This design comes from an exercise in tuning for small area, a short achievable clock period and few clock cycles per item on the open sky130 flow, not from production work. At most, simulation tests tie the RTL to the original design; equivalence was not proved. The series may have gaps, and a smaller design here may also do less where the tests do not look. For run 8, only the layout was checked, not whether the RTL still works.

==> flow/design.v <==
module RSA_IP #(parameter WIDTH = 3) (
    IN_P, IN_Q, IN_E,
    OUT_N, OUT_D
);
input  [WIDTH-1:0]   IN_P, IN_Q;
input  [WIDTH*2-1:0] IN_E;
output [WIDTH*2-1:0] OUT_N, OUT_D;
wire  [WIDTH*2-1:0] OUT_N;
wire  signed[WIDTH*2-1:0] OUT_D;
wire [WIDTH-1:0] P;
wire [WIDTH-1:0] Q;
wire [WIDTH*2-1:0] N;
wire signed[WIDTH*2-1:0] Phi;
assign OUT_N = IN_P*IN_Q;
assign Phi = (IN_P-1)*(IN_Q-1);
wire signed[WIDTH*2-1:0]remainder [1:WIDTH*2];
wire signed[WIDTH*2-1:0]quotient [1:WIDTH*2];
wire checkDone [1:WIDTH*2];
wire signed[WIDTH*2-1:0] A [1:WIDTH*2];
wire signed[WIDTH*2-1:0] B [1:WIDTH*2];
genvar level_idx,iter_idx;
genvar iter_idx2;
generate
	for(level_idx = 1; level_idx<=1; level_idx=level_idx+1)begin: level_l
		if(level_idx ==1)begin: if_lv_1
			for(iter_idx = 1 ; iter_idx<=6; iter_idx = iter_idx+1)begin : iter_l
				wire checkOne;
				if(iter_idx==1)begin
					assign remainder[1] = Phi % IN_E;
					assign quotient[1] = Phi / IN_E;
					assign checkOne = remainder[1]==1;
					assign checkDone[1] = 0;
					assign A[1] = (checkOne)?1:B[2];
					assign B[1] = (checkOne)?(-1*quotient[1]):(A[2] + B[2] * -1 *quotient[1]);
					assign OUT_D = (B[1][WIDTH*2-1]==1)? B[1]+Phi:B[1];
				end
				else if(iter_idx==2)begin
					assign remainder[2] = (IN_E) % (remainder[1]);
					assign quotient[2] = (IN_E) / (remainder[1]);
					assign checkOne = remainder[2]==1;
					assign checkDone[2] = (checkDone[1] || level_l[1].if_lv_1.iter_l[1].checkOne);
					assign A[2] = (checkOne)?1:((checkDone[2])?0:B[3]);
					assign B[2] = (checkOne)?(-1*quotient[2]):((checkDone[2])?0:(A[3] + B[3] * -1 *quotient[2]));
				end
				else begin
					assign remainder[iter_idx] = (remainder[iter_idx-2]) % (remainder[iter_idx-1]);
					assign quotient[iter_idx] = (remainder[iter_idx-2]) / (remainder[iter_idx-1]);
					assign checkOne = remainder[iter_idx]==1;
					assign checkDone[iter_idx] = (checkDone[iter_idx-1] || level_l[1].if_lv_1.iter_l[iter_idx-1].checkOne);
					assign A[iter_idx] = (checkOne)?1:((checkDone[iter_idx])?0:B[iter_idx+1]);
					assign B[iter_idx] = (checkOne)?(-1*quotient[iter_idx]):((checkDone[iter_idx])?0:(A[iter_idx+1] + B[iter_idx+1] * -1 *quotient[iter_idx]));
				end
			end
		end
	end
endgenerate
endmodule
module RSA_TOP (
    clk, rst_n, in_valid,
    in_p, in_q, in_e, in_c,
    out_valid, out_m
);
input clk, rst_n, in_valid;
input [3:0] in_p, in_q;
input [7:0] in_e, in_c;
output reg out_valid;
output reg [7:0] out_m;
parameter IDLE = 4'd0;
parameter RD = 4'd1;
parameter IDLE2 = 4'd4;
parameter Set_C = 4'd6;
parameter OP = 4'd2;
parameter IDLE3 = 4'd5;
parameter DONE = 4'd3;
integer i;
reg [3:0] state_cs,state_ns;
reg [7:0] counter;
reg [3:0] round_counter;
reg [3:0]in_p_reg;
reg [3:0]in_q_reg;
reg [7:0]in_e_reg;
reg [7:0]in_c_reg[0:7];
reg [7:0]OUT_N_reg;
reg [7:0]OUT_D_reg;
reg [7:0]tmp_mod1;
wire doneRD,doneOP,doneOUTPUT,doneDecrypt;
assign doneRD = counter==7;
assign doneOP = counter==OUT_D_reg;
assign doneOUTPUT = counter==8;
assign doneDecrypt = round_counter==8;
wire signed[7:0] OUT_N,OUT_D;
RSA_IP #(.WIDTH(4)) I_RSA_IP ( .IN_P(in_p_reg), .IN_Q(in_q_reg), .IN_E(in_e_reg), .OUT_N(OUT_N), .OUT_D(OUT_D) );
always@(posedge clk or negedge rst_n)begin
	if(!rst_n)
		state_cs<=IDLE;
	else 
		state_cs<=state_ns;
end
always@(*)begin
	case(state_cs)
		IDLE:state_ns = in_valid?RD:IDLE;
		RD : state_ns = doneRD?IDLE2:RD;
		IDLE2:state_ns = doneDecrypt?IDLE3:Set_C;
		Set_C:state_ns = OP;
		OP : state_ns = doneOP?IDLE2:OP;
		IDLE3: state_ns = DONE;
		DONE:state_ns = doneOUTPUT?IDLE:DONE;
		default:state_ns = state_cs;
	endcase
end
always@(posedge clk or negedge rst_n)begin
	if(!rst_n)
		counter<=0;
	else if(state_ns==IDLE || state_ns==IDLE2 || state_ns==IDLE3)
		counter<=0;
	else if(state_ns==RD || state_ns ==OP || state_ns==DONE)
		counter<=counter+1;
end
always@(posedge clk or negedge rst_n)begin
	if(!rst_n)
		round_counter<=0;
	else if(state_ns == IDLE)
		round_counter<=0;
	else if(state_ns==IDLE2 && state_cs==OP)
		round_counter<=round_counter+1;
end
always@(posedge clk or negedge rst_n)begin
	if(!rst_n)
		OUT_N_reg<=0;
	else if(state_cs==RD && counter==7)
		OUT_N_reg<=OUT_N;
end
always@(posedge clk or negedge rst_n)begin
	if(!rst_n)
		OUT_D_reg<=0;
	else if(state_cs==RD && counter==7)
		OUT_D_reg<=OUT_D;
end
always@(posedge clk or negedge rst_n)begin
	if(!rst_n)
		in_p_reg<=0;
	else if(state_ns==RD && state_cs==IDLE)
		in_p_reg<=in_p;
end
always@(posedge clk or negedge rst_n)begin
	if(!rst_n)
		in_q_reg<=0;
	else if(state_ns==RD && state_cs==IDLE)
		in_q_reg<=in_q;
end
always@(posedge clk or negedge rst_n)begin
	if(!rst_n)
		in_e_reg<=0;
	else if(state_ns==RD && state_cs==IDLE)
		in_e_reg<=in_e;
end
always@(posedge clk or negedge rst_n)begin
	if(!rst_n)
		for(i=0;i<8;i=i+1)
			in_c_reg[i]<=0;
	else if(state_ns==RD || state_cs==RD)
		in_c_reg[counter]<=in_c;
	else if(state_cs==OP && state_ns==IDLE2)
		in_c_reg[round_counter]<=tmp_mod1;
end
reg [7:0]choose_val;
reg [7:0]tmp_out1;
reg [7:0]tmp_out2;
reg [15:0]tmp_out3;
reg [7:0] round_c;
always@(posedge clk or negedge rst_n)begin
	if(!rst_n)
		round_c<=0;
	else if(state_ns==Set_C)
		round_c<=tmp_out1;
end
always@(*)begin
	if(state_ns== Set_C)
		choose_val = in_c_reg[round_counter];
	else if(state_ns==OP && counter==0)
		choose_val = 1;
	else if(state_ns==OP)
		choose_val = tmp_mod1;
	else
		choose_val = 0;
end
always@(posedge clk or negedge rst_n)begin
	if(!rst_n)
		tmp_mod1<=0;
	else if(state_ns==OP)
		tmp_mod1<=tmp_out3;
end
always@(*)begin
	tmp_out1 = choose_val % OUT_N_reg;
end
always@(*)begin
	tmp_out3 = (tmp_out1*round_c) % OUT_N_reg;
end
always@(posedge clk or negedge rst_n)begin
	if(!rst_n)
		out_m<=0;
	else if(state_ns==IDLE)
		out_m<=0;
	else if(state_ns==DONE)
		out_m<=in_c_reg[counter];
end
always@(posedge clk or negedge rst_n)begin
	if(!rst_n)
		out_valid<=0;
	else if(state_ns==IDLE)
		out_valid<=0;
	else if(state_ns==DONE)
		out_valid<=1;
end
endmodule
==> flow/run.sh <==
#!/bin/bash
# synth_recipe.tcl (not shown) runs the flow's synth.tcl, then flattens the netlist and writes it again
# the make line also repeats each setting of config.mk as NAME=value (left out here)
make -C /OpenROAD-flow-scripts/flow DESIGN_CONFIG=/design/flow/config.mk WORK_HOME=/design/flow/orfs CLKGATE_MAP_FILE= SYNTH_SCRIPT=/design/flow/synth_recipe.tcl finish
==> flow/config.mk <==
export PLATFORM = sky130hd
export DESIGN_NAME = RSA_TOP
export DESIGN_NICKNAME = RSA_TOP
export VERILOG_FILES = /design/flow/design.v
export SDC_FILE = /design/flow/constraint.sdc
export NUM_CORES = 4
export LEC_CHECK = 0
export CAP_MARGIN = 20
export CORE_MARGIN = 2
export CORE_UTILIZATION = 40
export SLEW_MARGIN = 20
==> flow/constraint.sdc <==
create_clock -name core_clock -period 110.0 [get_ports {clk}]
set_input_delay 22.0000 -clock core_clock [delete_from_list [all_inputs] [get_ports {clk}]]
set_output_delay 22.0000 -clock core_clock [all_outputs]
set_load 0.01 [all_outputs]
==> impl_metrics.tcl, run 1 <==
set metrics [dict create \
    final-max-slew-violation-count 0 \
    worst_path_largest_cell_delay_ns 0.67 \
    postSynthCellCount 5256 \
    worst-r2r-cell-count 518 \
    global_route_wire_length_before_repair_um 208000 \
    drt.antenna.violating_nets 0 \
    flops_and_latches 137 \
    synth.ff_latch_count 137 \
    number_of_distinct_library_cells_after_synthesis 127 \
    synth.top_cell.area_share 0.176 \
    tritoncts "built" \
    critical_path.max_fanout 20 \
    synthMostInstantiatedCell "sky130_fd_sc_hd__ha_1" \
    ys.flop_type "sky130_fd_sc_hd__dfrtp_1" \
    dp.final_hpwl_um 108000 \
    n_tap_cell 1298 \
    dpl.cell_count 6651 \
    setup.worst_path.start_class "register" \
    die_height_um 322 \
    post-synth-top-area-cell "sky130_fd_sc_hd__ha_1" \
    final.fill_count 9965 \
    clock_buffer_count 17 \
    drtIter0Drc 3258 \
    holdPathEnd "out_m[3]" \
    cts_max_path_buffers 2 \
    place_congestion 0.998 \
    critical-path-slowest-cell "sky130_fd_sc_hd__or4b_2" \
    bufAreaShareNonClock 0.0572 \
    drc_errors 0 \
    cts-htree-levels 4 \
    critPathMostFrequentCell "sky130_fd_sc_hd__ha_1" \
    worstMarginPinSlew_ns 1.20 \
    critical-path-top-delay-family "compound AO/OA/AOI/OAI gates" \
    synth_edf_count 0 \
    tritoncts.num_buffers 17 \
    placeableCoreArea_sq_um 100000 \
    clk_pin_slew_ns 0.07 \
    async_flop_share 1.00 \
    netlist_area_sq_um 40300 \
    antenna_cells 1 \
    run_status "finished clean" \
    max_freq_mhz 9.65 \
    design.die.area_sq_um 103000 \
    die_x_um 322 \
    worst_clock_skew_ns 0.0215 \
    finalSetupViolCount 0 \
    critical_path.endpoint_type "register" \
    post_route_cells_drive_above_1_share 0.143 \
    r2r-start "in_q_reg[2]" \
    multi_input_area_share 0.785 \
    worst-endpoint-required_ns 110.28 \
    drt_pre_antenna_iters 6 \
    ys_seq_area_frac 0.0850 \
    layout_common_cells "sky130_fd_sc_hd__ha_1, sky130_fd_sc_hd__nor2_1, sky130_fd_sc_hd__nand2_1" \
    crit_arrival_ns 103.88 \
    path_depth 518 \
    worstHoldPathType "reg2reg" \
    register_area_sq_um 3430 \
    timing.final.crit_share 0.942 \
    n_multi_input_combinational_cell 4574 \
    layout.cells.largest_class "multi-input gates" \
    report.final.hold_viol_count 0 \
    fin_nets 6192 \
    r2r_setup_slack_ns 6.40 \
    grt_start_max_net_pins 73 \
    worstSetupPathType "reg2reg" \
    routed_via_density 5.97 \
]
Testbench counts for the RTL of run 1, summed over its fixed seeds: cycles 60,096, items 320.
-- run 1: worst max path at each step --
stage | startpoint | endpoint | slack (ns) | depth (start not counted)
after global placement | in_q_reg[0] | OUT_D_reg[6] | 0.74 | 511
after floorplan | in_q_reg[0] | OUT_D_reg[2] | 5.90 | 523
-- run 1: kinds of logic after synthesis --
group           share of synthesized area
simple gates                        0.226
compound gates                      0.242
fa+ha+maj                           0.248
buf+inv                            0.0525
xor+xnor                           0.0896
mux                                0.0569
flops                              0.0850
-- run 1: stage by stage --
step	TNS [ns]	setup slack, ns	hold WS (ns)	area [sq um]	util
final	0	6.40	0.505	45500	0.455
after floorplan	0	5.90	0.469	40300	-
after global routing	-5.14	-0.702	0.526	45500	0.455
after detailed placement	-12.16	-1.58	0.493	43300	0.433
after CTS	0	0.0609	0.512	44000	0.440
after global placement	0	0.741	0.462	43300	0.433
-- run 1: metal layers --
layer / vias up / wire, um / global-route usage / part of all wire
met5: - / 0 / 0 / 0
met4: 0 / 5640 / 0.0909 / 0.042
met3: 289 / 7380 / 0.0274 / 0.056
met2: 1222 / 62200 / 0.423 / 0.47
met1: 19400 / 57700 / 0.321 / 0.43
li1: 19500 / - / - / -
==> run_1/sizing.png <==
Scale bar: 100 um.
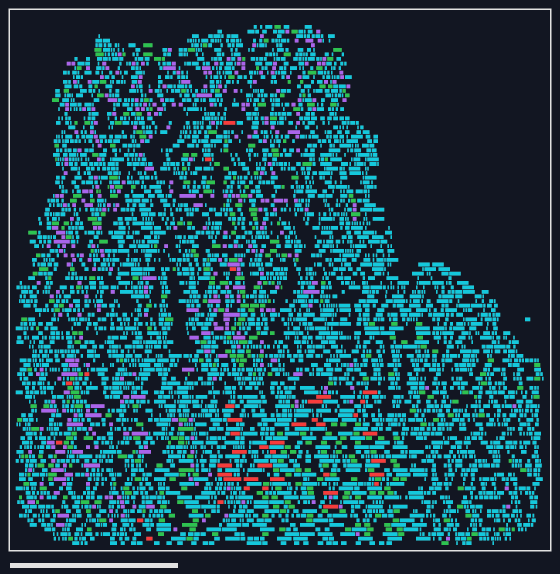
[purple] x3 and x4 | cells: 357 | share: 6.5% | most used: buf_4
[cyan] x1 and smaller | cells: 4686 | share: 86% | most used: ha_1
[green] x2 | cells: 384 | share: 7.0% | most used: mux2_2
[red] x6 and larger | cells: 39 | share: 0.71% | most used: clkbuf_16

==> run_1/critical_path.png <==
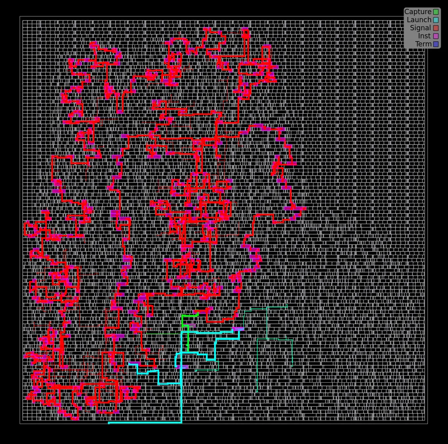
number of non-filler instances in the completed layout: 6765
final setup slack of the worst path: 6.40 ns
Finished Core Util: 0.455
minimum period implied by the final worst setup slack: 103.60 ns

==> run_1/layers.png <==
Scale bar: 100 um. Two of the layers only.
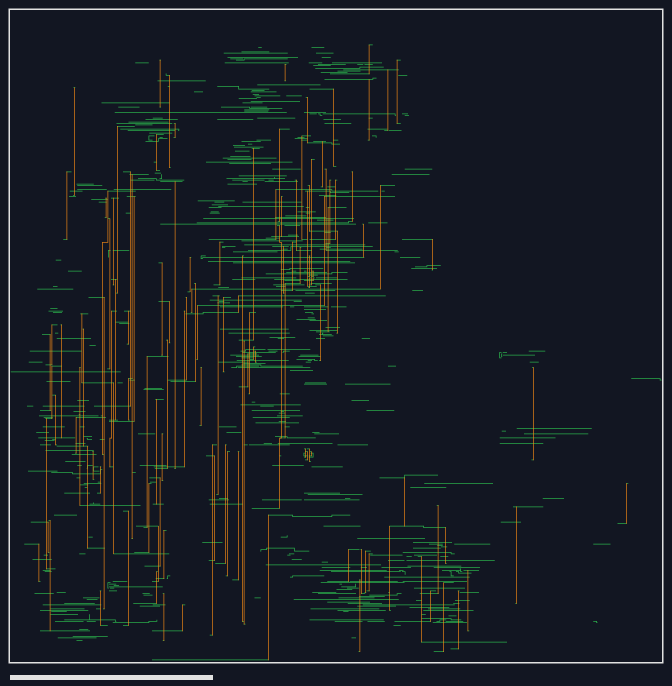
[orange] M4 | wire length: 5640 um
[green] M3 | wire length: 7380 um
total wire length: 133000 um
overall global routing resource usage: 0.248
wire per inst: 19.6 um
vias: 40400

==> run_1/m4.png <==
Scale bar: 100 um. Supply wires on this layer in grey.
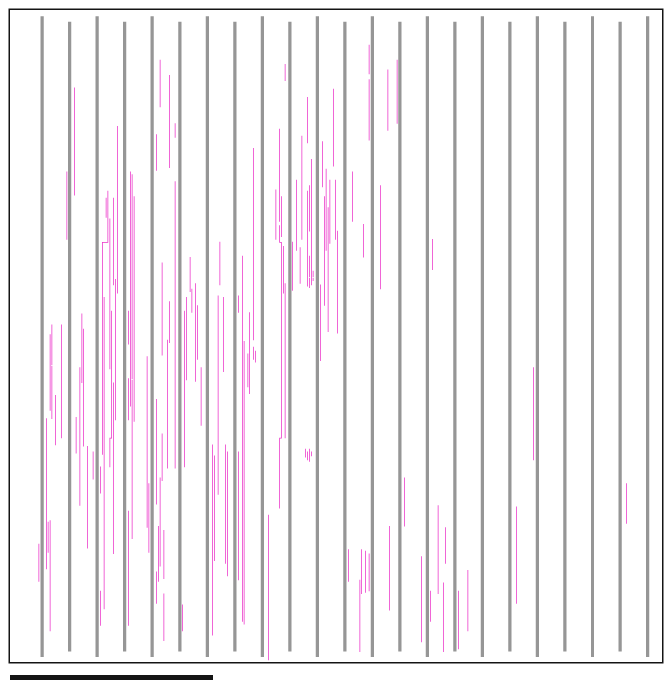

==> run 2: a larger rewrite; changed files in full <==
==> flow/design.v <==
module RSA_TOP (
    input clk, input rst_n, input in_valid,
    input [3:0] in_p, input [3:0] in_q, input [7:0] in_e, input [7:0] in_c,
    output reg out_valid, output reg [7:0] out_m
);
reg [3:0] cnt;
reg [7:0] s0, s1, s2, s3, s4, s5, s6, s7;
always @(posedge clk or negedge rst_n)
  if (!rst_n) begin cnt <= 4'd0; out_valid <= 1'b0; out_m <= 8'd0; end
  else begin
    if (in_valid | (|cnt)) cnt <= cnt + 4'd1;
    out_valid <= cnt[3];
    out_m <= cnt[3] ? s7 : 8'd0;
  end
reg [3:0] kp, kq;
reg [6:0] ke;
wire swap = in_p < in_q;
always @(posedge clk)
  if (in_valid && cnt == 4'd0) begin
    kp <= swap ? in_q : in_p;
    kq <= swap ? in_p : in_q;
    ke <= in_e[6:0];
  end
wire [7:0] f1, f2;
always @(posedge clk) begin
  s0 <= in_c; s1 <= f1; s2 <= f2; s3 <= s2; s4 <= s3; s5 <= s4; s6 <= s5; s7 <= s6;
end
wire e1 = ke[1];
wire [1:0] e3 = ke % 7'd3;
wire [2:0] e5 = ke % 7'd5;
wire [3:0] r3 = s0 % 8'd3;
wire [3:0] r5 = s0 % 8'd5;
wire [3:0] r7 = s0 % 8'd7;
wire [3:0] r11 = s0 % 8'd11;
wire [3:0] r13 = s0 % 8'd13;
wire [3:0] r2 = {3'd0, s0[0]};
wire [3:0] x2 = r2, x3 = r3;
reg [3:0] x5;
always @(*) begin
  case ({e1, r5})
    {1'd0, 4'd0}: x5 = 4'd0;
    {1'd0, 4'd1}: x5 = 4'd1;
    {1'd0, 4'd2}: x5 = 4'd2;
    {1'd0, 4'd3}: x5 = 4'd3;
    {1'd0, 4'd4}: x5 = 4'd4;
    {1'd1, 4'd0}: x5 = 4'd0;
    {1'd1, 4'd1}: x5 = 4'd1;
    {1'd1, 4'd2}: x5 = 4'd3;
    {1'd1, 4'd3}: x5 = 4'd2;
    {1'd1, 4'd4}: x5 = 4'd4;
    default: x5 = 4'bx;
  endcase
end
reg [3:0] x7;
always @(*) begin
  case ({e3, r7})
    {2'd1, 4'd0}: x7 = 4'd0;
    {2'd1, 4'd1}: x7 = 4'd1;
    {2'd1, 4'd2}: x7 = 4'd2;
    {2'd1, 4'd3}: x7 = 4'd3;
    {2'd1, 4'd4}: x7 = 4'd4;
    {2'd1, 4'd5}: x7 = 4'd5;
    {2'd1, 4'd6}: x7 = 4'd6;
    {2'd2, 4'd0}: x7 = 4'd0;
    {2'd2, 4'd1}: x7 = 4'd1;
    {2'd2, 4'd2}: x7 = 4'd4;
    {2'd2, 4'd3}: x7 = 4'd5;
    {2'd2, 4'd4}: x7 = 4'd2;
    {2'd2, 4'd5}: x7 = 4'd3;
    {2'd2, 4'd6}: x7 = 4'd6;
    default: x7 = 4'bx;
  endcase
end
reg [3:0] x11;
always @(*) begin
  case ({e5, r11})
    {3'd1, 4'd0}: x11 = 4'd0;
    {3'd1, 4'd1}: x11 = 4'd1;
    {3'd1, 4'd2}: x11 = 4'd2;
    {3'd1, 4'd3}: x11 = 4'd3;
    {3'd1, 4'd4}: x11 = 4'd4;
    {3'd1, 4'd5}: x11 = 4'd5;
    {3'd1, 4'd6}: x11 = 4'd6;
    {3'd1, 4'd7}: x11 = 4'd7;
    {3'd1, 4'd8}: x11 = 4'd8;
    {3'd1, 4'd9}: x11 = 4'd9;
    {3'd1, 4'd10}: x11 = 4'd10;
    {3'd2, 4'd0}: x11 = 4'd0;
    {3'd2, 4'd1}: x11 = 4'd1;
    {3'd2, 4'd2}: x11 = 4'd8;
    {3'd2, 4'd3}: x11 = 4'd5;
    {3'd2, 4'd4}: x11 = 4'd9;
    {3'd2, 4'd5}: x11 = 4'd4;
    {3'd2, 4'd6}: x11 = 4'd7;
    {3'd2, 4'd7}: x11 = 4'd2;
    {3'd2, 4'd8}: x11 = 4'd6;
    {3'd2, 4'd9}: x11 = 4'd3;
    {3'd2, 4'd10}: x11 = 4'd10;
    {3'd3, 4'd0}: x11 = 4'd0;
    {3'd3, 4'd1}: x11 = 4'd1;
    {3'd3, 4'd2}: x11 = 4'd7;
    {3'd3, 4'd3}: x11 = 4'd9;
    {3'd3, 4'd4}: x11 = 4'd5;
    {3'd3, 4'd5}: x11 = 4'd3;
    {3'd3, 4'd6}: x11 = 4'd8;
    {3'd3, 4'd7}: x11 = 4'd6;
    {3'd3, 4'd8}: x11 = 4'd2;
    {3'd3, 4'd9}: x11 = 4'd4;
    {3'd3, 4'd10}: x11 = 4'd10;
    {3'd4, 4'd0}: x11 = 4'd0;
    {3'd4, 4'd1}: x11 = 4'd1;
    {3'd4, 4'd2}: x11 = 4'd6;
    {3'd4, 4'd3}: x11 = 4'd4;
    {3'd4, 4'd4}: x11 = 4'd3;
    {3'd4, 4'd5}: x11 = 4'd9;
    {3'd4, 4'd6}: x11 = 4'd2;
    {3'd4, 4'd7}: x11 = 4'd8;
    {3'd4, 4'd8}: x11 = 4'd7;
    {3'd4, 4'd9}: x11 = 4'd5;
    {3'd4, 4'd10}: x11 = 4'd10;
    default: x11 = 4'bx;
  endcase
end
reg [3:0] x13;
always @(*) begin
  case ({{e1,e3}, r13})
    {3'd1, 4'd0}: x13 = 4'd0;
    {3'd1, 4'd1}: x13 = 4'd1;
    {3'd1, 4'd2}: x13 = 4'd2;
    {3'd1, 4'd3}: x13 = 4'd3;
    {3'd1, 4'd4}: x13 = 4'd4;
    {3'd1, 4'd5}: x13 = 4'd5;
    {3'd1, 4'd6}: x13 = 4'd6;
    {3'd1, 4'd7}: x13 = 4'd7;
    {3'd1, 4'd8}: x13 = 4'd8;
    {3'd1, 4'd9}: x13 = 4'd9;
    {3'd1, 4'd10}: x13 = 4'd10;
    {3'd1, 4'd11}: x13 = 4'd11;
    {3'd1, 4'd12}: x13 = 4'd12;
    {3'd2, 4'd0}: x13 = 4'd0;
    {3'd2, 4'd1}: x13 = 4'd1;
    {3'd2, 4'd2}: x13 = 4'd6;
    {3'd2, 4'd3}: x13 = 4'd9;
    {3'd2, 4'd4}: x13 = 4'd10;
    {3'd2, 4'd5}: x13 = 4'd5;
    {3'd2, 4'd6}: x13 = 4'd2;
    {3'd2, 4'd7}: x13 = 4'd11;
    {3'd2, 4'd8}: x13 = 4'd8;
    {3'd2, 4'd9}: x13 = 4'd3;
    {3'd2, 4'd10}: x13 = 4'd4;
    {3'd2, 4'd11}: x13 = 4'd7;
    {3'd2, 4'd12}: x13 = 4'd12;
    {3'd5, 4'd0}: x13 = 4'd0;
    {3'd5, 4'd1}: x13 = 4'd1;
    {3'd5, 4'd2}: x13 = 4'd11;
    {3'd5, 4'd3}: x13 = 4'd3;
    {3'd5, 4'd4}: x13 = 4'd4;
    {3'd5, 4'd5}: x13 = 4'd8;
    {3'd5, 4'd6}: x13 = 4'd7;
    {3'd5, 4'd7}: x13 = 4'd6;
    {3'd5, 4'd8}: x13 = 4'd5;
    {3'd5, 4'd9}: x13 = 4'd9;
    {3'd5, 4'd10}: x13 = 4'd10;
    {3'd5, 4'd11}: x13 = 4'd2;
    {3'd5, 4'd12}: x13 = 4'd12;
    {3'd6, 4'd0}: x13 = 4'd0;
    {3'd6, 4'd1}: x13 = 4'd1;
    {3'd6, 4'd2}: x13 = 4'd7;
    {3'd6, 4'd3}: x13 = 4'd9;
    {3'd6, 4'd4}: x13 = 4'd10;
    {3'd6, 4'd5}: x13 = 4'd8;
    {3'd6, 4'd6}: x13 = 4'd11;
    {3'd6, 4'd7}: x13 = 4'd2;
    {3'd6, 4'd8}: x13 = 4'd5;
    {3'd6, 4'd9}: x13 = 4'd3;
    {3'd6, 4'd10}: x13 = 4'd4;
    {3'd6, 4'd11}: x13 = 4'd6;
    {3'd6, 4'd12}: x13 = 4'd12;
    default: x13 = 4'bx;
  endcase
end
reg [3:0] mp, mq;
always @(*) begin
  case (kp)
    4'd5: mp = x5; 4'd7: mp = x7; 4'd11: mp = x11; 4'd13: mp = x13;
    default: mp = 4'bx;
  endcase
  case (kq)
    4'd2: mq = x2; 4'd3: mq = x3; 4'd5: mq = x5; 4'd7: mq = x7; 4'd11: mq = x11;
    default: mq = 4'bx;
  endcase
end
assign f1 = {mp, mq};
wire [3:0] ap = s1[7:4], aq = s1[3:0];
wire [4:0] t0 = {1'b0, ap} - {1'b0, aq};
wire [3:0] t = t0[4] ? t0[3:0] + kp : t0[3:0];
reg [3:0] h;
always @(*) begin
  case ({kp, kq, t})
    {4'd5, 4'd2, 4'd0}: h = 4'd0;
    {4'd5, 4'd2, 4'd1}: h = 4'd3;
    {4'd5, 4'd2, 4'd2}: h = 4'd1;
    {4'd5, 4'd2, 4'd3}: h = 4'd4;
    {4'd5, 4'd2, 4'd4}: h = 4'd2;
    {4'd5, 4'd3, 4'd0}: h = 4'd0;
    {4'd5, 4'd3, 4'd1}: h = 4'd2;
    {4'd5, 4'd3, 4'd2}: h = 4'd4;
    {4'd5, 4'd3, 4'd3}: h = 4'd1;
    {4'd5, 4'd3, 4'd4}: h = 4'd3;
    {4'd7, 4'd2, 4'd0}: h = 4'd0;
    {4'd7, 4'd2, 4'd1}: h = 4'd4;
    {4'd7, 4'd2, 4'd2}: h = 4'd1;
    {4'd7, 4'd2, 4'd3}: h = 4'd5;
    {4'd7, 4'd2, 4'd4}: h = 4'd2;
    {4'd7, 4'd2, 4'd5}: h = 4'd6;
    {4'd7, 4'd2, 4'd6}: h = 4'd3;
    {4'd7, 4'd3, 4'd0}: h = 4'd0;
    {4'd7, 4'd3, 4'd1}: h = 4'd5;
    {4'd7, 4'd3, 4'd2}: h = 4'd3;
    {4'd7, 4'd3, 4'd3}: h = 4'd1;
    {4'd7, 4'd3, 4'd4}: h = 4'd6;
    {4'd7, 4'd3, 4'd5}: h = 4'd4;
    {4'd7, 4'd3, 4'd6}: h = 4'd2;
    {4'd7, 4'd5, 4'd0}: h = 4'd0;
    {4'd7, 4'd5, 4'd1}: h = 4'd3;
    {4'd7, 4'd5, 4'd2}: h = 4'd6;
    {4'd7, 4'd5, 4'd3}: h = 4'd2;
    {4'd7, 4'd5, 4'd4}: h = 4'd5;
    {4'd7, 4'd5, 4'd5}: h = 4'd1;
    {4'd7, 4'd5, 4'd6}: h = 4'd4;
    {4'd11, 4'd2, 4'd0}: h = 4'd0;
    {4'd11, 4'd2, 4'd1}: h = 4'd6;
    {4'd11, 4'd2, 4'd2}: h = 4'd1;
    {4'd11, 4'd2, 4'd3}: h = 4'd7;
    {4'd11, 4'd2, 4'd4}: h = 4'd2;
    {4'd11, 4'd2, 4'd5}: h = 4'd8;
    {4'd11, 4'd2, 4'd6}: h = 4'd3;
    {4'd11, 4'd2, 4'd7}: h = 4'd9;
    {4'd11, 4'd2, 4'd8}: h = 4'd4;
    {4'd11, 4'd2, 4'd9}: h = 4'd10;
    {4'd11, 4'd2, 4'd10}: h = 4'd5;
    {4'd11, 4'd3, 4'd0}: h = 4'd0;
    {4'd11, 4'd3, 4'd1}: h = 4'd4;
    {4'd11, 4'd3, 4'd2}: h = 4'd8;
    {4'd11, 4'd3, 4'd3}: h = 4'd1;
    {4'd11, 4'd3, 4'd4}: h = 4'd5;
    {4'd11, 4'd3, 4'd5}: h = 4'd9;
    {4'd11, 4'd3, 4'd6}: h = 4'd2;
    {4'd11, 4'd3, 4'd7}: h = 4'd6;
    {4'd11, 4'd3, 4'd8}: h = 4'd10;
    {4'd11, 4'd3, 4'd9}: h = 4'd3;
    {4'd11, 4'd3, 4'd10}: h = 4'd7;
    {4'd11, 4'd5, 4'd0}: h = 4'd0;
    {4'd11, 4'd5, 4'd1}: h = 4'd9;
    {4'd11, 4'd5, 4'd2}: h = 4'd7;
    {4'd11, 4'd5, 4'd3}: h = 4'd5;
    {4'd11, 4'd5, 4'd4}: h = 4'd3;
    {4'd11, 4'd5, 4'd5}: h = 4'd1;
    {4'd11, 4'd5, 4'd6}: h = 4'd10;
    {4'd11, 4'd5, 4'd7}: h = 4'd8;
    {4'd11, 4'd5, 4'd8}: h = 4'd6;
    {4'd11, 4'd5, 4'd9}: h = 4'd4;
    {4'd11, 4'd5, 4'd10}: h = 4'd2;
    {4'd11, 4'd7, 4'd0}: h = 4'd0;
    {4'd11, 4'd7, 4'd1}: h = 4'd8;
    {4'd11, 4'd7, 4'd2}: h = 4'd5;
    {4'd11, 4'd7, 4'd3}: h = 4'd2;
    {4'd11, 4'd7, 4'd4}: h = 4'd10;
    {4'd11, 4'd7, 4'd5}: h = 4'd7;
    {4'd11, 4'd7, 4'd6}: h = 4'd4;
    {4'd11, 4'd7, 4'd7}: h = 4'd1;
    {4'd11, 4'd7, 4'd8}: h = 4'd9;
    {4'd11, 4'd7, 4'd9}: h = 4'd6;
    {4'd11, 4'd7, 4'd10}: h = 4'd3;
    {4'd13, 4'd2, 4'd0}: h = 4'd0;
    {4'd13, 4'd2, 4'd1}: h = 4'd7;
    {4'd13, 4'd2, 4'd2}: h = 4'd1;
    {4'd13, 4'd2, 4'd3}: h = 4'd8;
    {4'd13, 4'd2, 4'd4}: h = 4'd2;
    {4'd13, 4'd2, 4'd5}: h = 4'd9;
    {4'd13, 4'd2, 4'd6}: h = 4'd3;
    {4'd13, 4'd2, 4'd7}: h = 4'd10;
    {4'd13, 4'd2, 4'd8}: h = 4'd4;
    {4'd13, 4'd2, 4'd9}: h = 4'd11;
    {4'd13, 4'd2, 4'd10}: h = 4'd5;
    {4'd13, 4'd2, 4'd11}: h = 4'd12;
    {4'd13, 4'd2, 4'd12}: h = 4'd6;
    {4'd13, 4'd3, 4'd0}: h = 4'd0;
    {4'd13, 4'd3, 4'd1}: h = 4'd9;
    {4'd13, 4'd3, 4'd2}: h = 4'd5;
    {4'd13, 4'd3, 4'd3}: h = 4'd1;
    {4'd13, 4'd3, 4'd4}: h = 4'd10;
    {4'd13, 4'd3, 4'd5}: h = 4'd6;
    {4'd13, 4'd3, 4'd6}: h = 4'd2;
    {4'd13, 4'd3, 4'd7}: h = 4'd11;
    {4'd13, 4'd3, 4'd8}: h = 4'd7;
    {4'd13, 4'd3, 4'd9}: h = 4'd3;
    {4'd13, 4'd3, 4'd10}: h = 4'd12;
    {4'd13, 4'd3, 4'd11}: h = 4'd8;
    {4'd13, 4'd3, 4'd12}: h = 4'd4;
    {4'd13, 4'd5, 4'd0}: h = 4'd0;
    {4'd13, 4'd5, 4'd1}: h = 4'd8;
    {4'd13, 4'd5, 4'd2}: h = 4'd3;
    {4'd13, 4'd5, 4'd3}: h = 4'd11;
    {4'd13, 4'd5, 4'd4}: h = 4'd6;
    {4'd13, 4'd5, 4'd5}: h = 4'd1;
    {4'd13, 4'd5, 4'd6}: h = 4'd9;
    {4'd13, 4'd5, 4'd7}: h = 4'd4;
    {4'd13, 4'd5, 4'd8}: h = 4'd12;
    {4'd13, 4'd5, 4'd9}: h = 4'd7;
    {4'd13, 4'd5, 4'd10}: h = 4'd2;
    {4'd13, 4'd5, 4'd11}: h = 4'd10;
    {4'd13, 4'd5, 4'd12}: h = 4'd5;
    {4'd13, 4'd7, 4'd0}: h = 4'd0;
    {4'd13, 4'd7, 4'd1}: h = 4'd2;
    {4'd13, 4'd7, 4'd2}: h = 4'd4;
    {4'd13, 4'd7, 4'd3}: h = 4'd6;
    {4'd13, 4'd7, 4'd4}: h = 4'd8;
    {4'd13, 4'd7, 4'd5}: h = 4'd10;
    {4'd13, 4'd7, 4'd6}: h = 4'd12;
    {4'd13, 4'd7, 4'd7}: h = 4'd1;
    {4'd13, 4'd7, 4'd8}: h = 4'd3;
    {4'd13, 4'd7, 4'd9}: h = 4'd5;
    {4'd13, 4'd7, 4'd10}: h = 4'd7;
    {4'd13, 4'd7, 4'd11}: h = 4'd9;
    {4'd13, 4'd7, 4'd12}: h = 4'd11;
    {4'd13, 4'd11, 4'd0}: h = 4'd0;
    {4'd13, 4'd11, 4'd1}: h = 4'd6;
    {4'd13, 4'd11, 4'd2}: h = 4'd12;
    {4'd13, 4'd11, 4'd3}: h = 4'd5;
    {4'd13, 4'd11, 4'd4}: h = 4'd11;
    {4'd13, 4'd11, 4'd5}: h = 4'd4;
    {4'd13, 4'd11, 4'd6}: h = 4'd10;
    {4'd13, 4'd11, 4'd7}: h = 4'd3;
    {4'd13, 4'd11, 4'd8}: h = 4'd9;
    {4'd13, 4'd11, 4'd9}: h = 4'd2;
    {4'd13, 4'd11, 4'd10}: h = 4'd8;
    {4'd13, 4'd11, 4'd11}: h = 4'd1;
    {4'd13, 4'd11, 4'd12}: h = 4'd7;
    default: h = 4'bx;
  endcase
end
assign f2 = {4'd0, aq} + kq * h;
endmodule
==> flow/config.mk <==
export PLATFORM = sky130hd
export DESIGN_NAME = RSA_TOP
export DESIGN_NICKNAME = RSA_TOP
export VERILOG_FILES = /design/flow/design.v
export SDC_FILE = /design/flow/constraint.sdc
export NUM_CORES = 4
export LEC_CHECK = 0
export ABC_AREA = 1
export CAP_MARGIN = 20
export CORE_MARGIN = 2
export CORE_UTILIZATION = 40
export SLEW_MARGIN = 20
==> run_2/m4.png <==
Scale bar: 50 um. Supply wires on this layer in grey.
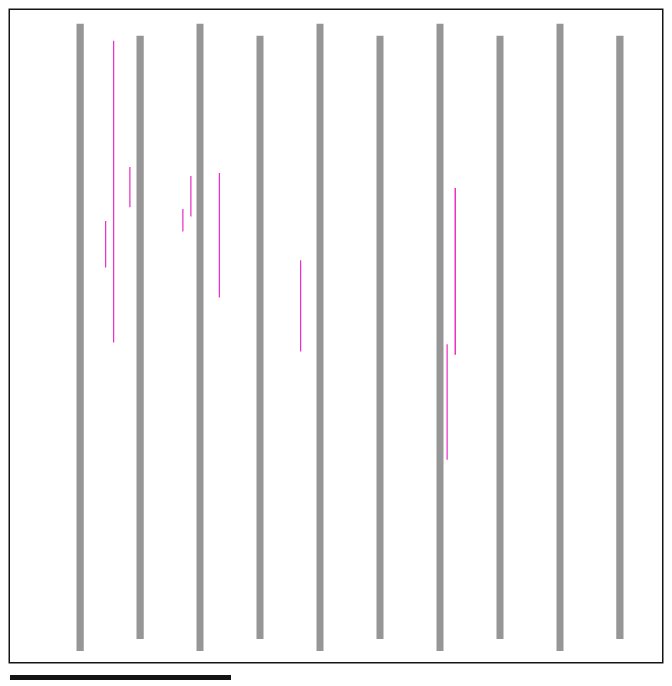
nets with wire on the layer: 8
share of all routed wire: 1.2%
main direction: vertical

==> run_2/layers.png <==
Scale bar: 50 um. Two of the layers only.
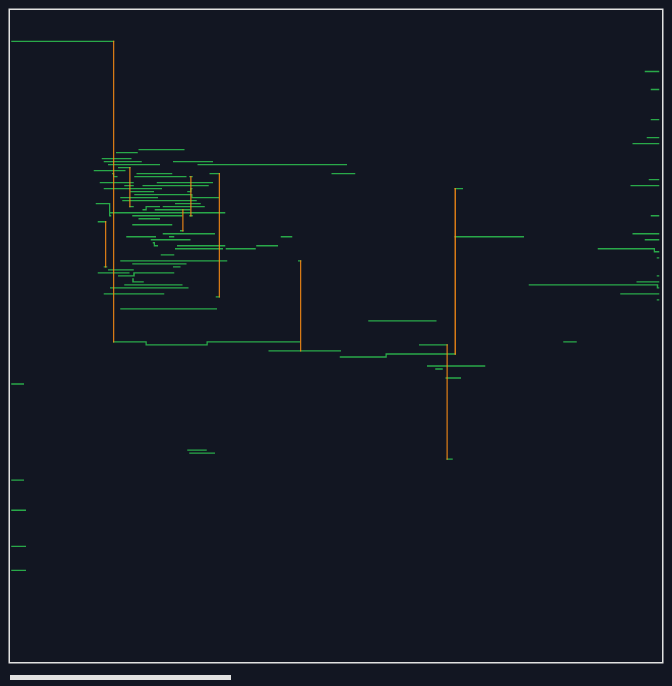
[orange] M4 | wire length: 212 um
[green] M3 | wire length: 790 um
vias: 7418
total wire length: 18000 um
overall global routing resource usage: 0.168
wire per inst: 11.8 um

==> run 2 against run 1 <==
Area after synthesis decreased by 80%. Critical path depth shrank 510. Register-to-register slack improved by 96 ns. Clock skew decreased by 0.0046 ns. First-iteration DRC count is 85% lower. Synthesized cell count shrank 77%. Routed wire length is 86% lower. Sequential share of layout area is 15 points higher. Maximum frequency increased to 4.4 times the previous value. Die area is 79% lower. Worst setup slack gained 80 ns. Global-route usage decreased by 7.9 points. Highest routed layer unchanged.
==> impl_metrics.tcl, run 2 <==
set metrics [dict create \
    crit_arrival_ns 23.70 \
    critical-path-slowest-cell "sky130_fd_sc_hd__o21bai_1" \
    async_flop_share 0.141 \
    cts_max_path_buffers 2 \
    drt.antenna.violating_nets 0 \
    synth.top_cell.area_share 0.155 \
    die_x_um 148 \
    finalSetupViolCount 0 \
    register_area_sq_um 2060 \
    drt_pre_antenna_iters 7 \
    final.fill_count 2059 \
    clock_buffer_count 9 \
    worst_clock_skew_ns 0.0168 \
    report.final.hold_viol_count 0 \
    die_height_um 148 \
    run_status "finished clean" \
    synthMostInstantiatedCell "sky130_fd_sc_hd__nand2_1" \
    path_depth 8 \
    worstHoldPathType "reg2reg" \
    placeableCoreArea_sq_um 20200 \
    ys_seq_area_frac 0.250 \
    drc_errors 0 \
    dp.final_hpwl_um 14100 \
    postSynthCellCount 1214 \
    layout_common_cells "sky130_fd_sc_hd__nand2_1, sky130_fd_sc_hd__inv_1, sky130_fd_sc_hd__nor2_1" \
    setup.worst_path.start_class "input pin" \
    worstMarginPinSlew_ns 0.812 \
    grtUsageMet1 0.233 \
    timing.final.crit_share 0.215 \
    global_route_wire_length_before_repair_um 30800 \
    layout.cells.largest_class "multi-input gates" \
    worstSetupPathType "in2reg" \
    met1Wirelength_um 8970 \
    wl_met2_um 8030 \
    busiest_layer "met2" \
    fin_nets 1345 \
    tritoncts.num_buffers 9 \
    antenna_cells 0 \
    clk_pin_slew_ns 0.08 \
    r2r_setup_slack_ns 102.77 \
    routed_via_density 4.87 \
    netlist_area_sq_um 8240 \
    finalCriticalPeriod_ns 23.63 \
    n_multi_input_combinational_cell 898 \
    critical-path-top-delay-family "compound AO/OA/AOI/OAI gates" \
    drtIter0Drc 503 \
    final_core_util 0.453 \
    clock_tree.root_cell "sky130_fd_sc_hd__clkbuf_16" \
    bufAreaShareNonClock 0.0412 \
    route.met3.wl_um 789 \
    worst_path_largest_cell_delay_ns 0.58 \
    maxUsedRoutingLayer "met4" \
    ys.flop_type "sky130_fd_sc_hd__dfxtp_1" \
    design.die.area_sq_um 21800 \
    n_tap_cell 270 \
    worst-endpoint-required_ns 110.07 \
    place_congestion 0.945 \
    synth.ff_latch_count 92 \
    final.setup.tns_ns 0 \
    post_route_cells_drive_above_1_share 0.0982 \
    final-max-slew-violation-count 0 \
    worst-r2r-cell-count 36 \
    r2r-start "s1[0]" \
    max_freq_mhz 42.3 \
    cts-htree-levels 3 \
    critPathMostFrequentCell "sky130_fd_sc_hd__a21oi_1" \
    number_of_distinct_library_cells_after_synthesis 61 \
    tritoncts "built" \
    post-synth-top-area-cell "sky130_fd_sc_hd__dfxtp_1" \
]
Testbench counts for the RTL of run 2, summed over its fixed seeds: cycles 5,120, items 320.
==> run 2: changes by cell type in the layout (fill, tap and decap cells not counted), sizes merged, moves of 124 or more <==
cell,before,now
ha,567,62
nor2,493,133
buf,298,5
xnor2,285,7
a21oi,288,46
inv,396,205
nor3,204,17
o21ai,250,63
o21a,160,4
mux2,154,0
nand2,482,332
fa,145,9
dfrtp,137,13
==> run 2: stage by stage <==
step	cell area, sq um	setup WS [ns]	hold WS [ns]	instances
2_1_floorplan	8240	86.74	0.310	1214
3_3_place_gp	8870	86.03	0.309	1506
3_5_place_dp	8870	86.05	0.312	1506
4_1_cts	9170	86.42	0.319	1522
5_1_grt	9170	86.23	0.324	1522
6_report	9170	86.37	0.316	1522
==> run 2: kinds of logic (layout without fill, tap and decap cells) <==
family                     Yosys count  count (layout)  share of synthesized area
AOI/OAI and AO/OA                  157             157                      0.123
xor gates and xnor gates            37              37                     0.0471
adders and majority gates           71              71                      0.116
buffers and inverters              224             262                      0.105
DFF                                 92              92                      0.250
and+or+nand+nor                    633             633                      0.359
==> inputs of run 3 (changes only) <==
==> flow/flow/run.sh (new file) <==
#!/bin/bash
# Layout flow: the standard synthesis, then a stronger ABC re-mapping of the
# combinational logic only (every flip-flop instance, its name and its cell type are kept),
# then the standard layout from floorplan to finish.
set -euo pipefail
HERE=$(pwd)
LIB=$FLOW_HOME/platforms/sky130hd/lib/sky130_fd_sc_hd__tt_025C_1v80.lib
R=$HERE/orfs/results/sky130hd/RSA_TOP/base

bash standard.sh synth > log_1_standard_synth.txt 2>&1
cp $R/1_2_yosys.v $HERE/std_1_2_yosys.v

python3 flow/mkmodels.py $LIB $HERE/std_1_2_yosys.v $HERE/cell_models.v > log_2_models.txt 2>&1
DU=""
for c in $(grep -o 'cell *( *"\?sky130_fd_sc_hd__\(lpflow\|probe\)[a-z0-9_]*' $LIB | sed 's/.*(\s*"\?//'); do DU="$DU -dont_use $c"; done
cat > $HERE/resynth.ys <<EOY
read_liberty -lib $LIB
read_verilog -overwrite $HERE/cell_models.v
read_verilog $HERE/std_1_2_yosys.v
hierarchy -top RSA_TOP
flatten
proc
techmap
opt -fast -purge
abc -liberty $LIB $DU -script $HERE/flow/resynth.abc
read_liberty -lib -ignore_redef $LIB
opt_clean -purge
hilomap -singleton -hicell sky130_fd_sc_hd__conb_1 HI -locell sky130_fd_sc_hd__conb_1 LO
insbuf -buf sky130_fd_sc_hd__buf_4 A X
splitnets
opt_clean -purge
check -assert -mapped
tee -o $HERE/resynth_stat.txt stat -liberty $LIB
write_verilog -noattr -nohex -nodec $HERE/resynth_1_2_yosys.v
EOY
yosys -s $HERE/resynth.ys > log_3_resynth.txt 2>&1

grep -oE '^\s*sky130_fd_sc_hd__(df|edf|sdf|dl)[a-z0-9_]+ [^ ]+' $HERE/std_1_2_yosys.v | sed 's/^ *//' | sort > $HERE/ff_std.txt
grep -oE '^\s*sky130_fd_sc_hd__(df|edf|sdf|dl)[a-z0-9_]+ [^ ]+' $HERE/resynth_1_2_yosys.v | sed 's/^ *//' | sort > $HERE/ff_new.txt
if cmp -s $HERE/ff_std.txt $HERE/ff_new.txt && [ -s $HERE/ff_std.txt ]; then
  cp $HERE/resynth_1_2_yosys.v $R/1_2_yosys.v
  echo "resynthesised netlist used" > log_4_choice.txt
else
  echo "flip-flops differ; standard netlist kept" > log_4_choice.txt
fi
rm -f $R/1_synth.odb $R/1_synth.sdc
bash standard.sh finish > log_5_standard_finish.txt 2>&1
==> flow/flow/mkmodels.py (new file) <==
#!/usr/bin/env python3
# Writes Verilog models of the combinational cells of a liberty file that a netlist uses.
# usage: mkmodels.py LIB NETLIST OUT
import re, sys
lib, net, out = sys.argv[1:4]
used = set(re.findall(r'\b(sky130_fd_sc_hd__\w+)\s', open(net).read()))
txt = open(lib).read()
cells = {}
for m in re.finditer(r'\n\s*cell\s*\(\s*"?([\w]+)"?\s*\)\s*\{', txt):
    cells[m.group(1)] = m.end()
names = list(cells)
res = []
for i, name in enumerate(names):
    if name not in used: continue
    start = cells[name]
    end = cells[names[i+1]] if i+1 < len(names) else len(txt)
    body = txt[start:end]
    if re.search(r'\b(ff|latch|statetable)\s*\(', body): continue
    pins = []
    for pm in re.finditer(r'\n\s*pin\s*\(\s*"?(\w+)"?\s*\)\s*\{', body):
        pstart = pm.end()
        nxt = re.search(r'\n\s*pin\s*\(', body[pstart:])
        pbody = body[pstart: pstart + (nxt.start() if nxt else len(body)-pstart)]
        d = re.search(r'direction\s*:\s*"?(\w+)"?', pbody)
        f = re.search(r'\bfunction\s*:\s*"([^"]*)"', pbody)
        pins.append((pm.group(1), d.group(1) if d else None, f.group(1) if f else None))
    outs = [p for p in pins if p[1] == 'output']
    if not outs or any(p[2] is None for p in outs):
        continue
    ports = [p[0] for p in pins if p[1] in ('input', 'output')]
    s = [f"module {name}({', '.join(ports)});"]
    for p in pins:
        if p[1] == 'input': s.append(f"  input {p[0]};")
        if p[1] == 'output': s.append(f"  output {p[0]};")
    for p in outs:
        f = p[2].replace('!', '~').replace('+', '|').replace('*', '&')
        f = re.sub(r'(\w)\s+(?=[\w(~])', r'\1 & ', f)   # juxtaposition means AND
        f = re.sub(r'\)\s+(?=[\w(~])', r') & ', f)
        s.append(f"  assign {p[0]} = {f};")
    s.append("endmodule")
    res.append("\n".join(s))
open(out, 'w').write("\n".join(res) + "\n")
==> flow/flow/resynth.abc (new file) <==
strash
&get -n
&deepsyn -T 60
&put
dch -f
map -a
topo
==> flow/standard.sh (new file) <==
#!/bin/bash
# synth_recipe.tcl (not shown) runs the flow's synth.tcl, then flattens the netlist and writes it again
# the make line also repeats each setting of config.mk as NAME=value (left out here)
make -C /OpenROAD-flow-scripts/flow DESIGN_CONFIG=/design/flow/config.mk WORK_HOME=/design/flow/orfs CLKGATE_MAP_FILE= SYNTH_SCRIPT=/design/flow/synth_recipe.tcl "${@:-finish}"
removed: flow/run.sh
==> run 3 against run 2 <==
Clock-buffer cell count is the same. Synthesized cell count shrank 28%. Final cell count shrank 27%. Critical path depth is the same. Global-route usage grew 0.64 points. Sequential share of layout area grew 8.3 points. Routed wire length shrank 26%. Hold slack gained 0.0038 ns. Utilization grew 2.3 points. Clock skew shrank 0.0023 ns.
==> impl_metrics.tcl, run 3 <==
set metrics [dict create \
    flops_and_latches 92 \
    tritoncts.num_buffers 9 \
    critical-path-slowest-cell "sky130_fd_sc_hd__a21oi_1" \
    clock_buffer_count 9 \
    worst_hold_slack_ns 0.320 \
    met1Wirelength_um 6640 \
    worst_clock_skew_ns 0.0145 \
    postSynthCellCount 880 \
    place_congestion 0.976 \
    antenna_cells 0 \
    die_height_um 124 \
    worst-endpoint-required_ns 110.05 \
    grtUsageMet1 0.249 \
    global_route_wire_length_before_repair_um 23000 \
    drt_pre_antenna_iters 5 \
    wl_per_cell_um 12.0 \
    dr_total_vias 5701 \
    post_route_cells_drive_above_1_share 0.0332 \
    netlist_area_sq_um 5800 \
    grt_start_max_net_pins 20 \
    report.final.hold_viol_count 0 \
    fin_nets 955 \
    tritoncts "built" \
    drt_wl_total_um 13300 \
    gr-usage-met2 0.252 \
    cts-htree-levels 3 \
    finalSetupViolCount 0 \
    routed_via_density 5.12 \
    run_status "finished clean" \
    route.met3.wl_um 899 \
    drtIter0Drc 392 \
    drc_errors 0 \
    crit_arrival_ns 23.82 \
    worst_path_largest_cell_delay_ns 0.54 \
    groute.usage.overall 0.175 \
    n_tap_cell 180 \
    maxUsedRoutingLayer "met4" \
    setup.worst_path.start_class "input pin" \
    design.die.area_sq_um 15500 \
    cts_max_path_buffers 2 \
    final-max-slew-violation-count 0 \
    multi_input_area_share 0.480 \
    clk_pin_slew_ns 0.07 \
    register_area_sq_um 2060 \
    global_route.usage.met3 0.0335 \
    worstSetupPathType "in2reg" \
    n_multi_input_combinational_cell 646 \
    critical-path-top-delay-family "compound AO/OA/AOI/OAI gates" \
]
==> run 3: cell types whose count changed in the layout (fill, tap and decap cells not counted), sizes merged, moves of 54 or more <==
cell,before,now
nor2,133,187
clkinv,9,145
ha,62,0
nand2,332,151
nand3,108,22
inv,205,4
==> run 3: stage by stage <==
step                       util  cell area [sq um]  cells
after CTS                 0.476               6680   1113
after floorplan               -               5800    880
final                     0.476               6680   1113
after global placement    0.455               6380   1097
after global routing      0.476               6680   1113
after detailed placement  0.455               6380   1097
==> run 3: path summary, 6_finish.rpt <==
path / end / cells after the start / start
worst max-delay path: kq[2] / 8 / in_p[1]
worst min-delay path: s6[4] / 0 / s5[4]
worst max register to register: s1[1] / 46 / s0[7]
worst min register to register: s6[4] / 0 / s5[4]
max in group asynchronous: cnt[0] / 1 / rst_n
min in group asynchronous: out_m[4] / 1 / rst_n
==> run_3/class_map.png <==
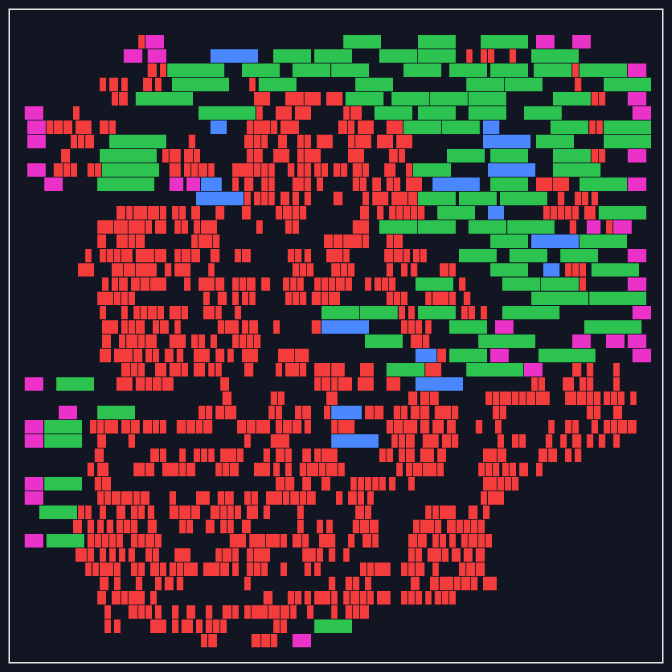
[magenta] remaining buffers and delay cells | cells: 37 | share of their area: 5.6%
[blue] clock drivers and dummy loads | cells: 16 | share of their area: 4.6%
[green] sequential cells | cells: 92 | share of their area: 32%
[red] remaining logic cells | cells: 788 | share of their area: 58%
sequential share of cell area: 0.308
Finished Core Util: 0.476
final design instance area without fill: 6680 sq um

==> run_3/critical_path.png <==
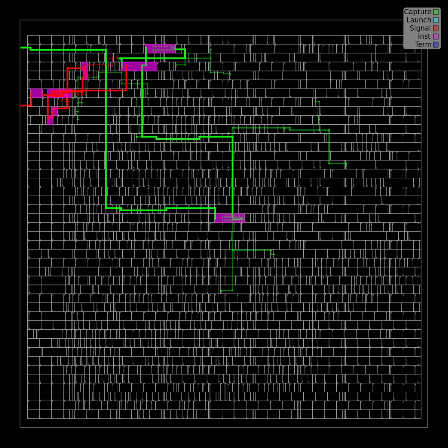
Fin Setup TNS: 0 ns
minimum period implied by the final worst setup slack: 23.77 ns
final setup slack of the worst path: 86.23 ns
number of non-filler instances in the completed layout: 1113

==> run 4: a larger rewrite; changed files in full <==
==> flow/design.v <==
module RSA_TOP (
    input clk, input rst_n, input in_valid,
    input [3:0] in_p, input [3:0] in_q, input [7:0] in_e, input [7:0] in_c,
    output reg out_valid, output reg [7:0] out_m
);
reg [3:0] cnt;
reg [7:0] s0, s1, s2, s3, s4, s5, s6, s7;
always @(posedge clk or negedge rst_n)
  if (!rst_n) begin cnt <= 4'd0; out_valid <= 1'b0; out_m <= 8'd0; end
  else begin
    if (in_valid | (|cnt)) cnt <= cnt + 4'd1;
    out_valid <= cnt[3];
    out_m <= cnt[3] ? s7 : 8'd0;
  end
reg [2:0] kp, kq;
reg [6:0] ke;
always @(posedge clk)
  if (in_valid && cnt == 4'd0) begin
    kp <= {in_p[3], in_p[2], in_p[1] ^ in_p[0]};
    kq <= {in_q[3], in_q[2], in_q[1] ^ in_q[0]};
    ke <= in_e[6:0];
  end
wire [3:0] xp, xq;
wire [7:0] m;
core1 u1 (.c(s0), .cp(kp), .cq(kq), .e(ke), .xp(xp), .xq(xq));
core2 u2 (.xp(s1[7:4]), .xq(s1[3:0]), .cp(kp), .cq(kq), .m(m));
always @(posedge clk) begin
  s0 <= in_c; s1 <= {xp, xq}; s2 <= m; s3 <= s2; s4 <= s3; s5 <= s4; s6 <= s5; s7 <= s6;
end
endmodule
module core1(input [7:0] c, input [2:0] cp, input [2:0] cq, input [6:0] e, output reg [3:0] xp, output reg [3:0] xq);
wire i2 = (cp==3'd1)|(cq==3'd1);
wire i3 = (cp==3'd0)|(cq==3'd0);
wire i5 = (cp==3'd3)|(cq==3'd3);
wire i7 = (cp==3'd2)|(cq==3'd2);
wire i11 = (cp==3'd4)|(cq==3'd4);
wire i13 = (cp==3'd7)|(cq==3'd7);
wire [1:0] pi = i13 ? 2'd3 : i11 ? 2'd2 : i7 ? 2'd1 : 2'd0;
wire [2:0] qi = i2 ? 3'd0 : i3 ? 3'd1 : i5 ? 3'd2 : i7 ? 3'd3 : 3'd4;
wire [1:0] e3 = e % 7'd3;
wire [2:0] e5 = e % 7'd5;
wire [3:0] r3 = c % 8'd3, r5 = c % 8'd5, r7 = c % 8'd7, r11 = c % 8'd11, r13 = c % 8'd13;
reg [3:0] x5;
always @(*) case ({e[1], r5})
  {1'd0, 4'd0}: x5 = 4'd0;
  {1'd0, 4'd1}: x5 = 4'd1;
  {1'd0, 4'd2}: x5 = 4'd2;
  {1'd0, 4'd3}: x5 = 4'd3;
  {1'd0, 4'd4}: x5 = 4'd4;
  {1'd1, 4'd0}: x5 = 4'd0;
  {1'd1, 4'd1}: x5 = 4'd1;
  {1'd1, 4'd2}: x5 = 4'd3;
  {1'd1, 4'd3}: x5 = 4'd2;
  {1'd1, 4'd4}: x5 = 4'd4;
  default: x5 = 4'bx;
endcase
reg [3:0] x7;
always @(*) case ({e3, r7})
  {2'd1, 4'd0}: x7 = 4'd0;
  {2'd1, 4'd1}: x7 = 4'd1;
  {2'd1, 4'd2}: x7 = 4'd2;
  {2'd1, 4'd3}: x7 = 4'd3;
  {2'd1, 4'd4}: x7 = 4'd4;
  {2'd1, 4'd5}: x7 = 4'd5;
  {2'd1, 4'd6}: x7 = 4'd6;
  {2'd2, 4'd0}: x7 = 4'd0;
  {2'd2, 4'd1}: x7 = 4'd1;
  {2'd2, 4'd2}: x7 = 4'd4;
  {2'd2, 4'd3}: x7 = 4'd5;
  {2'd2, 4'd4}: x7 = 4'd2;
  {2'd2, 4'd5}: x7 = 4'd3;
  {2'd2, 4'd6}: x7 = 4'd6;
  default: x7 = 4'bx;
endcase
reg [3:0] x11;
always @(*) case ({e5, r11})
  {3'd1, 4'd0}: x11 = 4'd0;
  {3'd1, 4'd1}: x11 = 4'd1;
  {3'd1, 4'd2}: x11 = 4'd2;
  {3'd1, 4'd3}: x11 = 4'd3;
  {3'd1, 4'd4}: x11 = 4'd4;
  {3'd1, 4'd5}: x11 = 4'd5;
  {3'd1, 4'd6}: x11 = 4'd6;
  {3'd1, 4'd7}: x11 = 4'd7;
  {3'd1, 4'd8}: x11 = 4'd8;
  {3'd1, 4'd9}: x11 = 4'd9;
  {3'd1, 4'd10}: x11 = 4'd10;
  {3'd2, 4'd0}: x11 = 4'd0;
  {3'd2, 4'd1}: x11 = 4'd1;
  {3'd2, 4'd2}: x11 = 4'd8;
  {3'd2, 4'd3}: x11 = 4'd5;
  {3'd2, 4'd4}: x11 = 4'd9;
  {3'd2, 4'd5}: x11 = 4'd4;
  {3'd2, 4'd6}: x11 = 4'd7;
  {3'd2, 4'd7}: x11 = 4'd2;
  {3'd2, 4'd8}: x11 = 4'd6;
  {3'd2, 4'd9}: x11 = 4'd3;
  {3'd2, 4'd10}: x11 = 4'd10;
  {3'd3, 4'd0}: x11 = 4'd0;
  {3'd3, 4'd1}: x11 = 4'd1;
  {3'd3, 4'd2}: x11 = 4'd7;
  {3'd3, 4'd3}: x11 = 4'd9;
  {3'd3, 4'd4}: x11 = 4'd5;
  {3'd3, 4'd5}: x11 = 4'd3;
  {3'd3, 4'd6}: x11 = 4'd8;
  {3'd3, 4'd7}: x11 = 4'd6;
  {3'd3, 4'd8}: x11 = 4'd2;
  {3'd3, 4'd9}: x11 = 4'd4;
  {3'd3, 4'd10}: x11 = 4'd10;
  {3'd4, 4'd0}: x11 = 4'd0;
  {3'd4, 4'd1}: x11 = 4'd1;
  {3'd4, 4'd2}: x11 = 4'd6;
  {3'd4, 4'd3}: x11 = 4'd4;
  {3'd4, 4'd4}: x11 = 4'd3;
  {3'd4, 4'd5}: x11 = 4'd9;
  {3'd4, 4'd6}: x11 = 4'd2;
  {3'd4, 4'd7}: x11 = 4'd8;
  {3'd4, 4'd8}: x11 = 4'd7;
  {3'd4, 4'd9}: x11 = 4'd5;
  {3'd4, 4'd10}: x11 = 4'd10;
  default: x11 = 4'bx;
endcase
reg [3:0] x13;
always @(*) case ({{e[1],e3}, r13})
  {3'd1, 4'd0}: x13 = 4'd0;
  {3'd1, 4'd1}: x13 = 4'd1;
  {3'd1, 4'd2}: x13 = 4'd2;
  {3'd1, 4'd3}: x13 = 4'd3;
  {3'd1, 4'd4}: x13 = 4'd4;
  {3'd1, 4'd5}: x13 = 4'd5;
  {3'd1, 4'd6}: x13 = 4'd6;
  {3'd1, 4'd7}: x13 = 4'd7;
  {3'd1, 4'd8}: x13 = 4'd8;
  {3'd1, 4'd9}: x13 = 4'd9;
  {3'd1, 4'd10}: x13 = 4'd10;
  {3'd1, 4'd11}: x13 = 4'd11;
  {3'd1, 4'd12}: x13 = 4'd12;
  {3'd2, 4'd0}: x13 = 4'd0;
  {3'd2, 4'd1}: x13 = 4'd1;
  {3'd2, 4'd2}: x13 = 4'd6;
  {3'd2, 4'd3}: x13 = 4'd9;
  {3'd2, 4'd4}: x13 = 4'd10;
  {3'd2, 4'd5}: x13 = 4'd5;
  {3'd2, 4'd6}: x13 = 4'd2;
  {3'd2, 4'd7}: x13 = 4'd11;
  {3'd2, 4'd8}: x13 = 4'd8;
  {3'd2, 4'd9}: x13 = 4'd3;
  {3'd2, 4'd10}: x13 = 4'd4;
  {3'd2, 4'd11}: x13 = 4'd7;
  {3'd2, 4'd12}: x13 = 4'd12;
  {3'd5, 4'd0}: x13 = 4'd0;
  {3'd5, 4'd1}: x13 = 4'd1;
  {3'd5, 4'd2}: x13 = 4'd11;
  {3'd5, 4'd3}: x13 = 4'd3;
  {3'd5, 4'd4}: x13 = 4'd4;
  {3'd5, 4'd5}: x13 = 4'd8;
  {3'd5, 4'd6}: x13 = 4'd7;
  {3'd5, 4'd7}: x13 = 4'd6;
  {3'd5, 4'd8}: x13 = 4'd5;
  {3'd5, 4'd9}: x13 = 4'd9;
  {3'd5, 4'd10}: x13 = 4'd10;
  {3'd5, 4'd11}: x13 = 4'd2;
  {3'd5, 4'd12}: x13 = 4'd12;
  {3'd6, 4'd0}: x13 = 4'd0;
  {3'd6, 4'd1}: x13 = 4'd1;
  {3'd6, 4'd2}: x13 = 4'd7;
  {3'd6, 4'd3}: x13 = 4'd9;
  {3'd6, 4'd4}: x13 = 4'd10;
  {3'd6, 4'd5}: x13 = 4'd8;
  {3'd6, 4'd6}: x13 = 4'd11;
  {3'd6, 4'd7}: x13 = 4'd2;
  {3'd6, 4'd8}: x13 = 4'd5;
  {3'd6, 4'd9}: x13 = 4'd3;
  {3'd6, 4'd10}: x13 = 4'd4;
  {3'd6, 4'd11}: x13 = 4'd6;
  {3'd6, 4'd12}: x13 = 4'd12;
  default: x13 = 4'bx;
endcase
always @(*) begin
  case (pi) 2'd0: xp = x5; 2'd1: xp = x7; 2'd2: xp = x11; default: xp = x13; endcase
  case (qi) 3'd0: xq = {3'd0, c[0]}; 3'd1: xq = r3; 3'd2: xq = x5; 3'd3: xq = x7; 3'd4: xq = x11; default: xq = 4'bx; endcase
end
endmodule
module core2(input [3:0] xp, input [3:0] xq, input [2:0] cp, input [2:0] cq, output [7:0] m);
wire i2 = (cp==3'd1)|(cq==3'd1);
wire i3 = (cp==3'd0)|(cq==3'd0);
wire i5 = (cp==3'd3)|(cq==3'd3);
wire i7 = (cp==3'd2)|(cq==3'd2);
wire i11 = (cp==3'd4)|(cq==3'd4);
wire i13 = (cp==3'd7)|(cq==3'd7);
wire [1:0] pi = i13 ? 2'd3 : i11 ? 2'd2 : i7 ? 2'd1 : 2'd0;
wire [2:0] qi = i2 ? 3'd0 : i3 ? 3'd1 : i5 ? 3'd2 : i7 ? 3'd3 : 3'd4;
reg [3:0] pv, qv;
always @(*) begin
  case (pi) 2'd0: pv = 4'd5; 2'd1: pv = 4'd7; 2'd2: pv = 4'd11; default: pv = 4'd13; endcase
  case (qi) 3'd0: qv = 4'd2; 3'd1: qv = 4'd3; 3'd2: qv = 4'd5; 3'd3: qv = 4'd7; 3'd4: qv = 4'd11; default: qv = 4'bx; endcase
end
wire [4:0] t0 = {1'b0, xp} - {1'b0, xq};
wire [3:0] d = t0[4] ? t0[3:0] + pv : t0[3:0];
reg [3:0] h;
always @(*) case ({pi, qi, d})
  {2'd0, 3'd0, 4'd0}: h = 4'd0;
  {2'd0, 3'd0, 4'd1}: h = 4'd3;
  {2'd0, 3'd0, 4'd2}: h = 4'd1;
  {2'd0, 3'd0, 4'd3}: h = 4'd4;
  {2'd0, 3'd0, 4'd4}: h = 4'd2;
  {2'd0, 3'd1, 4'd0}: h = 4'd0;
  {2'd0, 3'd1, 4'd1}: h = 4'd2;
  {2'd0, 3'd1, 4'd2}: h = 4'd4;
  {2'd0, 3'd1, 4'd3}: h = 4'd1;
  {2'd0, 3'd1, 4'd4}: h = 4'd3;
  {2'd1, 3'd0, 4'd0}: h = 4'd0;
  {2'd1, 3'd0, 4'd1}: h = 4'd4;
  {2'd1, 3'd0, 4'd2}: h = 4'd1;
  {2'd1, 3'd0, 4'd3}: h = 4'd5;
  {2'd1, 3'd0, 4'd4}: h = 4'd2;
  {2'd1, 3'd0, 4'd5}: h = 4'd6;
  {2'd1, 3'd0, 4'd6}: h = 4'd3;
  {2'd1, 3'd1, 4'd0}: h = 4'd0;
  {2'd1, 3'd1, 4'd1}: h = 4'd5;
  {2'd1, 3'd1, 4'd2}: h = 4'd3;
  {2'd1, 3'd1, 4'd3}: h = 4'd1;
  {2'd1, 3'd1, 4'd4}: h = 4'd6;
  {2'd1, 3'd1, 4'd5}: h = 4'd4;
  {2'd1, 3'd1, 4'd6}: h = 4'd2;
  {2'd1, 3'd2, 4'd0}: h = 4'd0;
  {2'd1, 3'd2, 4'd1}: h = 4'd3;
  {2'd1, 3'd2, 4'd2}: h = 4'd6;
  {2'd1, 3'd2, 4'd3}: h = 4'd2;
  {2'd1, 3'd2, 4'd4}: h = 4'd5;
  {2'd1, 3'd2, 4'd5}: h = 4'd1;
  {2'd1, 3'd2, 4'd6}: h = 4'd4;
  {2'd2, 3'd0, 4'd0}: h = 4'd0;
  {2'd2, 3'd0, 4'd1}: h = 4'd6;
  {2'd2, 3'd0, 4'd2}: h = 4'd1;
  {2'd2, 3'd0, 4'd3}: h = 4'd7;
  {2'd2, 3'd0, 4'd4}: h = 4'd2;
  {2'd2, 3'd0, 4'd5}: h = 4'd8;
  {2'd2, 3'd0, 4'd6}: h = 4'd3;
  {2'd2, 3'd0, 4'd7}: h = 4'd9;
  {2'd2, 3'd0, 4'd8}: h = 4'd4;
  {2'd2, 3'd0, 4'd9}: h = 4'd10;
  {2'd2, 3'd0, 4'd10}: h = 4'd5;
  {2'd2, 3'd1, 4'd0}: h = 4'd0;
  {2'd2, 3'd1, 4'd1}: h = 4'd4;
  {2'd2, 3'd1, 4'd2}: h = 4'd8;
  {2'd2, 3'd1, 4'd3}: h = 4'd1;
  {2'd2, 3'd1, 4'd4}: h = 4'd5;
  {2'd2, 3'd1, 4'd5}: h = 4'd9;
  {2'd2, 3'd1, 4'd6}: h = 4'd2;
  {2'd2, 3'd1, 4'd7}: h = 4'd6;
  {2'd2, 3'd1, 4'd8}: h = 4'd10;
  {2'd2, 3'd1, 4'd9}: h = 4'd3;
  {2'd2, 3'd1, 4'd10}: h = 4'd7;
  {2'd2, 3'd2, 4'd0}: h = 4'd0;
  {2'd2, 3'd2, 4'd1}: h = 4'd9;
  {2'd2, 3'd2, 4'd2}: h = 4'd7;
  {2'd2, 3'd2, 4'd3}: h = 4'd5;
  {2'd2, 3'd2, 4'd4}: h = 4'd3;
  {2'd2, 3'd2, 4'd5}: h = 4'd1;
  {2'd2, 3'd2, 4'd6}: h = 4'd10;
  {2'd2, 3'd2, 4'd7}: h = 4'd8;
  {2'd2, 3'd2, 4'd8}: h = 4'd6;
  {2'd2, 3'd2, 4'd9}: h = 4'd4;
  {2'd2, 3'd2, 4'd10}: h = 4'd2;
  {2'd2, 3'd3, 4'd0}: h = 4'd0;
  {2'd2, 3'd3, 4'd1}: h = 4'd8;
  {2'd2, 3'd3, 4'd2}: h = 4'd5;
  {2'd2, 3'd3, 4'd3}: h = 4'd2;
  {2'd2, 3'd3, 4'd4}: h = 4'd10;
  {2'd2, 3'd3, 4'd5}: h = 4'd7;
  {2'd2, 3'd3, 4'd6}: h = 4'd4;
  {2'd2, 3'd3, 4'd7}: h = 4'd1;
  {2'd2, 3'd3, 4'd8}: h = 4'd9;
  {2'd2, 3'd3, 4'd9}: h = 4'd6;
  {2'd2, 3'd3, 4'd10}: h = 4'd3;
  {2'd3, 3'd0, 4'd0}: h = 4'd0;
  {2'd3, 3'd0, 4'd1}: h = 4'd7;
  {2'd3, 3'd0, 4'd2}: h = 4'd1;
  {2'd3, 3'd0, 4'd3}: h = 4'd8;
  {2'd3, 3'd0, 4'd4}: h = 4'd2;
  {2'd3, 3'd0, 4'd5}: h = 4'd9;
  {2'd3, 3'd0, 4'd6}: h = 4'd3;
  {2'd3, 3'd0, 4'd7}: h = 4'd10;
  {2'd3, 3'd0, 4'd8}: h = 4'd4;
  {2'd3, 3'd0, 4'd9}: h = 4'd11;
  {2'd3, 3'd0, 4'd10}: h = 4'd5;
  {2'd3, 3'd0, 4'd11}: h = 4'd12;
  {2'd3, 3'd0, 4'd12}: h = 4'd6;
  {2'd3, 3'd1, 4'd0}: h = 4'd0;
  {2'd3, 3'd1, 4'd1}: h = 4'd9;
  {2'd3, 3'd1, 4'd2}: h = 4'd5;
  {2'd3, 3'd1, 4'd3}: h = 4'd1;
  {2'd3, 3'd1, 4'd4}: h = 4'd10;
  {2'd3, 3'd1, 4'd5}: h = 4'd6;
  {2'd3, 3'd1, 4'd6}: h = 4'd2;
  {2'd3, 3'd1, 4'd7}: h = 4'd11;
  {2'd3, 3'd1, 4'd8}: h = 4'd7;
  {2'd3, 3'd1, 4'd9}: h = 4'd3;
  {2'd3, 3'd1, 4'd10}: h = 4'd12;
  {2'd3, 3'd1, 4'd11}: h = 4'd8;
  {2'd3, 3'd1, 4'd12}: h = 4'd4;
  {2'd3, 3'd2, 4'd0}: h = 4'd0;
  {2'd3, 3'd2, 4'd1}: h = 4'd8;
  {2'd3, 3'd2, 4'd2}: h = 4'd3;
  {2'd3, 3'd2, 4'd3}: h = 4'd11;
  {2'd3, 3'd2, 4'd4}: h = 4'd6;
  {2'd3, 3'd2, 4'd5}: h = 4'd1;
  {2'd3, 3'd2, 4'd6}: h = 4'd9;
  {2'd3, 3'd2, 4'd7}: h = 4'd4;
  {2'd3, 3'd2, 4'd8}: h = 4'd12;
  {2'd3, 3'd2, 4'd9}: h = 4'd7;
  {2'd3, 3'd2, 4'd10}: h = 4'd2;
  {2'd3, 3'd2, 4'd11}: h = 4'd10;
  {2'd3, 3'd2, 4'd12}: h = 4'd5;
  {2'd3, 3'd3, 4'd0}: h = 4'd0;
  {2'd3, 3'd3, 4'd1}: h = 4'd2;
  {2'd3, 3'd3, 4'd2}: h = 4'd4;
  {2'd3, 3'd3, 4'd3}: h = 4'd6;
  {2'd3, 3'd3, 4'd4}: h = 4'd8;
  {2'd3, 3'd3, 4'd5}: h = 4'd10;
  {2'd3, 3'd3, 4'd6}: h = 4'd12;
  {2'd3, 3'd3, 4'd7}: h = 4'd1;
  {2'd3, 3'd3, 4'd8}: h = 4'd3;
  {2'd3, 3'd3, 4'd9}: h = 4'd5;
  {2'd3, 3'd3, 4'd10}: h = 4'd7;
  {2'd3, 3'd3, 4'd11}: h = 4'd9;
  {2'd3, 3'd3, 4'd12}: h = 4'd11;
  {2'd3, 3'd4, 4'd0}: h = 4'd0;
  {2'd3, 3'd4, 4'd1}: h = 4'd6;
  {2'd3, 3'd4, 4'd2}: h = 4'd12;
  {2'd3, 3'd4, 4'd3}: h = 4'd5;
  {2'd3, 3'd4, 4'd4}: h = 4'd11;
  {2'd3, 3'd4, 4'd5}: h = 4'd4;
  {2'd3, 3'd4, 4'd6}: h = 4'd10;
  {2'd3, 3'd4, 4'd7}: h = 4'd3;
  {2'd3, 3'd4, 4'd8}: h = 4'd9;
  {2'd3, 3'd4, 4'd9}: h = 4'd2;
  {2'd3, 3'd4, 4'd10}: h = 4'd8;
  {2'd3, 3'd4, 4'd11}: h = 4'd1;
  {2'd3, 3'd4, 4'd12}: h = 4'd7;
  default: h = 4'bx;
endcase
assign m = {4'd0, xq} + qv * h;
endmodule
==> flow/flow/run.sh <==
#!/bin/bash
# Layout flow: the standard synthesis, then a stronger ABC re-mapping of the
# combinational logic only (every flip-flop instance, its name and its cell type are kept),
# then the standard layout from floorplan to finish.
set -euo pipefail
HERE=$(pwd)
LIB=$FLOW_HOME/platforms/sky130hd/lib/sky130_fd_sc_hd__tt_025C_1v80.lib
R=$HERE/orfs/results/sky130hd/RSA_TOP/base

bash standard.sh synth > log_1_standard_synth.txt 2>&1
cp $R/1_2_yosys.v $HERE/std_1_2_yosys.v

python3 flow/mkmodels.py $LIB $HERE/std_1_2_yosys.v $HERE/cell_models.v > log_2_models.txt 2>&1
DU=""
for c in $(grep -o 'cell *( *"\?sky130_fd_sc_hd__\(lpflow\|probe\)[a-z0-9_]*' $LIB | sed 's/.*(\s*"\?//'); do DU="$DU -dont_use $c"; done
cat > $HERE/resynth.ys <<EOY
read_liberty -lib $LIB
read_verilog -overwrite $HERE/cell_models.v
read_verilog $HERE/std_1_2_yosys.v
hierarchy -top RSA_TOP
flatten
proc
techmap
opt -fast -purge
abc -liberty $LIB $DU -script $HERE/flow/resynth.abc
read_liberty -lib -ignore_redef $LIB
opt_clean -purge
hilomap -singleton -hicell sky130_fd_sc_hd__conb_1 HI -locell sky130_fd_sc_hd__conb_1 LO
insbuf -buf sky130_fd_sc_hd__buf_4 A X
splitnets
opt_clean -purge
check -assert -mapped
tee -o $HERE/resynth_stat.txt stat -liberty $LIB
write_verilog -noattr -nohex -nodec $HERE/resynth_1_2_yosys.v
EOY
yosys -s $HERE/resynth.ys > log_3_resynth.txt 2>&1

grep -oE '^\s*sky130_fd_sc_hd__(df|edf|sdf|dl)[a-z0-9_]+ [^ ]+' $HERE/std_1_2_yosys.v | sed 's/^ *//' | sort > $HERE/ff_std.txt
grep -oE '^\s*sky130_fd_sc_hd__(df|edf|sdf|dl)[a-z0-9_]+ [^ ]+' $HERE/resynth_1_2_yosys.v | sed 's/^ *//' | sort > $HERE/ff_new.txt
if cmp -s $HERE/ff_std.txt $HERE/ff_new.txt && [ -s $HERE/ff_std.txt ]; then
  cp $HERE/resynth_1_2_yosys.v $R/1_2_yosys.v
  echo "resynthesised netlist used" > log_4_choice.txt
else
  echo "flip-flops differ; standard netlist kept" > log_4_choice.txt
fi
rm -f $R/1_synth.odb $R/1_synth.sdc
EXTRA=()
if [ -f flow/extra_make_args.txt ]; then mapfile -t EXTRA < flow/extra_make_args.txt; fi
bash standard.sh finish "${EXTRA[@]}" > log_5_standard_finish.txt 2>&1
==> flow/flow/extra_make_args.txt <==
BUFFER_PORTS_ARGS=-buffer_cell sky130_fd_sc_hd__buf_1
==> run_4/layers.png <==
Scale bar: 20 um. Two of the layers only.
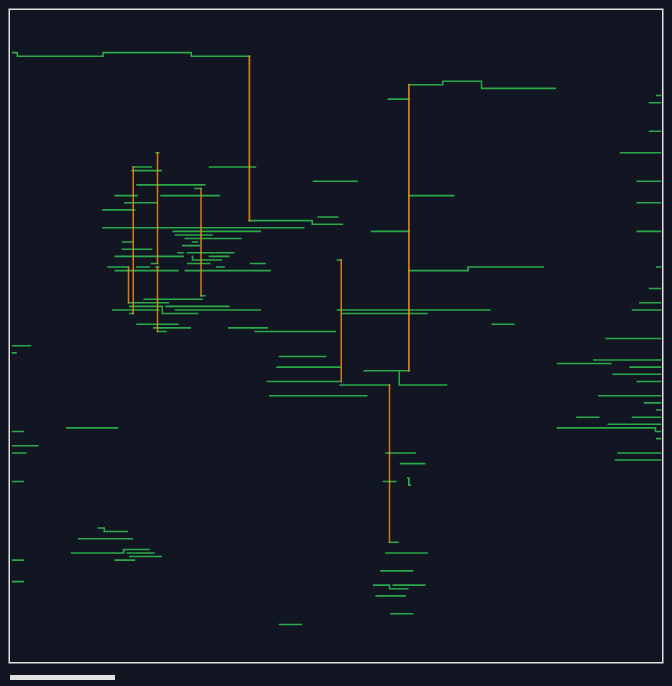
[orange] M4 | wire length: 227 um
[green] M3 | wire length: 909 um

==> run 4 against run 3 <==
Maximum frequency grew 4.2%. Worst setup slack gained 0.95 ns. Global-route usage grew 1.0 points. Largest cell class unchanged. Clock skew is essentially flat. Area after synthesis shrank 0.52%. Routed wire length grew 1.1%. Critical path depth shrank 7. Clock-buffer cell count is the same. Flip-flop and latch count shrank 2.
==> impl_metrics.tcl, run 4 <==
set metrics [dict create \
    final_cell_count_no_fill 1132 \
    worst-endpoint-required_ns 88.00 \
    timing.final.crit_share 0.207 \
    place_congestion 0.954 \
    worst_hold_slack_ns 0.319 \
    tritoncts "built" \
    worst_clock_skew_ns 0.0141 \
    drc_errors 0 \
    cts_max_path_buffers 2 \
    crit_arrival_ns 0.82 \
    post_route_cells_drive_above_1_share 0.0420 \
    setup.worst_path.start_class "register" \
    routed_via_density 5.00 \
    final-max-slew-violation-count 0 \
    critical_path.max_fanout 1 \
    detailedPlace.worstSlack_ns 86.59 \
    critical_path.endpoint_type "output pin" \
    post_cts_resize_count 0 \
    drt_pre_antenna_iters 6 \
    critical-path-top-delay-family "flip-flops" \
    report.final.hold_viol_count 0 \
    worstMarginPinSlew_ns 0.732 \
    final.setup.tns_ns 0 \
    finalCriticalPeriod_ns 22.82 \
    fin_nets 974 \
    dpl.cell_count 1116 \
    global_route_wire_length_before_repair_um 22900 \
    cts-htree-levels 3 \
    drtIter0Drc 318 \
    design.die.area_sq_um 15400 \
    wl_per_cell_um 11.9 \
    placeableCoreArea_sq_um 14000 \
    finalSetupViolCount 0 \
    die_height_um 124 \
    die_x_um 124 \
    drt.antenna.violating_nets 0 \
    final_core_util 0.461 \
    grt_start_max_net_pins 19 \
    cts_hold_buf 0 \
    run_status "finished clean" \
    worstHoldPathType "reg2reg" \
    antenna_cells 0 \
    dr_total_vias 5660 \
    drt_wl_total_um 13500 \
    layout_common_cells "sky130_fd_sc_hd__nor2_1, sky130_fd_sc_hd__nand2_1, sky130_fd_sc_hd__clkinv_1" \
    clk_pin_slew_ns 0.07 \
    max_freq_mhz 43.8 \
    netlist_area_sq_um 5770 \
    dpl-instance-area_sq_um 6150 \
    critical-path-slowest-cell "sky130_fd_sc_hd__dfrtp_1" \
    dp.final_hpwl_um 10400 \
    tritoncts.num_buffers 9 \
]
Testbench counts for the RTL of run 4, summed over its fixed seeds: cycles 5,120, items 320.
==> run_4/sizing.png <==
Scale bar: 20 um.
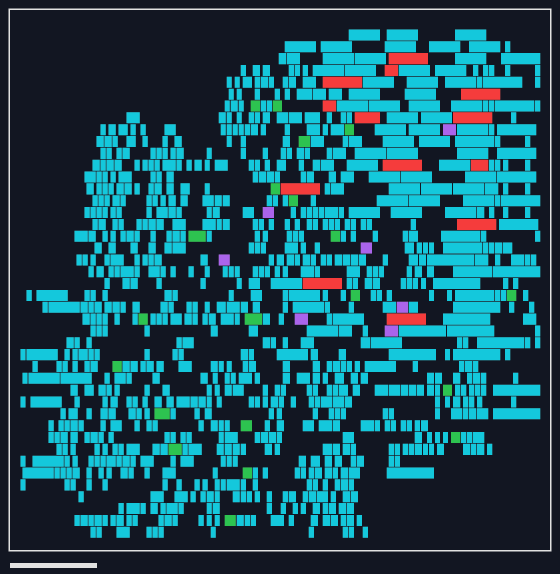
[green] x2 | cells: 20 | share: 2.1% | most used: or2_2
[red] x6 and larger | cells: 13 | share: 1.4% | most used: clkbuf_16
[cyan] x1 and smaller | cells: 912 | share: 96% | most used: nor2_1
[purple] x3 and x4 | cells: 7 | share: 0.74% | most used: buf_4
final design instance area without fill: 6450 sq um
area added between synthesis and finish: 11.8%
number of ordinary and repair buffers in the finished layout: 38
final setup slack of the worst path: 87.18 ns

## run 4: worst paths after layout
check,start,to,slack (ns),depth (start not counted)
worst max register to register,kp[2],s2[6],102.62,32
min in group asynchronous,rst_n,cnt[0],21.66,1
worst max-delay path,out_valid,out_valid,87.18,1
worst min register to register,s4[1],s5[1],0.32,0
max in group asynchronous,rst_n,out_m[5],87.91,1
worst min-delay path,s4[1],s5[1],0.32,0
## run 4: layout make-up
type | count | share of cell area
repair buffers | 38 | 0.0245
well taps | 180 | 0.0349
clock buffers | 9 | 0.0349
clock inverters | 7 | 0.0111
inverters | 146 | 0.0850
flip-flops and latches | 90 | 0.310
multi-input cells | 662 | 0.500
## run 4: per-layer routing
metal | track usage | wire (um)
met2 | 0.297 | 5750
met3 | 0.0426 | 909
met5 | 0 | 0
met4 | 0.0492 | 227
met1 | 0.250 | 6610
==> inputs of run 5 (changes only) <==
==> flow/flow/extra_make_args.txt (replaced) <==
BUFFER_PORTS_ARGS=-buffer_cell sky130_fd_sc_hd__buf_1
CTS_ARGS=-sink_clustering_enable -repair_clock_nets -buf_list sky130_fd_sc_hd__clkbuf_4 -root_buf sky130_fd_sc_hd__clkbuf_8 -dont_use_dummy_load
==> run_5/layers.png <==
Scale bar: 20 um. Two of the layers only.
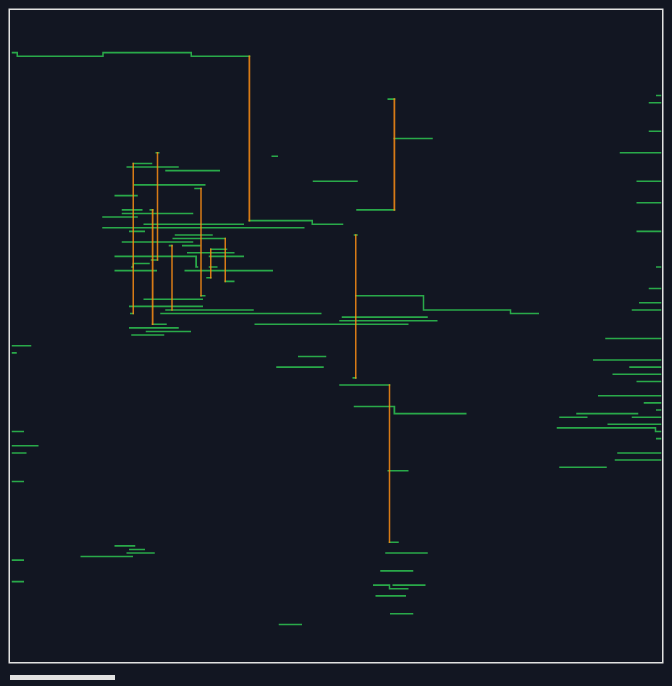
[green] M3 | wire length: 825 um
[orange] M4 | wire length: 226 um

==> run_5/critical_path.png <==
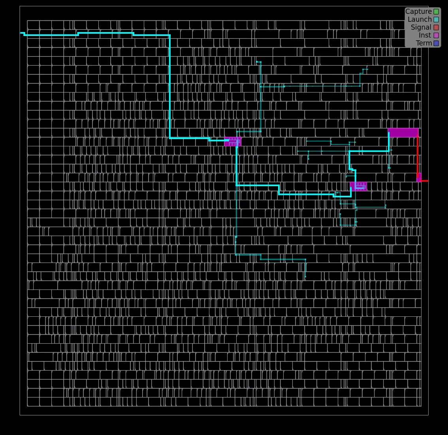
number of non-filler instances in the completed layout: 1125
minimum period implied by the final worst setup slack: 22.86 ns
final setup slack of the worst path: 87.14 ns
Finished Core Util: 0.449

==> run 5 against run 4 <==
Design area decreased by 2.7%. Sequential share of layout area increased by 0.85 points. Maximum frequency decreased by 0.16%. Area after synthesis unchanged. Largest cell class unchanged. Clock skew increased by 0.026 ns. Via count decreased by 0.72%. Worst setup slack got worse by 0.036 ns. Flip-flop and latch count unchanged. First-iteration DRC count increased by 8.8%. Synthesized cell count unchanged. Still clean on timing, DRC and antenna. Highest routed layer unchanged. Critical endpoint unchanged.
==> impl_metrics.tcl, run 5 <==
set metrics [dict create \
    layout_common_cells "sky130_fd_sc_hd__nor2_1, sky130_fd_sc_hd__nand2_1, sky130_fd_sc_hd__clkinv_1" \
    drtIter0Drc 346 \
    report.final.hold_viol_count 0 \
    grtUsageMet1 0.247 \
    grt_start_max_net_pins 19 \
    postSynthNetCount 925 \
    met1Wirelength_um 6650 \
    drt_pre_antenna_iters 7 \
    dpl.cell_count 1116 \
    layout.cells.most_common "sky130_fd_sc_hd__nor2_1" \
    run_status "finished clean" \
    groute.usage.overall 0.183 \
    total_congestion_overflow_after_global_routing 0 \
    placeableCoreArea_sq_um 14000 \
    setup.worst_path.start_class "register" \
    global_route_wire_length_before_repair_um 22700 \
    antenna_cells 0 \
    floorplan.io_pins 36 \
    drt.antenna.violating_nets 0 \
    critical-path-top-delay-family "flip-flops" \
    clk_pin_slew_ns 0.10 \
    gr-usage-met2 0.295 \
    postSynthCellCount 898 \
    worst-endpoint-required_ns 88.00 \
    worst_slew_margin_rel 0.523 \
    die_height_um 124 \
    number_of_setup_buffers_added_after_cts 0 \
    clock_sinks 90 \
    setup_repair_after_global_routing_missed_its_margin "no" \
    count_of_port_buffers_added_during_placement 34 \
    worstSetupPathType "reg2out" \
    critical_path.max_fanout 1 \
    drc_errors 0 \
    worstSkewPairLatency_ns 0.36 \
    max_freq_mhz 43.7 \
    route.met3.wl_um 824 \
    wl_per_cell_um 11.9 \
    routed_via_density 4.99 \
    cts-htree-levels 3 \
    tritoncts "built" \
    tritoncts.num_buffers 9 \
    post_cts_resize_count 0 \
    dp.final_hpwl_um 10400 \
    global_route.usage.met3 0.0380 \
    maxCapViolCount 0 \
    final-max-slew-violation-count 0 \
    synthToLayoutAreaGrowth_pct 8.83 \
    critical_path.endpoint_type "output pin" \
    maxUsedRoutingLayer "met4" \
    critical-path-slowest-cell "sky130_fd_sc_hd__dfrtp_1" \
    worstMarginPinSlew_ns 0.713 \
    number_of_global_route_vias_before_repair 5106 \
    die_x_um 124 \
    drt_wl_total_um 13400 \
    timing.final.crit_share 0.208 \
    cts_hold_buf 0 \
    design.die.area_sq_um 15400 \
    netlist_area_sq_um 5770 \
    finalSetupViolCount 0 \
    dr_total_vias 5619 \
    worst_path_largest_cell_delay_ns 0.38 \
    wl_met2_um 5700 \
    crit_arrival_ns 0.86 \
    grt_antenna_before_repair 0 \
    timing.critical_path.cells "buf_1" \
    syn_area_per_cell_sq_um 6.42 \
    cp.buffers_inverters 1 \
    cts_max_path_buffers 2 \
    place_congestion 0.954 \
    final.setup.tns_ns 0 \
    worst_clock_skew_ns 0.0402 \
    placement_rows 43 \
    clock_tree.root_cell "sky130_fd_sc_hd__clkbuf_8" \
    worstHoldPathType "reg2reg" \
    synthesis.yosys.warnings 3 \
    post_route_cells_drive_above_1_share 0.0349 \
    start_util 0.412 \
    busiest_layer "met2" \
    fin_nets 974 \
]
## run 5: worst paths after layout
| kind | startpoint | endpoint | slack (ns) | depth (start not counted) |
|---|---|---|---|---|
| min in group asynchronous | rst_n | cnt[0] | 21.63 | 1 |
| worst min-delay path | s2[0] | s3[0] | 0.28 | 0 |
| worst min register to register | s2[0] | s3[0] | 0.28 | 0 |
| max in group asynchronous | rst_n | out_m[5] | 87.91 | 1 |
| worst max-delay path | out_valid | out_valid | 87.14 | 1 |
| worst max register to register | kp[1] | s2[6] | 102.60 | 31 |
## run 5: cell type report
class                   instances  area, sq um
fillers                      1525         7710
repair buffers                 38          158
inverters                     146          548
flip-flops and latches         90         2000
multi-input cells             662         3220
well taps                     180          225
clock buffers                   9          124
## run 5: per-stage QoR
| stage | util | hold WS, ns | instance area, sq um | worst slack (ns) |
|---|---|---|---|---|
| finish | 0.449 | 0.278 | 6270 | 87.14 |
| global route | 0.449 | 0.281 | 6270 | 87.07 |
| CTS | 0.448 | 0.282 | 6270 | 86.97 |
| detailed placement | 0.440 | 0.312 | 6150 | 86.59 |
| global placement | 0.440 | 0.310 | 6150 | 86.62 |
| floorplan | - | 0.310 | 5770 | 86.99 |
==> inputs of run 6 (changes only) <==
==> flow/flow/resynth.abc (replaced) <==
strash
&get -n
&deepsyn -T 60 -I 4
&put
dch -f
amap
topo
==> run_6/sizing.png <==
Scale bar: 20 um.
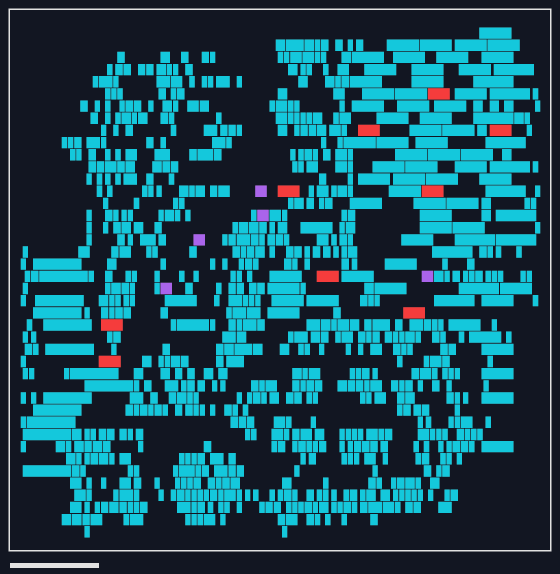
[purple] x3 and x4 | cells: 5 | share: 0.59% | most used: buf_4
[red] x6 and larger | cells: 9 | share: 1.1% | most used: clkbuf_8
[cyan] x1 and smaller | cells: 832 | share: 98% | most used: nor2_1
final design instance area without fill: 5960 sq um
number of ordinary and repair buffers in the finished layout: 39
final setup slack of the worst path: 87.13 ns
area added between synthesis and finish: 9.34%

==> run_6/class_map.png <==
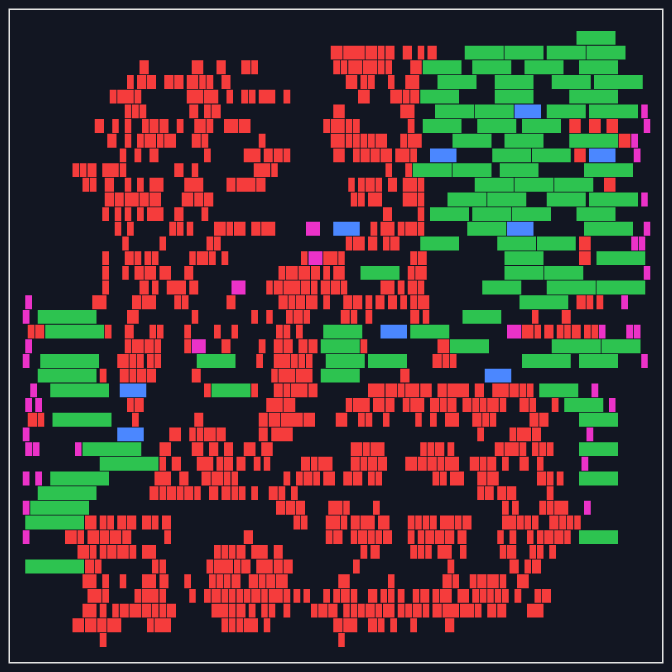
[magenta] remaining buffers and delay cells | cells: 39 | share of their area: 2.9%
[red] remaining logic cells | cells: 708 | share of their area: 60%
[green] sequential cells | cells: 90 | share of their area: 35%
[blue] clock-net drivers | cells: 9 | share of their area: 2.2%

==> run 6 against run 5 <==
Still clean on timing, DRC and antenna. Register-to-register slack lost 0.88 ns. Die area fell by 5.2%. Routed wire length rose by 1.6%. Final cell count is 9.2% lower.
==> impl_metrics.tcl, run 6 <==
set metrics [dict create \
    worstHoldPathType "reg2reg" \
    finalCriticalPeriod_ns 22.87 \
    worst_clock_skew_ns 0.0304 \
    number_of_global_route_vias_before_repair 5151 \
    die_x_um 121 \
    critical_path.endpoint_type "output pin" \
    cts_hold_buf 0 \
    timing.final.crit_share 0.208 \
    critical_path.max_fanout 1 \
    clock_sinks 90 \
    setup.worst_path.start_class "register" \
    antenna_cells 0 \
    count_of_port_buffers_added_during_placement 34 \
    global_route.usage.met3 0.0396 \
    post_cts_resize_count 0 \
    layout_common_cells "sky130_fd_sc_hd__nor2_1, sky130_fd_sc_hd__clkinv_1, sky130_fd_sc_hd__o21ai_0" \
    final-max-slew-violation-count 0 \
    netlist_area_sq_um 5450 \
    number_of_setup_buffers_added_after_cts 0 \
    detailedPlace.worstSlack_ns 87.21 \
    drc_errors 0 \
    report.final.hold_viol_count 0 \
    post_route_cells_drive_above_1_share 0.0165 \
    clock_tree.root_cell "sky130_fd_sc_hd__clkbuf_8" \
    path_depth 1 \
    start_util 0.410 \
    postSynthNetCount 825 \
    placement_rows 42 \
    synthesis.yosys.warnings 3 \
    dpl-instance-area_sq_um 5840 \
    floorplan.io_pins 36 \
    tritoncts "built" \
    worstSetupPathType "reg2out" \
    clk_pin_slew_ns 0.09 \
    worst_path_largest_cell_delay_ns 0.38 \
    dr_total_vias 5671 \
    worstSkewPairLatency_ns 0.37 \
    drtIter0Drc 515 \
    finalSetupViolCount 0 \
    timing.critical_path.cells "buf_1" \
    die_height_um 121 \
    drt_wl_total_um 13600 \
    worst_slew_margin_rel 0.423 \
    maxCapViolCount 0 \
    place_congestion 0.929 \
    critical-path-slowest-cell "sky130_fd_sc_hd__dfrtp_1" \
    layout.cells.most_common "sky130_fd_sc_hd__nor2_1" \
    design.die.area_sq_um 14600 \
    syn_area_per_cell_sq_um 6.83 \
    grt_start_max_net_pins 20 \
    max_freq_mhz 43.7 \
    grt_antenna_before_repair 0 \
    gr-usage-met2 0.327 \
    final.setup.tns_ns 0 \
    worst-r2r-cell-count 37 \
    dp.final_hpwl_um 10700 \
    tritoncts.num_buffers 9 \
    worst_hold_path.num_cells 0 \
    total_congestion_overflow_after_global_routing 0 \
    setup_repair_after_global_routing_missed_its_margin "no" \
    final_core_util 0.449 \
    dpl.cell_count 1013 \
    global_route_wire_length_before_repair_um 23100 \
    grtUsageMet1 0.249 \
    worst_hold_slack_ns 0.304 \
    cts-htree-levels 3 \
    run_status "finished clean" \
    worstMarginPinSlew_ns 0.856 \
    crit_arrival_ns 0.87 \
    fin_nets 875 \
    worst-endpoint-required_ns 88.00 \
    final.fill_count 1358 \
    drt.antenna.violating_nets 0 \
    cts_max_path_buffers 2 \
    critical-path-top-delay-family "flip-flops" \
    busiest_layer "met2" \
]
run 6: area by class of cell:
cell class / instances / area (sq um) / area share
clock buffer: 9 / 124 / 0.0208
sequential: 90 / 2000 / 0.335
tap: 176 / 220 / 0.0369
timing repair buffer: 39 / 165 / 0.0277
multi-input combinational: 613 / 3100 / 0.520
inverter: 95 / 357 / 0.0598
run 6: path summary, 6_finish.rpt:
| path | endpoint | start | slack, ns |
|---|---|---|---|
| worst min register to register | s6[2] | s5[2] | 0.30 |
| worst min-delay path | s6[2] | s5[2] | 0.30 |
| worst max register to register | s2[6] | kq[0] | 101.72 |
| min in group asynchronous | out_m[5] | rst_n | 21.62 |
| worst max-delay path | out_m[4] | out_m[4] | 87.13 |
| max in group asynchronous | cnt[3] | rst_n | 87.93 |
run 6: metal layers:
layer / part of all wire / wire (um)
met2: 0.46 / 6220
met1: 0.47 / 6450
met4: 0.019 / 261
met5: 0 / 0
met3: 0.050 / 680
==> run_6/layers.png <==
Scale bar: 20 um. Two of the layers only.
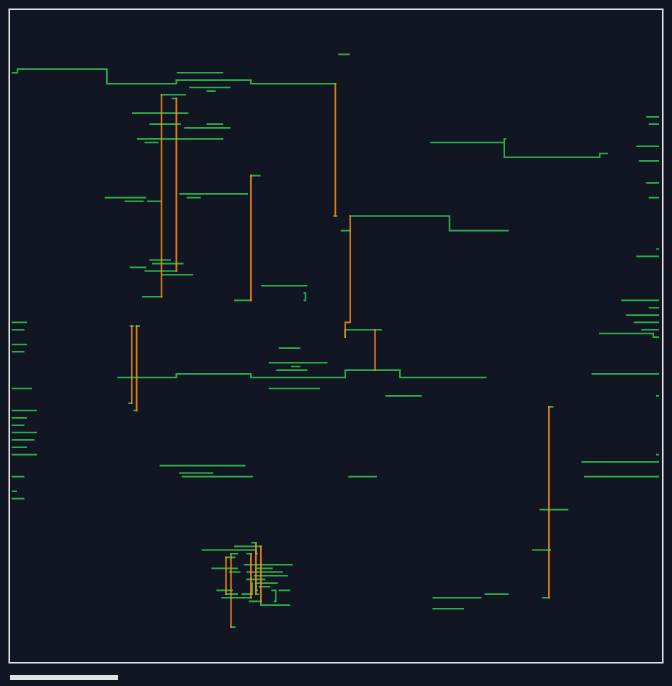

==> inputs of run 7 (changes only) <==
==> flow/flow/extra_make_args.txt (replaced) <==
BUFFER_PORTS_ARGS=-buffer_cell sky130_fd_sc_hd__buf_1
CTS_ARGS=-sink_clustering_enable -repair_clock_nets -buf_list sky130_fd_sc_hd__clkbuf_16 -root_buf sky130_fd_sc_hd__clkbuf_16 -sink_clustering_size 100 -sink_clustering_max_diameter 1000 -dont_use_dummy_load
==> run_7/layers.png <==
Scale bar: 20 um. Two of the layers only.
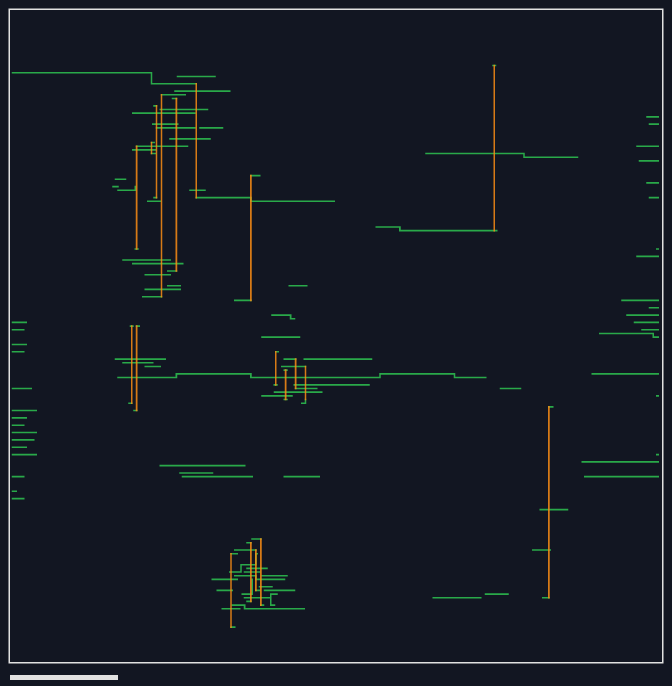
[orange] M4 | wire length: 315 um
[green] M3 | wire length: 691 um
vias: 5710
total wire length: 13700 um

==> run 7 against run 6 <==
Still clean. Register-to-register slack better by 0.02 ns. Non-clock buffer count unchanged. Critical path depth unchanged. Synthesized cell count unchanged. Critical path type unchanged. Critical endpoint unchanged. Largest cell class unchanged.
==> impl_metrics.tcl, run 7 <==
set metrics [dict create \
    critical_path.max_fanout 1 \
    worst_hold_slack_ns 0.310 \
    final.fill_count 1339 \
    final.setup.tns_ns 0 \
    synthesis.yosys.warnings 3 \
    placement_rows 42 \
    tritoncts.num_buffers 9 \
    crit_arrival_ns 0.83 \
    max_freq_mhz 43.8 \
    number_of_global_route_vias_before_repair 5191 \
    worstSetupPathType "reg2out" \
    cts-htree-levels 3 \
    die_x_um 121 \
    run_status "finished clean" \
    grt_antenna_before_repair 0 \
    postSynthNetCount 825 \
    number_of_setup_buffers_added_after_cts 0 \
    setup_repair_after_global_routing_missed_its_margin "no" \
    fin_nets 875 \
    worst-endpoint-required_ns 88.00 \
    critical_path.endpoint_type "output pin" \
    worst_slew_margin_rel 0.400 \
    postSynthCellCount 798 \
    dpl-instance-area_sq_um 5840 \
    cts_hold_buf 0 \
    maxCapViolCount 0 \
    placeableCoreArea_sq_um 13300 \
    multiInputGateArea_sq_um 3100 \
    critical-path-slowest-cell "sky130_fd_sc_hd__dfrtp_1" \
    worst-r2r-cell-count 37 \
    drt.antenna.violating_nets 0 \
    drtIter0Drc 485 \
    count_of_port_buffers_added_during_placement 34 \
    syn_area_per_cell_sq_um 6.83 \
    final-max-slew-violation-count 0 \
    timing.critical_path.cells "buf_1" \
    tritoncts "built" \
    antenna_cells 0 \
    clock_sinks 90 \
    register_area_sq_um 2000 \
    post_route_cells_drive_above_1_share 0.0165 \
    worst_path_largest_cell_delay_ns 0.37 \
    worstHoldPathType "reg2reg" \
    netlist_area_sq_um 5450 \
    clock_tree.root_cell "sky130_fd_sc_hd__clkbuf_16" \
    die_height_um 121 \
    finalSetupViolCount 0 \
    post_cts_resize_count 0 \
    synthToLayoutAreaGrowth_pct 11.2 \
    cp.buffers_inverters 1 \
    groute.usage.overall 0.194 \
    layout_common_cells "sky130_fd_sc_hd__nor2_1, sky130_fd_sc_hd__clkinv_1, sky130_fd_sc_hd__o21ai_0" \
    global_route_wire_length_before_repair_um 23200 \
    wl_per_cell_um 13.4 \
    layout.cell_area.non_filler_sq_um 6060 \
    worst_clock_skew_ns 0.0223 \
    dp.final_hpwl_um 10700 \
    worstMarginPinSlew_ns 0.890 \
    design.die.area_sq_um 14600 \
    cts_max_path_buffers 2 \
    grt_start_max_net_pins 20 \
    worst_hold_path.num_cells 0 \
    floorplan.io_pins 36 \
    detailedPlace.worstSlack_ns 87.21 \
    timing.final.crit_share 0.208 \
    drt_pre_antenna_iters 5 \
    total_congestion_overflow_after_global_routing 0 \
    dpl.cell_count 1013 \
    worstSkewPairLatency_ns 0.34 \
    routed_via_density 5.59 \
    setup.worst_path.start_class "register" \
    critical-path-top-delay-family "flip-flops" \
]
==> run_7/critical_path.png <==
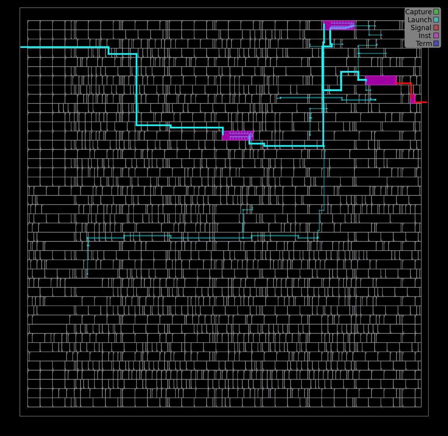
final setup slack of the worst path: 87.17 ns
Finished Core Util: 0.456
minimum period implied by the final worst setup slack: 22.83 ns
number of non-filler instances in the completed layout: 1022

run 7: cell type report:
type / instances / area share
inverters: 95 / 0.0588
well taps: 176 / 0.0363
flip-flops and latches: 90 / 0.329
multi-input cells: 613 / 0.511
repair buffers: 39 / 0.0272
clock buffers: 9 / 0.0371
run 7: path summary, 6_finish.rpt:
kind                          start        to  slack (ns)
min in group asynchronous     rst_n  out_m[5]       21.65
max                        out_m[4]  out_m[4]       87.17
min reg2reg                   s5[2]     s6[2]        0.31
max in group asynchronous     rst_n    cnt[3]       87.91
max reg2reg                   kq[0]     s2[6]      101.74
min                           s5[2]     s6[2]        0.31
run 7: layer usage:
layer,GRT usage,part of all wire,routed length (um)
met1,0.249,0.47,6400
met2,0.331,0.46,6280
met3,0.0396,0.050,690
met4,0.0552,0.023,314
met5,0,0,0
==> run 8: too many edits to list; what changed since run 7 <==
flow/design.v: 345 -> 344 lines; modules unchanged: 0
  RSA_TOP: edited, 30 -> 43 lines
  core1: edited, 153 -> 147 lines
  core2: edited, 162 -> 154 lines
==> module RSA_TOP as of run 8 <==
module RSA_TOP (
    input clk, input rst_n, input in_valid,
    input [3:0] in_p, input [3:0] in_q, input [7:0] in_e, input [7:0] in_c,
    output reg out_valid, output reg [7:0] out_m
);
reg [3:0] cnt;
reg [7:0] s0, s1, s2, s3, s4, s5, s6, s7;
always @(posedge clk or negedge rst_n)
  if (!rst_n) begin cnt <= 4'd0; out_valid <= 1'b0; out_m <= 8'd0; end
  else begin
    if (in_valid | (|cnt)) cnt <= cnt + 4'd1;
    out_valid <= cnt[3];
    out_m <= cnt[3] ? s7 : 8'd0;
  end
wire j2 = (in_p == 4'd2) | (in_q == 4'd2);
wire j3 = (in_p == 4'd3) | (in_q == 4'd3);
wire j5 = (in_p == 4'd5) | (in_q == 4'd5);
wire j7 = (in_p == 4'd7) | (in_q == 4'd7);
wire j11 = (in_p == 4'd11) | (in_q == 4'd11);
wire j13 = (in_p == 4'd13) | (in_q == 4'd13);
wire [1:0] npi = j13 ? 2'd3 : j11 ? 2'd2 : j7 ? 2'd1 : 2'd0;
wire [2:0] nqi = j2 ? 3'd0 : j3 ? 3'd1 : j5 ? 3'd2 : j7 ? 3'd3 : 3'd4;
wire [1:0] e3 = in_e[6:0] % 7'd3;
wire [2:0] e5 = in_e[6:0] % 7'd5;
reg [1:0] kpi;
reg [2:0] kqi;
reg ka5, ka7, ka11, kb11;
always @(posedge clk)
  if (in_valid && cnt == 4'd0) begin
    kpi <= npi; kqi <= nqi;
    ka5 <= in_e[1];
    ka7 <= e3[1];
    ka11 <= e5[2] | (e5 == 3'd3);
    kb11 <= (e5 == 3'd2) | (e5 == 3'd3);
  end
wire [3:0] xp, xq;
wire [7:0] m;
core1 u1 (.c(s0), .pi(kpi), .qi(kqi), .a5(ka5), .a7(ka7), .a11(ka11), .b11(kb11), .xp(xp), .xq(xq));
core2 u2 (.xp(s1[7:4]), .xq(s1[3:0]), .pi(kpi), .qi(kqi), .m(m));
always @(posedge clk) begin
  s0 <= in_c; s1 <= {xp, xq}; s2 <= m; s3 <= s2; s4 <= s3; s5 <= s4; s6 <= s5; s7 <= s6;
end
endmodule
==> flow/flow/extra_make_args.txt (replaced) <==
BUFFER_PORTS_ARGS=-buffer_cell sky130_fd_sc_hd__buf_1
CTS_ARGS=-sink_clustering_enable -repair_clock_nets -buf_list sky130_fd_sc_hd__clkbuf_4 -root_buf sky130_fd_sc_hd__clkbuf_8 -dont_use_dummy_load
==> flow/flow/resynth.abc (replaced) <==
strash
&get -n
&deepsyn -T 60 -I 4
&put
dch -f
amap -m
topo
==> run_8/class_map.png <==
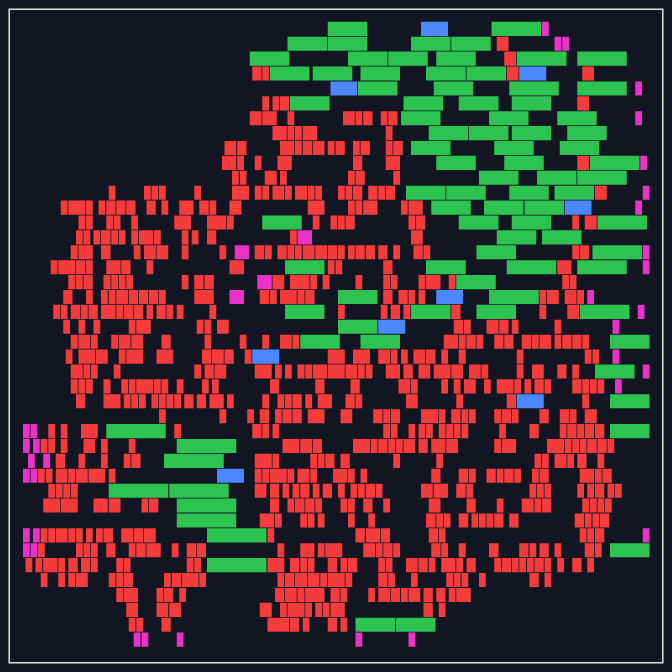
[red] remaining logic cells | cells: 712 | share of their area: 61%
[magenta] remaining buffers and delay cells | cells: 38 | share of their area: 2.8%
[green] sequential cells | cells: 86 | share of their area: 34%
[blue] clock-net drivers | cells: 9 | share of their area: 2.2%
Finished Core Util: 0.443
total core area: 13100 sq um

==> run 8 against run 7 <==
Sequential share of layout area fell by 0.54 points. Hold slack improved by 0.0085 ns. Still clean on timing, DRC and antenna. Clock skew barely moved.
==> impl_metrics.tcl, run 8 <==
set metrics [dict create \
    run_status "finished clean" \
    worst_clock_skew_ns 0.0224 \
    path_depth 18 \
    layout.cell_area.non_filler_sq_um 5800 \
    worstMarginPinSlew_ns 0.679 \
    start_util 0.405 \
    fin_nets 874 \
    design.die.area_sq_um 14200 \
    global_route_wire_length_before_repair_um 21000 \
    critPathMostFrequentCell "sky130_fd_sc_hd__nor2_1" \
    synthToLayoutAreaGrowth_pct 9.48 \
    antenna_cells 0 \
    maxCapViolCount 0 \
    worstHoldPathType "reg2reg" \
    crit_arrival_ns 24.44 \
    clock_sinks 86 \
    finalSetupViolCount 0 \
    grt_antenna_before_repair 0 \
    post_cts_resize_count 0 \
    placement_rows 42 \
    critical-path-top-delay-family "simple AND/OR/NAND/NOR gates" \
    final_cell_count_no_fill 1021 \
    r2r-start "kpi[0]" \
    clock_tree.root_cell "sky130_fd_sc_hd__clkbuf_8" \
    worst_slew_margin_rel 0.542 \
    setup.worst_path.start_class "input pin" \
    dp.final_hpwl_um 9590 \
    die_height_um 119 \
    postSynthCellCount 798 \
    place_congestion 0.974 \
    worst_path_largest_cell_delay_ns 0.34 \
    tritoncts "built" \
    critical_path.max_fanout 3 \
    drt_pre_antenna_iters 5 \
    final.fill_count 1346 \
    worstSetupPathType "in2reg" \
    detailedPlace.worstSlack_ns 85.27 \
    critical-path-slowest-cell "sky130_fd_sc_hd__or3_1" \
    worst-endpoint-required_ns 110.08 \
    layout.cells.most_common "sky130_fd_sc_hd__nor2_1" \
    synthesis.yosys.warnings 3 \
    tritoncts.num_buffers 9 \
    cts_max_path_buffers 2 \
    critical_path.endpoint_type "register" \
    count_of_port_buffers_added_during_placement 34 \
    drc_errors 0 \
    groute.usage.overall 0.180 \
    worst_hold_path.num_cells 0 \
    routed_via_density 5.19 \
    cts_hold_buf 0 \
    total_congestion_overflow_after_global_routing 0 \
    drt.antenna.violating_nets 0 \
    die_x_um 119 \
    wl_per_cell_um 12.2 \
    cts-htree-levels 3 \
    number_of_setup_buffers_added_after_cts 0 \
    final-max-slew-violation-count 0 \
    worst-r2r-cell-count 33 \
    report.final.hold_viol_count 0 \
    final_critical_path_setup_slack_ns 85.64 \
    holdPathEnd "s5[4]" \
    postSynthNetCount 825 \
    critical_path.reg2reg.endpoint "s2[6]" \
    max_freq_mhz 41.0 \
    timing.critical_path.cells "buf_1, clkinv_1, nor2_1, clkinv_1, o21ai_0, nor2_1, nor2_1, nor3_1, or3_1, a22oi_1, clkinv_1, or2_0, o21ai_0, nor2_1, a21oi_1, nor2_1, nor2_1, o21ai_0" \
    final.setup.tns_ns 0 \
    floorplan.io_pins 36 \
    syn_area_per_cell_sq_um 6.63 \
    finalCriticalPeriod_ns 24.36 \
    dpl-instance-area_sq_um 5670 \
    number_of_global_route_vias_before_repair 4694 \
    drtIter0Drc 367 \
    holdCritStartpoint "s4[4]" \
    worst_hold_slack_ns 0.318 \
    worstSkewPairLatency_ns 0.36 \
    cp.buffers_inverters 4 \
    netlist_area_sq_um 5290 \
    setup_repair_after_global_routing_missed_its_margin "no" \
    post_route_cells_drive_above_1_share 0.0154 \
    grt_start_max_net_pins 16 \
    dpl.cell_count 1012 \
    r2r_setup_slack_ns 103.04 \
    clk_pin_slew_ns 0.08 \
    layout_common_cells "sky130_fd_sc_hd__nor2_1, sky130_fd_sc_hd__o21ai_0, sky130_fd_sc_hd__nand2_1" \
    timing.final.crit_share 0.221 \
]
==> run_8/m4.png <==
Scale bar: 20 um. Supply wires on this layer in grey.
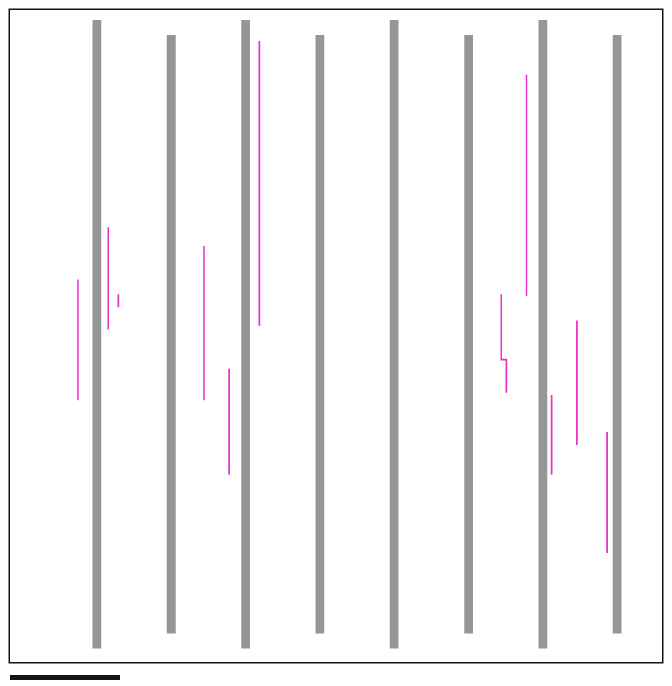
nets with wire on the layer: 9
wire length on this layer: 258 um
vias: 5299
total wire length: 12400 um

==> run 8: layout make-up <==
cell class	instances	area (sq um)	area share
multi-input cells	624	3090	0.533
well taps	176	220	0.0380
flip-flops and latches	86	1880	0.324
inverters	88	330	0.0570
clock buffers	9	124	0.0214
repair buffers	38	158	0.0272
==> run 8: how the worst max path moves through the flow <==
stage,startpoint,to,slack [ns]
3_3_place_gp,in_e[6],ka11,85.27
3_5_place_dp,in_e[6],ka11,85.27
6_report,in_e[6],ka11,85.64
2_1_floorplan,in_e[6],ka11,85.62
4_1_cts,in_e[6],ka11,85.65
5_1_grt,in_e[6],ka11,85.22
==> run 8: metal layers <==
metal / vias up / global-route usage / part of all wire
met1: 2237 / 0.239 / 0.49
met4: 0 / 0.0766 / 0.021
met3: 23 / 0.0431 / 0.058
met5: - / 0 / 0
li1: 2890 / - / -
met2: 149 / 0.280 / 0.43
==> run_8/layers.png <==
Scale bar: 20 um. Two of the layers only.
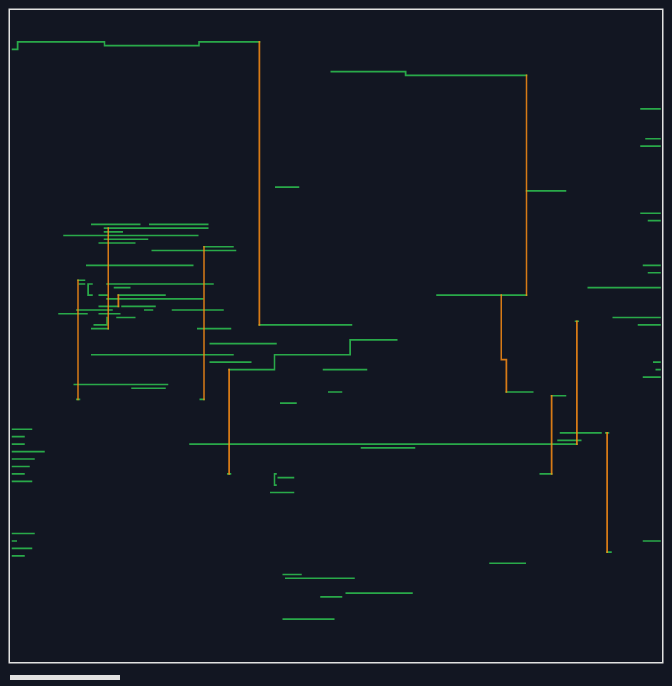

## Run 9: large edit since run 8, in outline
flow/design.v: 344 -> 336 lines; modules unchanged: 0
  RSA_TOP: edited, 43 -> 45 lines
  core1: edited, 147 -> 148 lines
  core2: edited, 154 -> 143 lines
==> run_9/layers.png <==
Scale bar: 20 um. Two of the layers only.
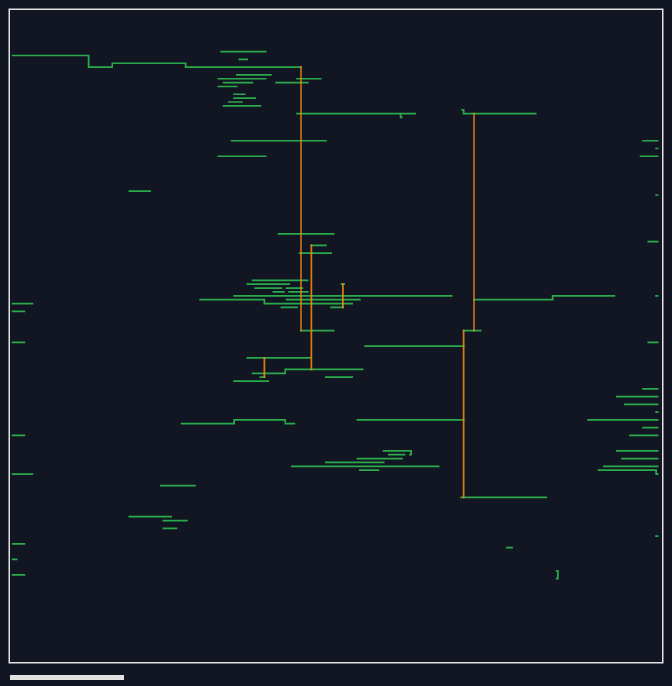
[green] M3 | wire length: 626 um
[orange] M4 | wire length: 143 um

==> run_9/critical_path.png <==
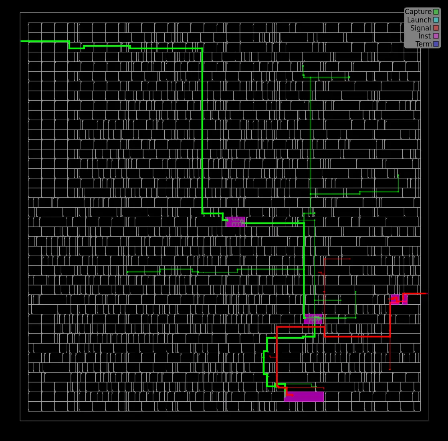
minimum period implied by the final worst setup slack: 22.95 ns
number of non-filler instances in the completed layout: 882
final setup slack of the worst path: 87.05 ns
Finished Core Util: 0.445

==> run 9 against run 8 <==
Still clean on timing, DRC and antenna. Worst setup slack better by 1.4 ns. Hold slack worse by 0.0091 ns. Global-route usage is 0.38 points higher. Largest cell class unchanged.
==> impl_metrics.tcl, run 9 <==
set metrics [dict create \
    syn_area_per_cell_sq_um 7.06 \
    worstHoldPathType "reg2reg" \
    drc_errors 0 \
    drt_pre_antenna_iters 5 \
    placeableCoreArea_sq_um 12000 \
    fin_nets 764 \
    placement_rows 40 \
    worst-r2r-cell-count 42 \
    setup_repair_after_global_routing_missed_its_margin "no" \
    postSynthCellCount 691 \
    critical_path.max_fanout 12 \
    drtIter0Drc 524 \
    start_util 0.408 \
    dpl-instance-area_sq_um 5200 \
    layout.cells.most_common "sky130_fd_sc_hd__nor2_1" \
    drt_wl_total_um 11800 \
    post_cts_resize_count 0 \
    cts_max_path_buffers 2 \
    critical_path.reg2reg.endpoint "s2[6]" \
    post_route_cells_drive_above_1_share 0.0150 \
    dr_total_vias 4859 \
    final.fill_count 1240 \
    groute.usage.overall 0.184 \
    number_of_setup_buffers_added_after_cts 0 \
    holdPathEnd "s3[3]" \
    r2r_setup_slack_ns 102.23 \
    clock_sinks 89 \
    postSynthNetCount 718 \
    r2r-start "kq[2]" \
    cp.buffers_inverters 1 \
    max_freq_mhz 43.6 \
    worst_hold_path.num_cells 0 \
    cts_hold_buf 0 \
    number_of_global_route_vias_before_repair 4113 \
    report.final.hold_viol_count 0 \
    final-max-slew-violation-count 0 \
    worst-endpoint-required_ns 109.97 \
    global_route_wire_length_before_repair_um 19300 \
    critical_path.endpoint_type "register" \
    grt_antenna_before_repair 0 \
    detailedPlace.worstSlack_ns 86.65 \
    layout.cell_area.non_filler_sq_um 5320 \
    worst_path_largest_cell_delay_ns 0.83 \
    cts-htree-levels 3 \
    holdCritStartpoint "s2[3]" \
    worstMarginPinSlew_ns 1.05 \
    path_depth 2 \
    dp.final_hpwl_um 9010 \
    synthToLayoutAreaGrowth_pct 9.16 \
    antenna_cells 0 \
    tritoncts.num_buffers 9 \
    critical-path-slowest-cell "sky130_fd_sc_hd__nor2b_1" \
    layout_common_cells "sky130_fd_sc_hd__nor2_1, sky130_fd_sc_hd__nand2_1, sky130_fd_sc_hd__clkinv_1" \
    finalSetupViolCount 0 \
    run_status "finished clean" \
    timing.critical_path.cells "buf_1, nor2b_1" \
    clk_pin_slew_ns 0.09 \
    worstSetupPathType "in2reg" \
    synthesis.yosys.warnings 3 \
    worst_clock_skew_ns 0.0289 \
    final.setup.tns_ns 0 \
    count_of_port_buffers_added_during_placement 33 \
    total_congestion_overflow_after_global_routing 0 \
    design.die.area_sq_um 13100 \
]
Testbench counts for the RTL of run 9, summed over its fixed seeds: cycles 5,120, items 320.
run 9: per-stage QoR:
| stage | instances |
|---|---|
| floorplan | 691 |
| global placement | 873 |
| detailed placement | 873 |
| CTS | 882 |
| global route | 882 |
| finish | 882 |
run 9: layer usage:
layer | part of all wire | vias up | global-route usage | wire [um]
li1 | - | 2522 | - | -
met1 | 0.48 | 2183 | 0.246 | 5670
met2 | 0.45 | 139 | 0.298 | 5320
met3 | 0.053 | 15 | 0.0445 | 626
met4 | 0.012 | 0 | 0.0488 | 142
met5 | 0 | - | 0 | 0
run 9: final cells by class:
class / instances / area (sq um) / share of cell area
Multi-Input combinational cell: 525 / 2620 / 0.492
Sequential cell: 89 / 1970 / 0.370
Inverter: 77 / 289 / 0.0543
Tap cell: 147 / 184 / 0.0346
Timing Repair Buffer: 35 / 139 / 0.0261
Clock buffer: 9 / 124 / 0.0233

## Gallery

Metal 4.
Scale bar: 20 um. Supply wires on this layer in grey.
Plate I
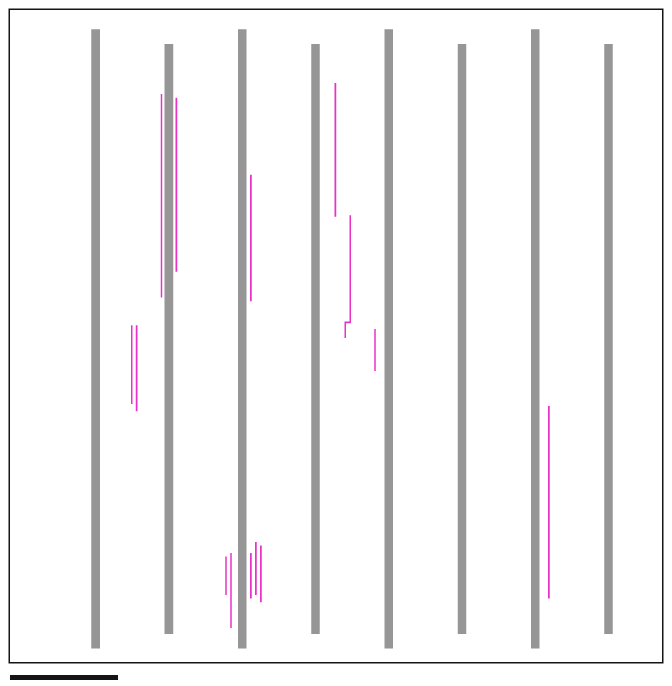
Plate II
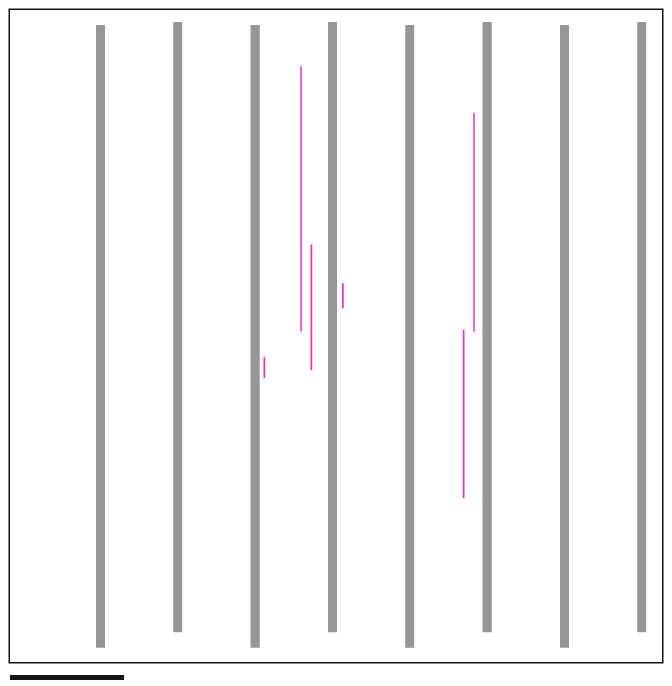
run 6 -> Plate I
run 9 -> Plate II

## port drivers added, routing unchanged
How much do the figures lean on ideal ports? The routed layouts below were timed once more, with nothing changed but the port constraints. Step 1: set_driving_cell puts a clkbuf_16 on clk and a buf_2 on each other input, an assumption about the parent block. Step 2, shift: input delay + t, output delay - t, t = (earliest + latest rising clock arrival at the registers) / 2. This alone moves slack from input paths to output paths. Slacks: no drivers / after step 1 / after step 2; pairs: no drivers / after step 1.
run	t (ns)	setup slack, ns	worst register clock-pin slew, ns	worst slew at a driven data input, ns	cell pins on the clock port's net
run 1	0.474	6.400 / 6.400 / 6.400	0.08 / 0.08	0.07	1
run 2	0.386	86.375 / 86.396 / 86.010	0.09 / 0.09	0.05	1
run 3	0.383	86.226 / 86.243 / 85.860	0.08 / 0.08	0.05	1
run 4	0.374	87.178 / 87.141 / 86.876	0.08 / 0.08	0.05	1
run 5	0.373	87.142 / 87.109 / 86.888	0.10 / 0.10	0.05	1
run 6	0.384	87.134 / 87.100 / 87.165	0.09 / 0.09	0.03	1
run 7	0.367	87.174 / 87.136 / 87.170	0.07 / 0.07	0.03	1
run 8	0.384	85.639 / 85.655 / 85.271	0.08 / 0.08	0.03	1
run 9	0.382	87.053 / 87.063 / 86.681	0.09 / 0.09	0.04	1
After both steps every run listed still meets setup and hold. The setup slack of run 9, which loses most, moves by +0.010 ns with the drivers and by -0.372 ns with both steps.
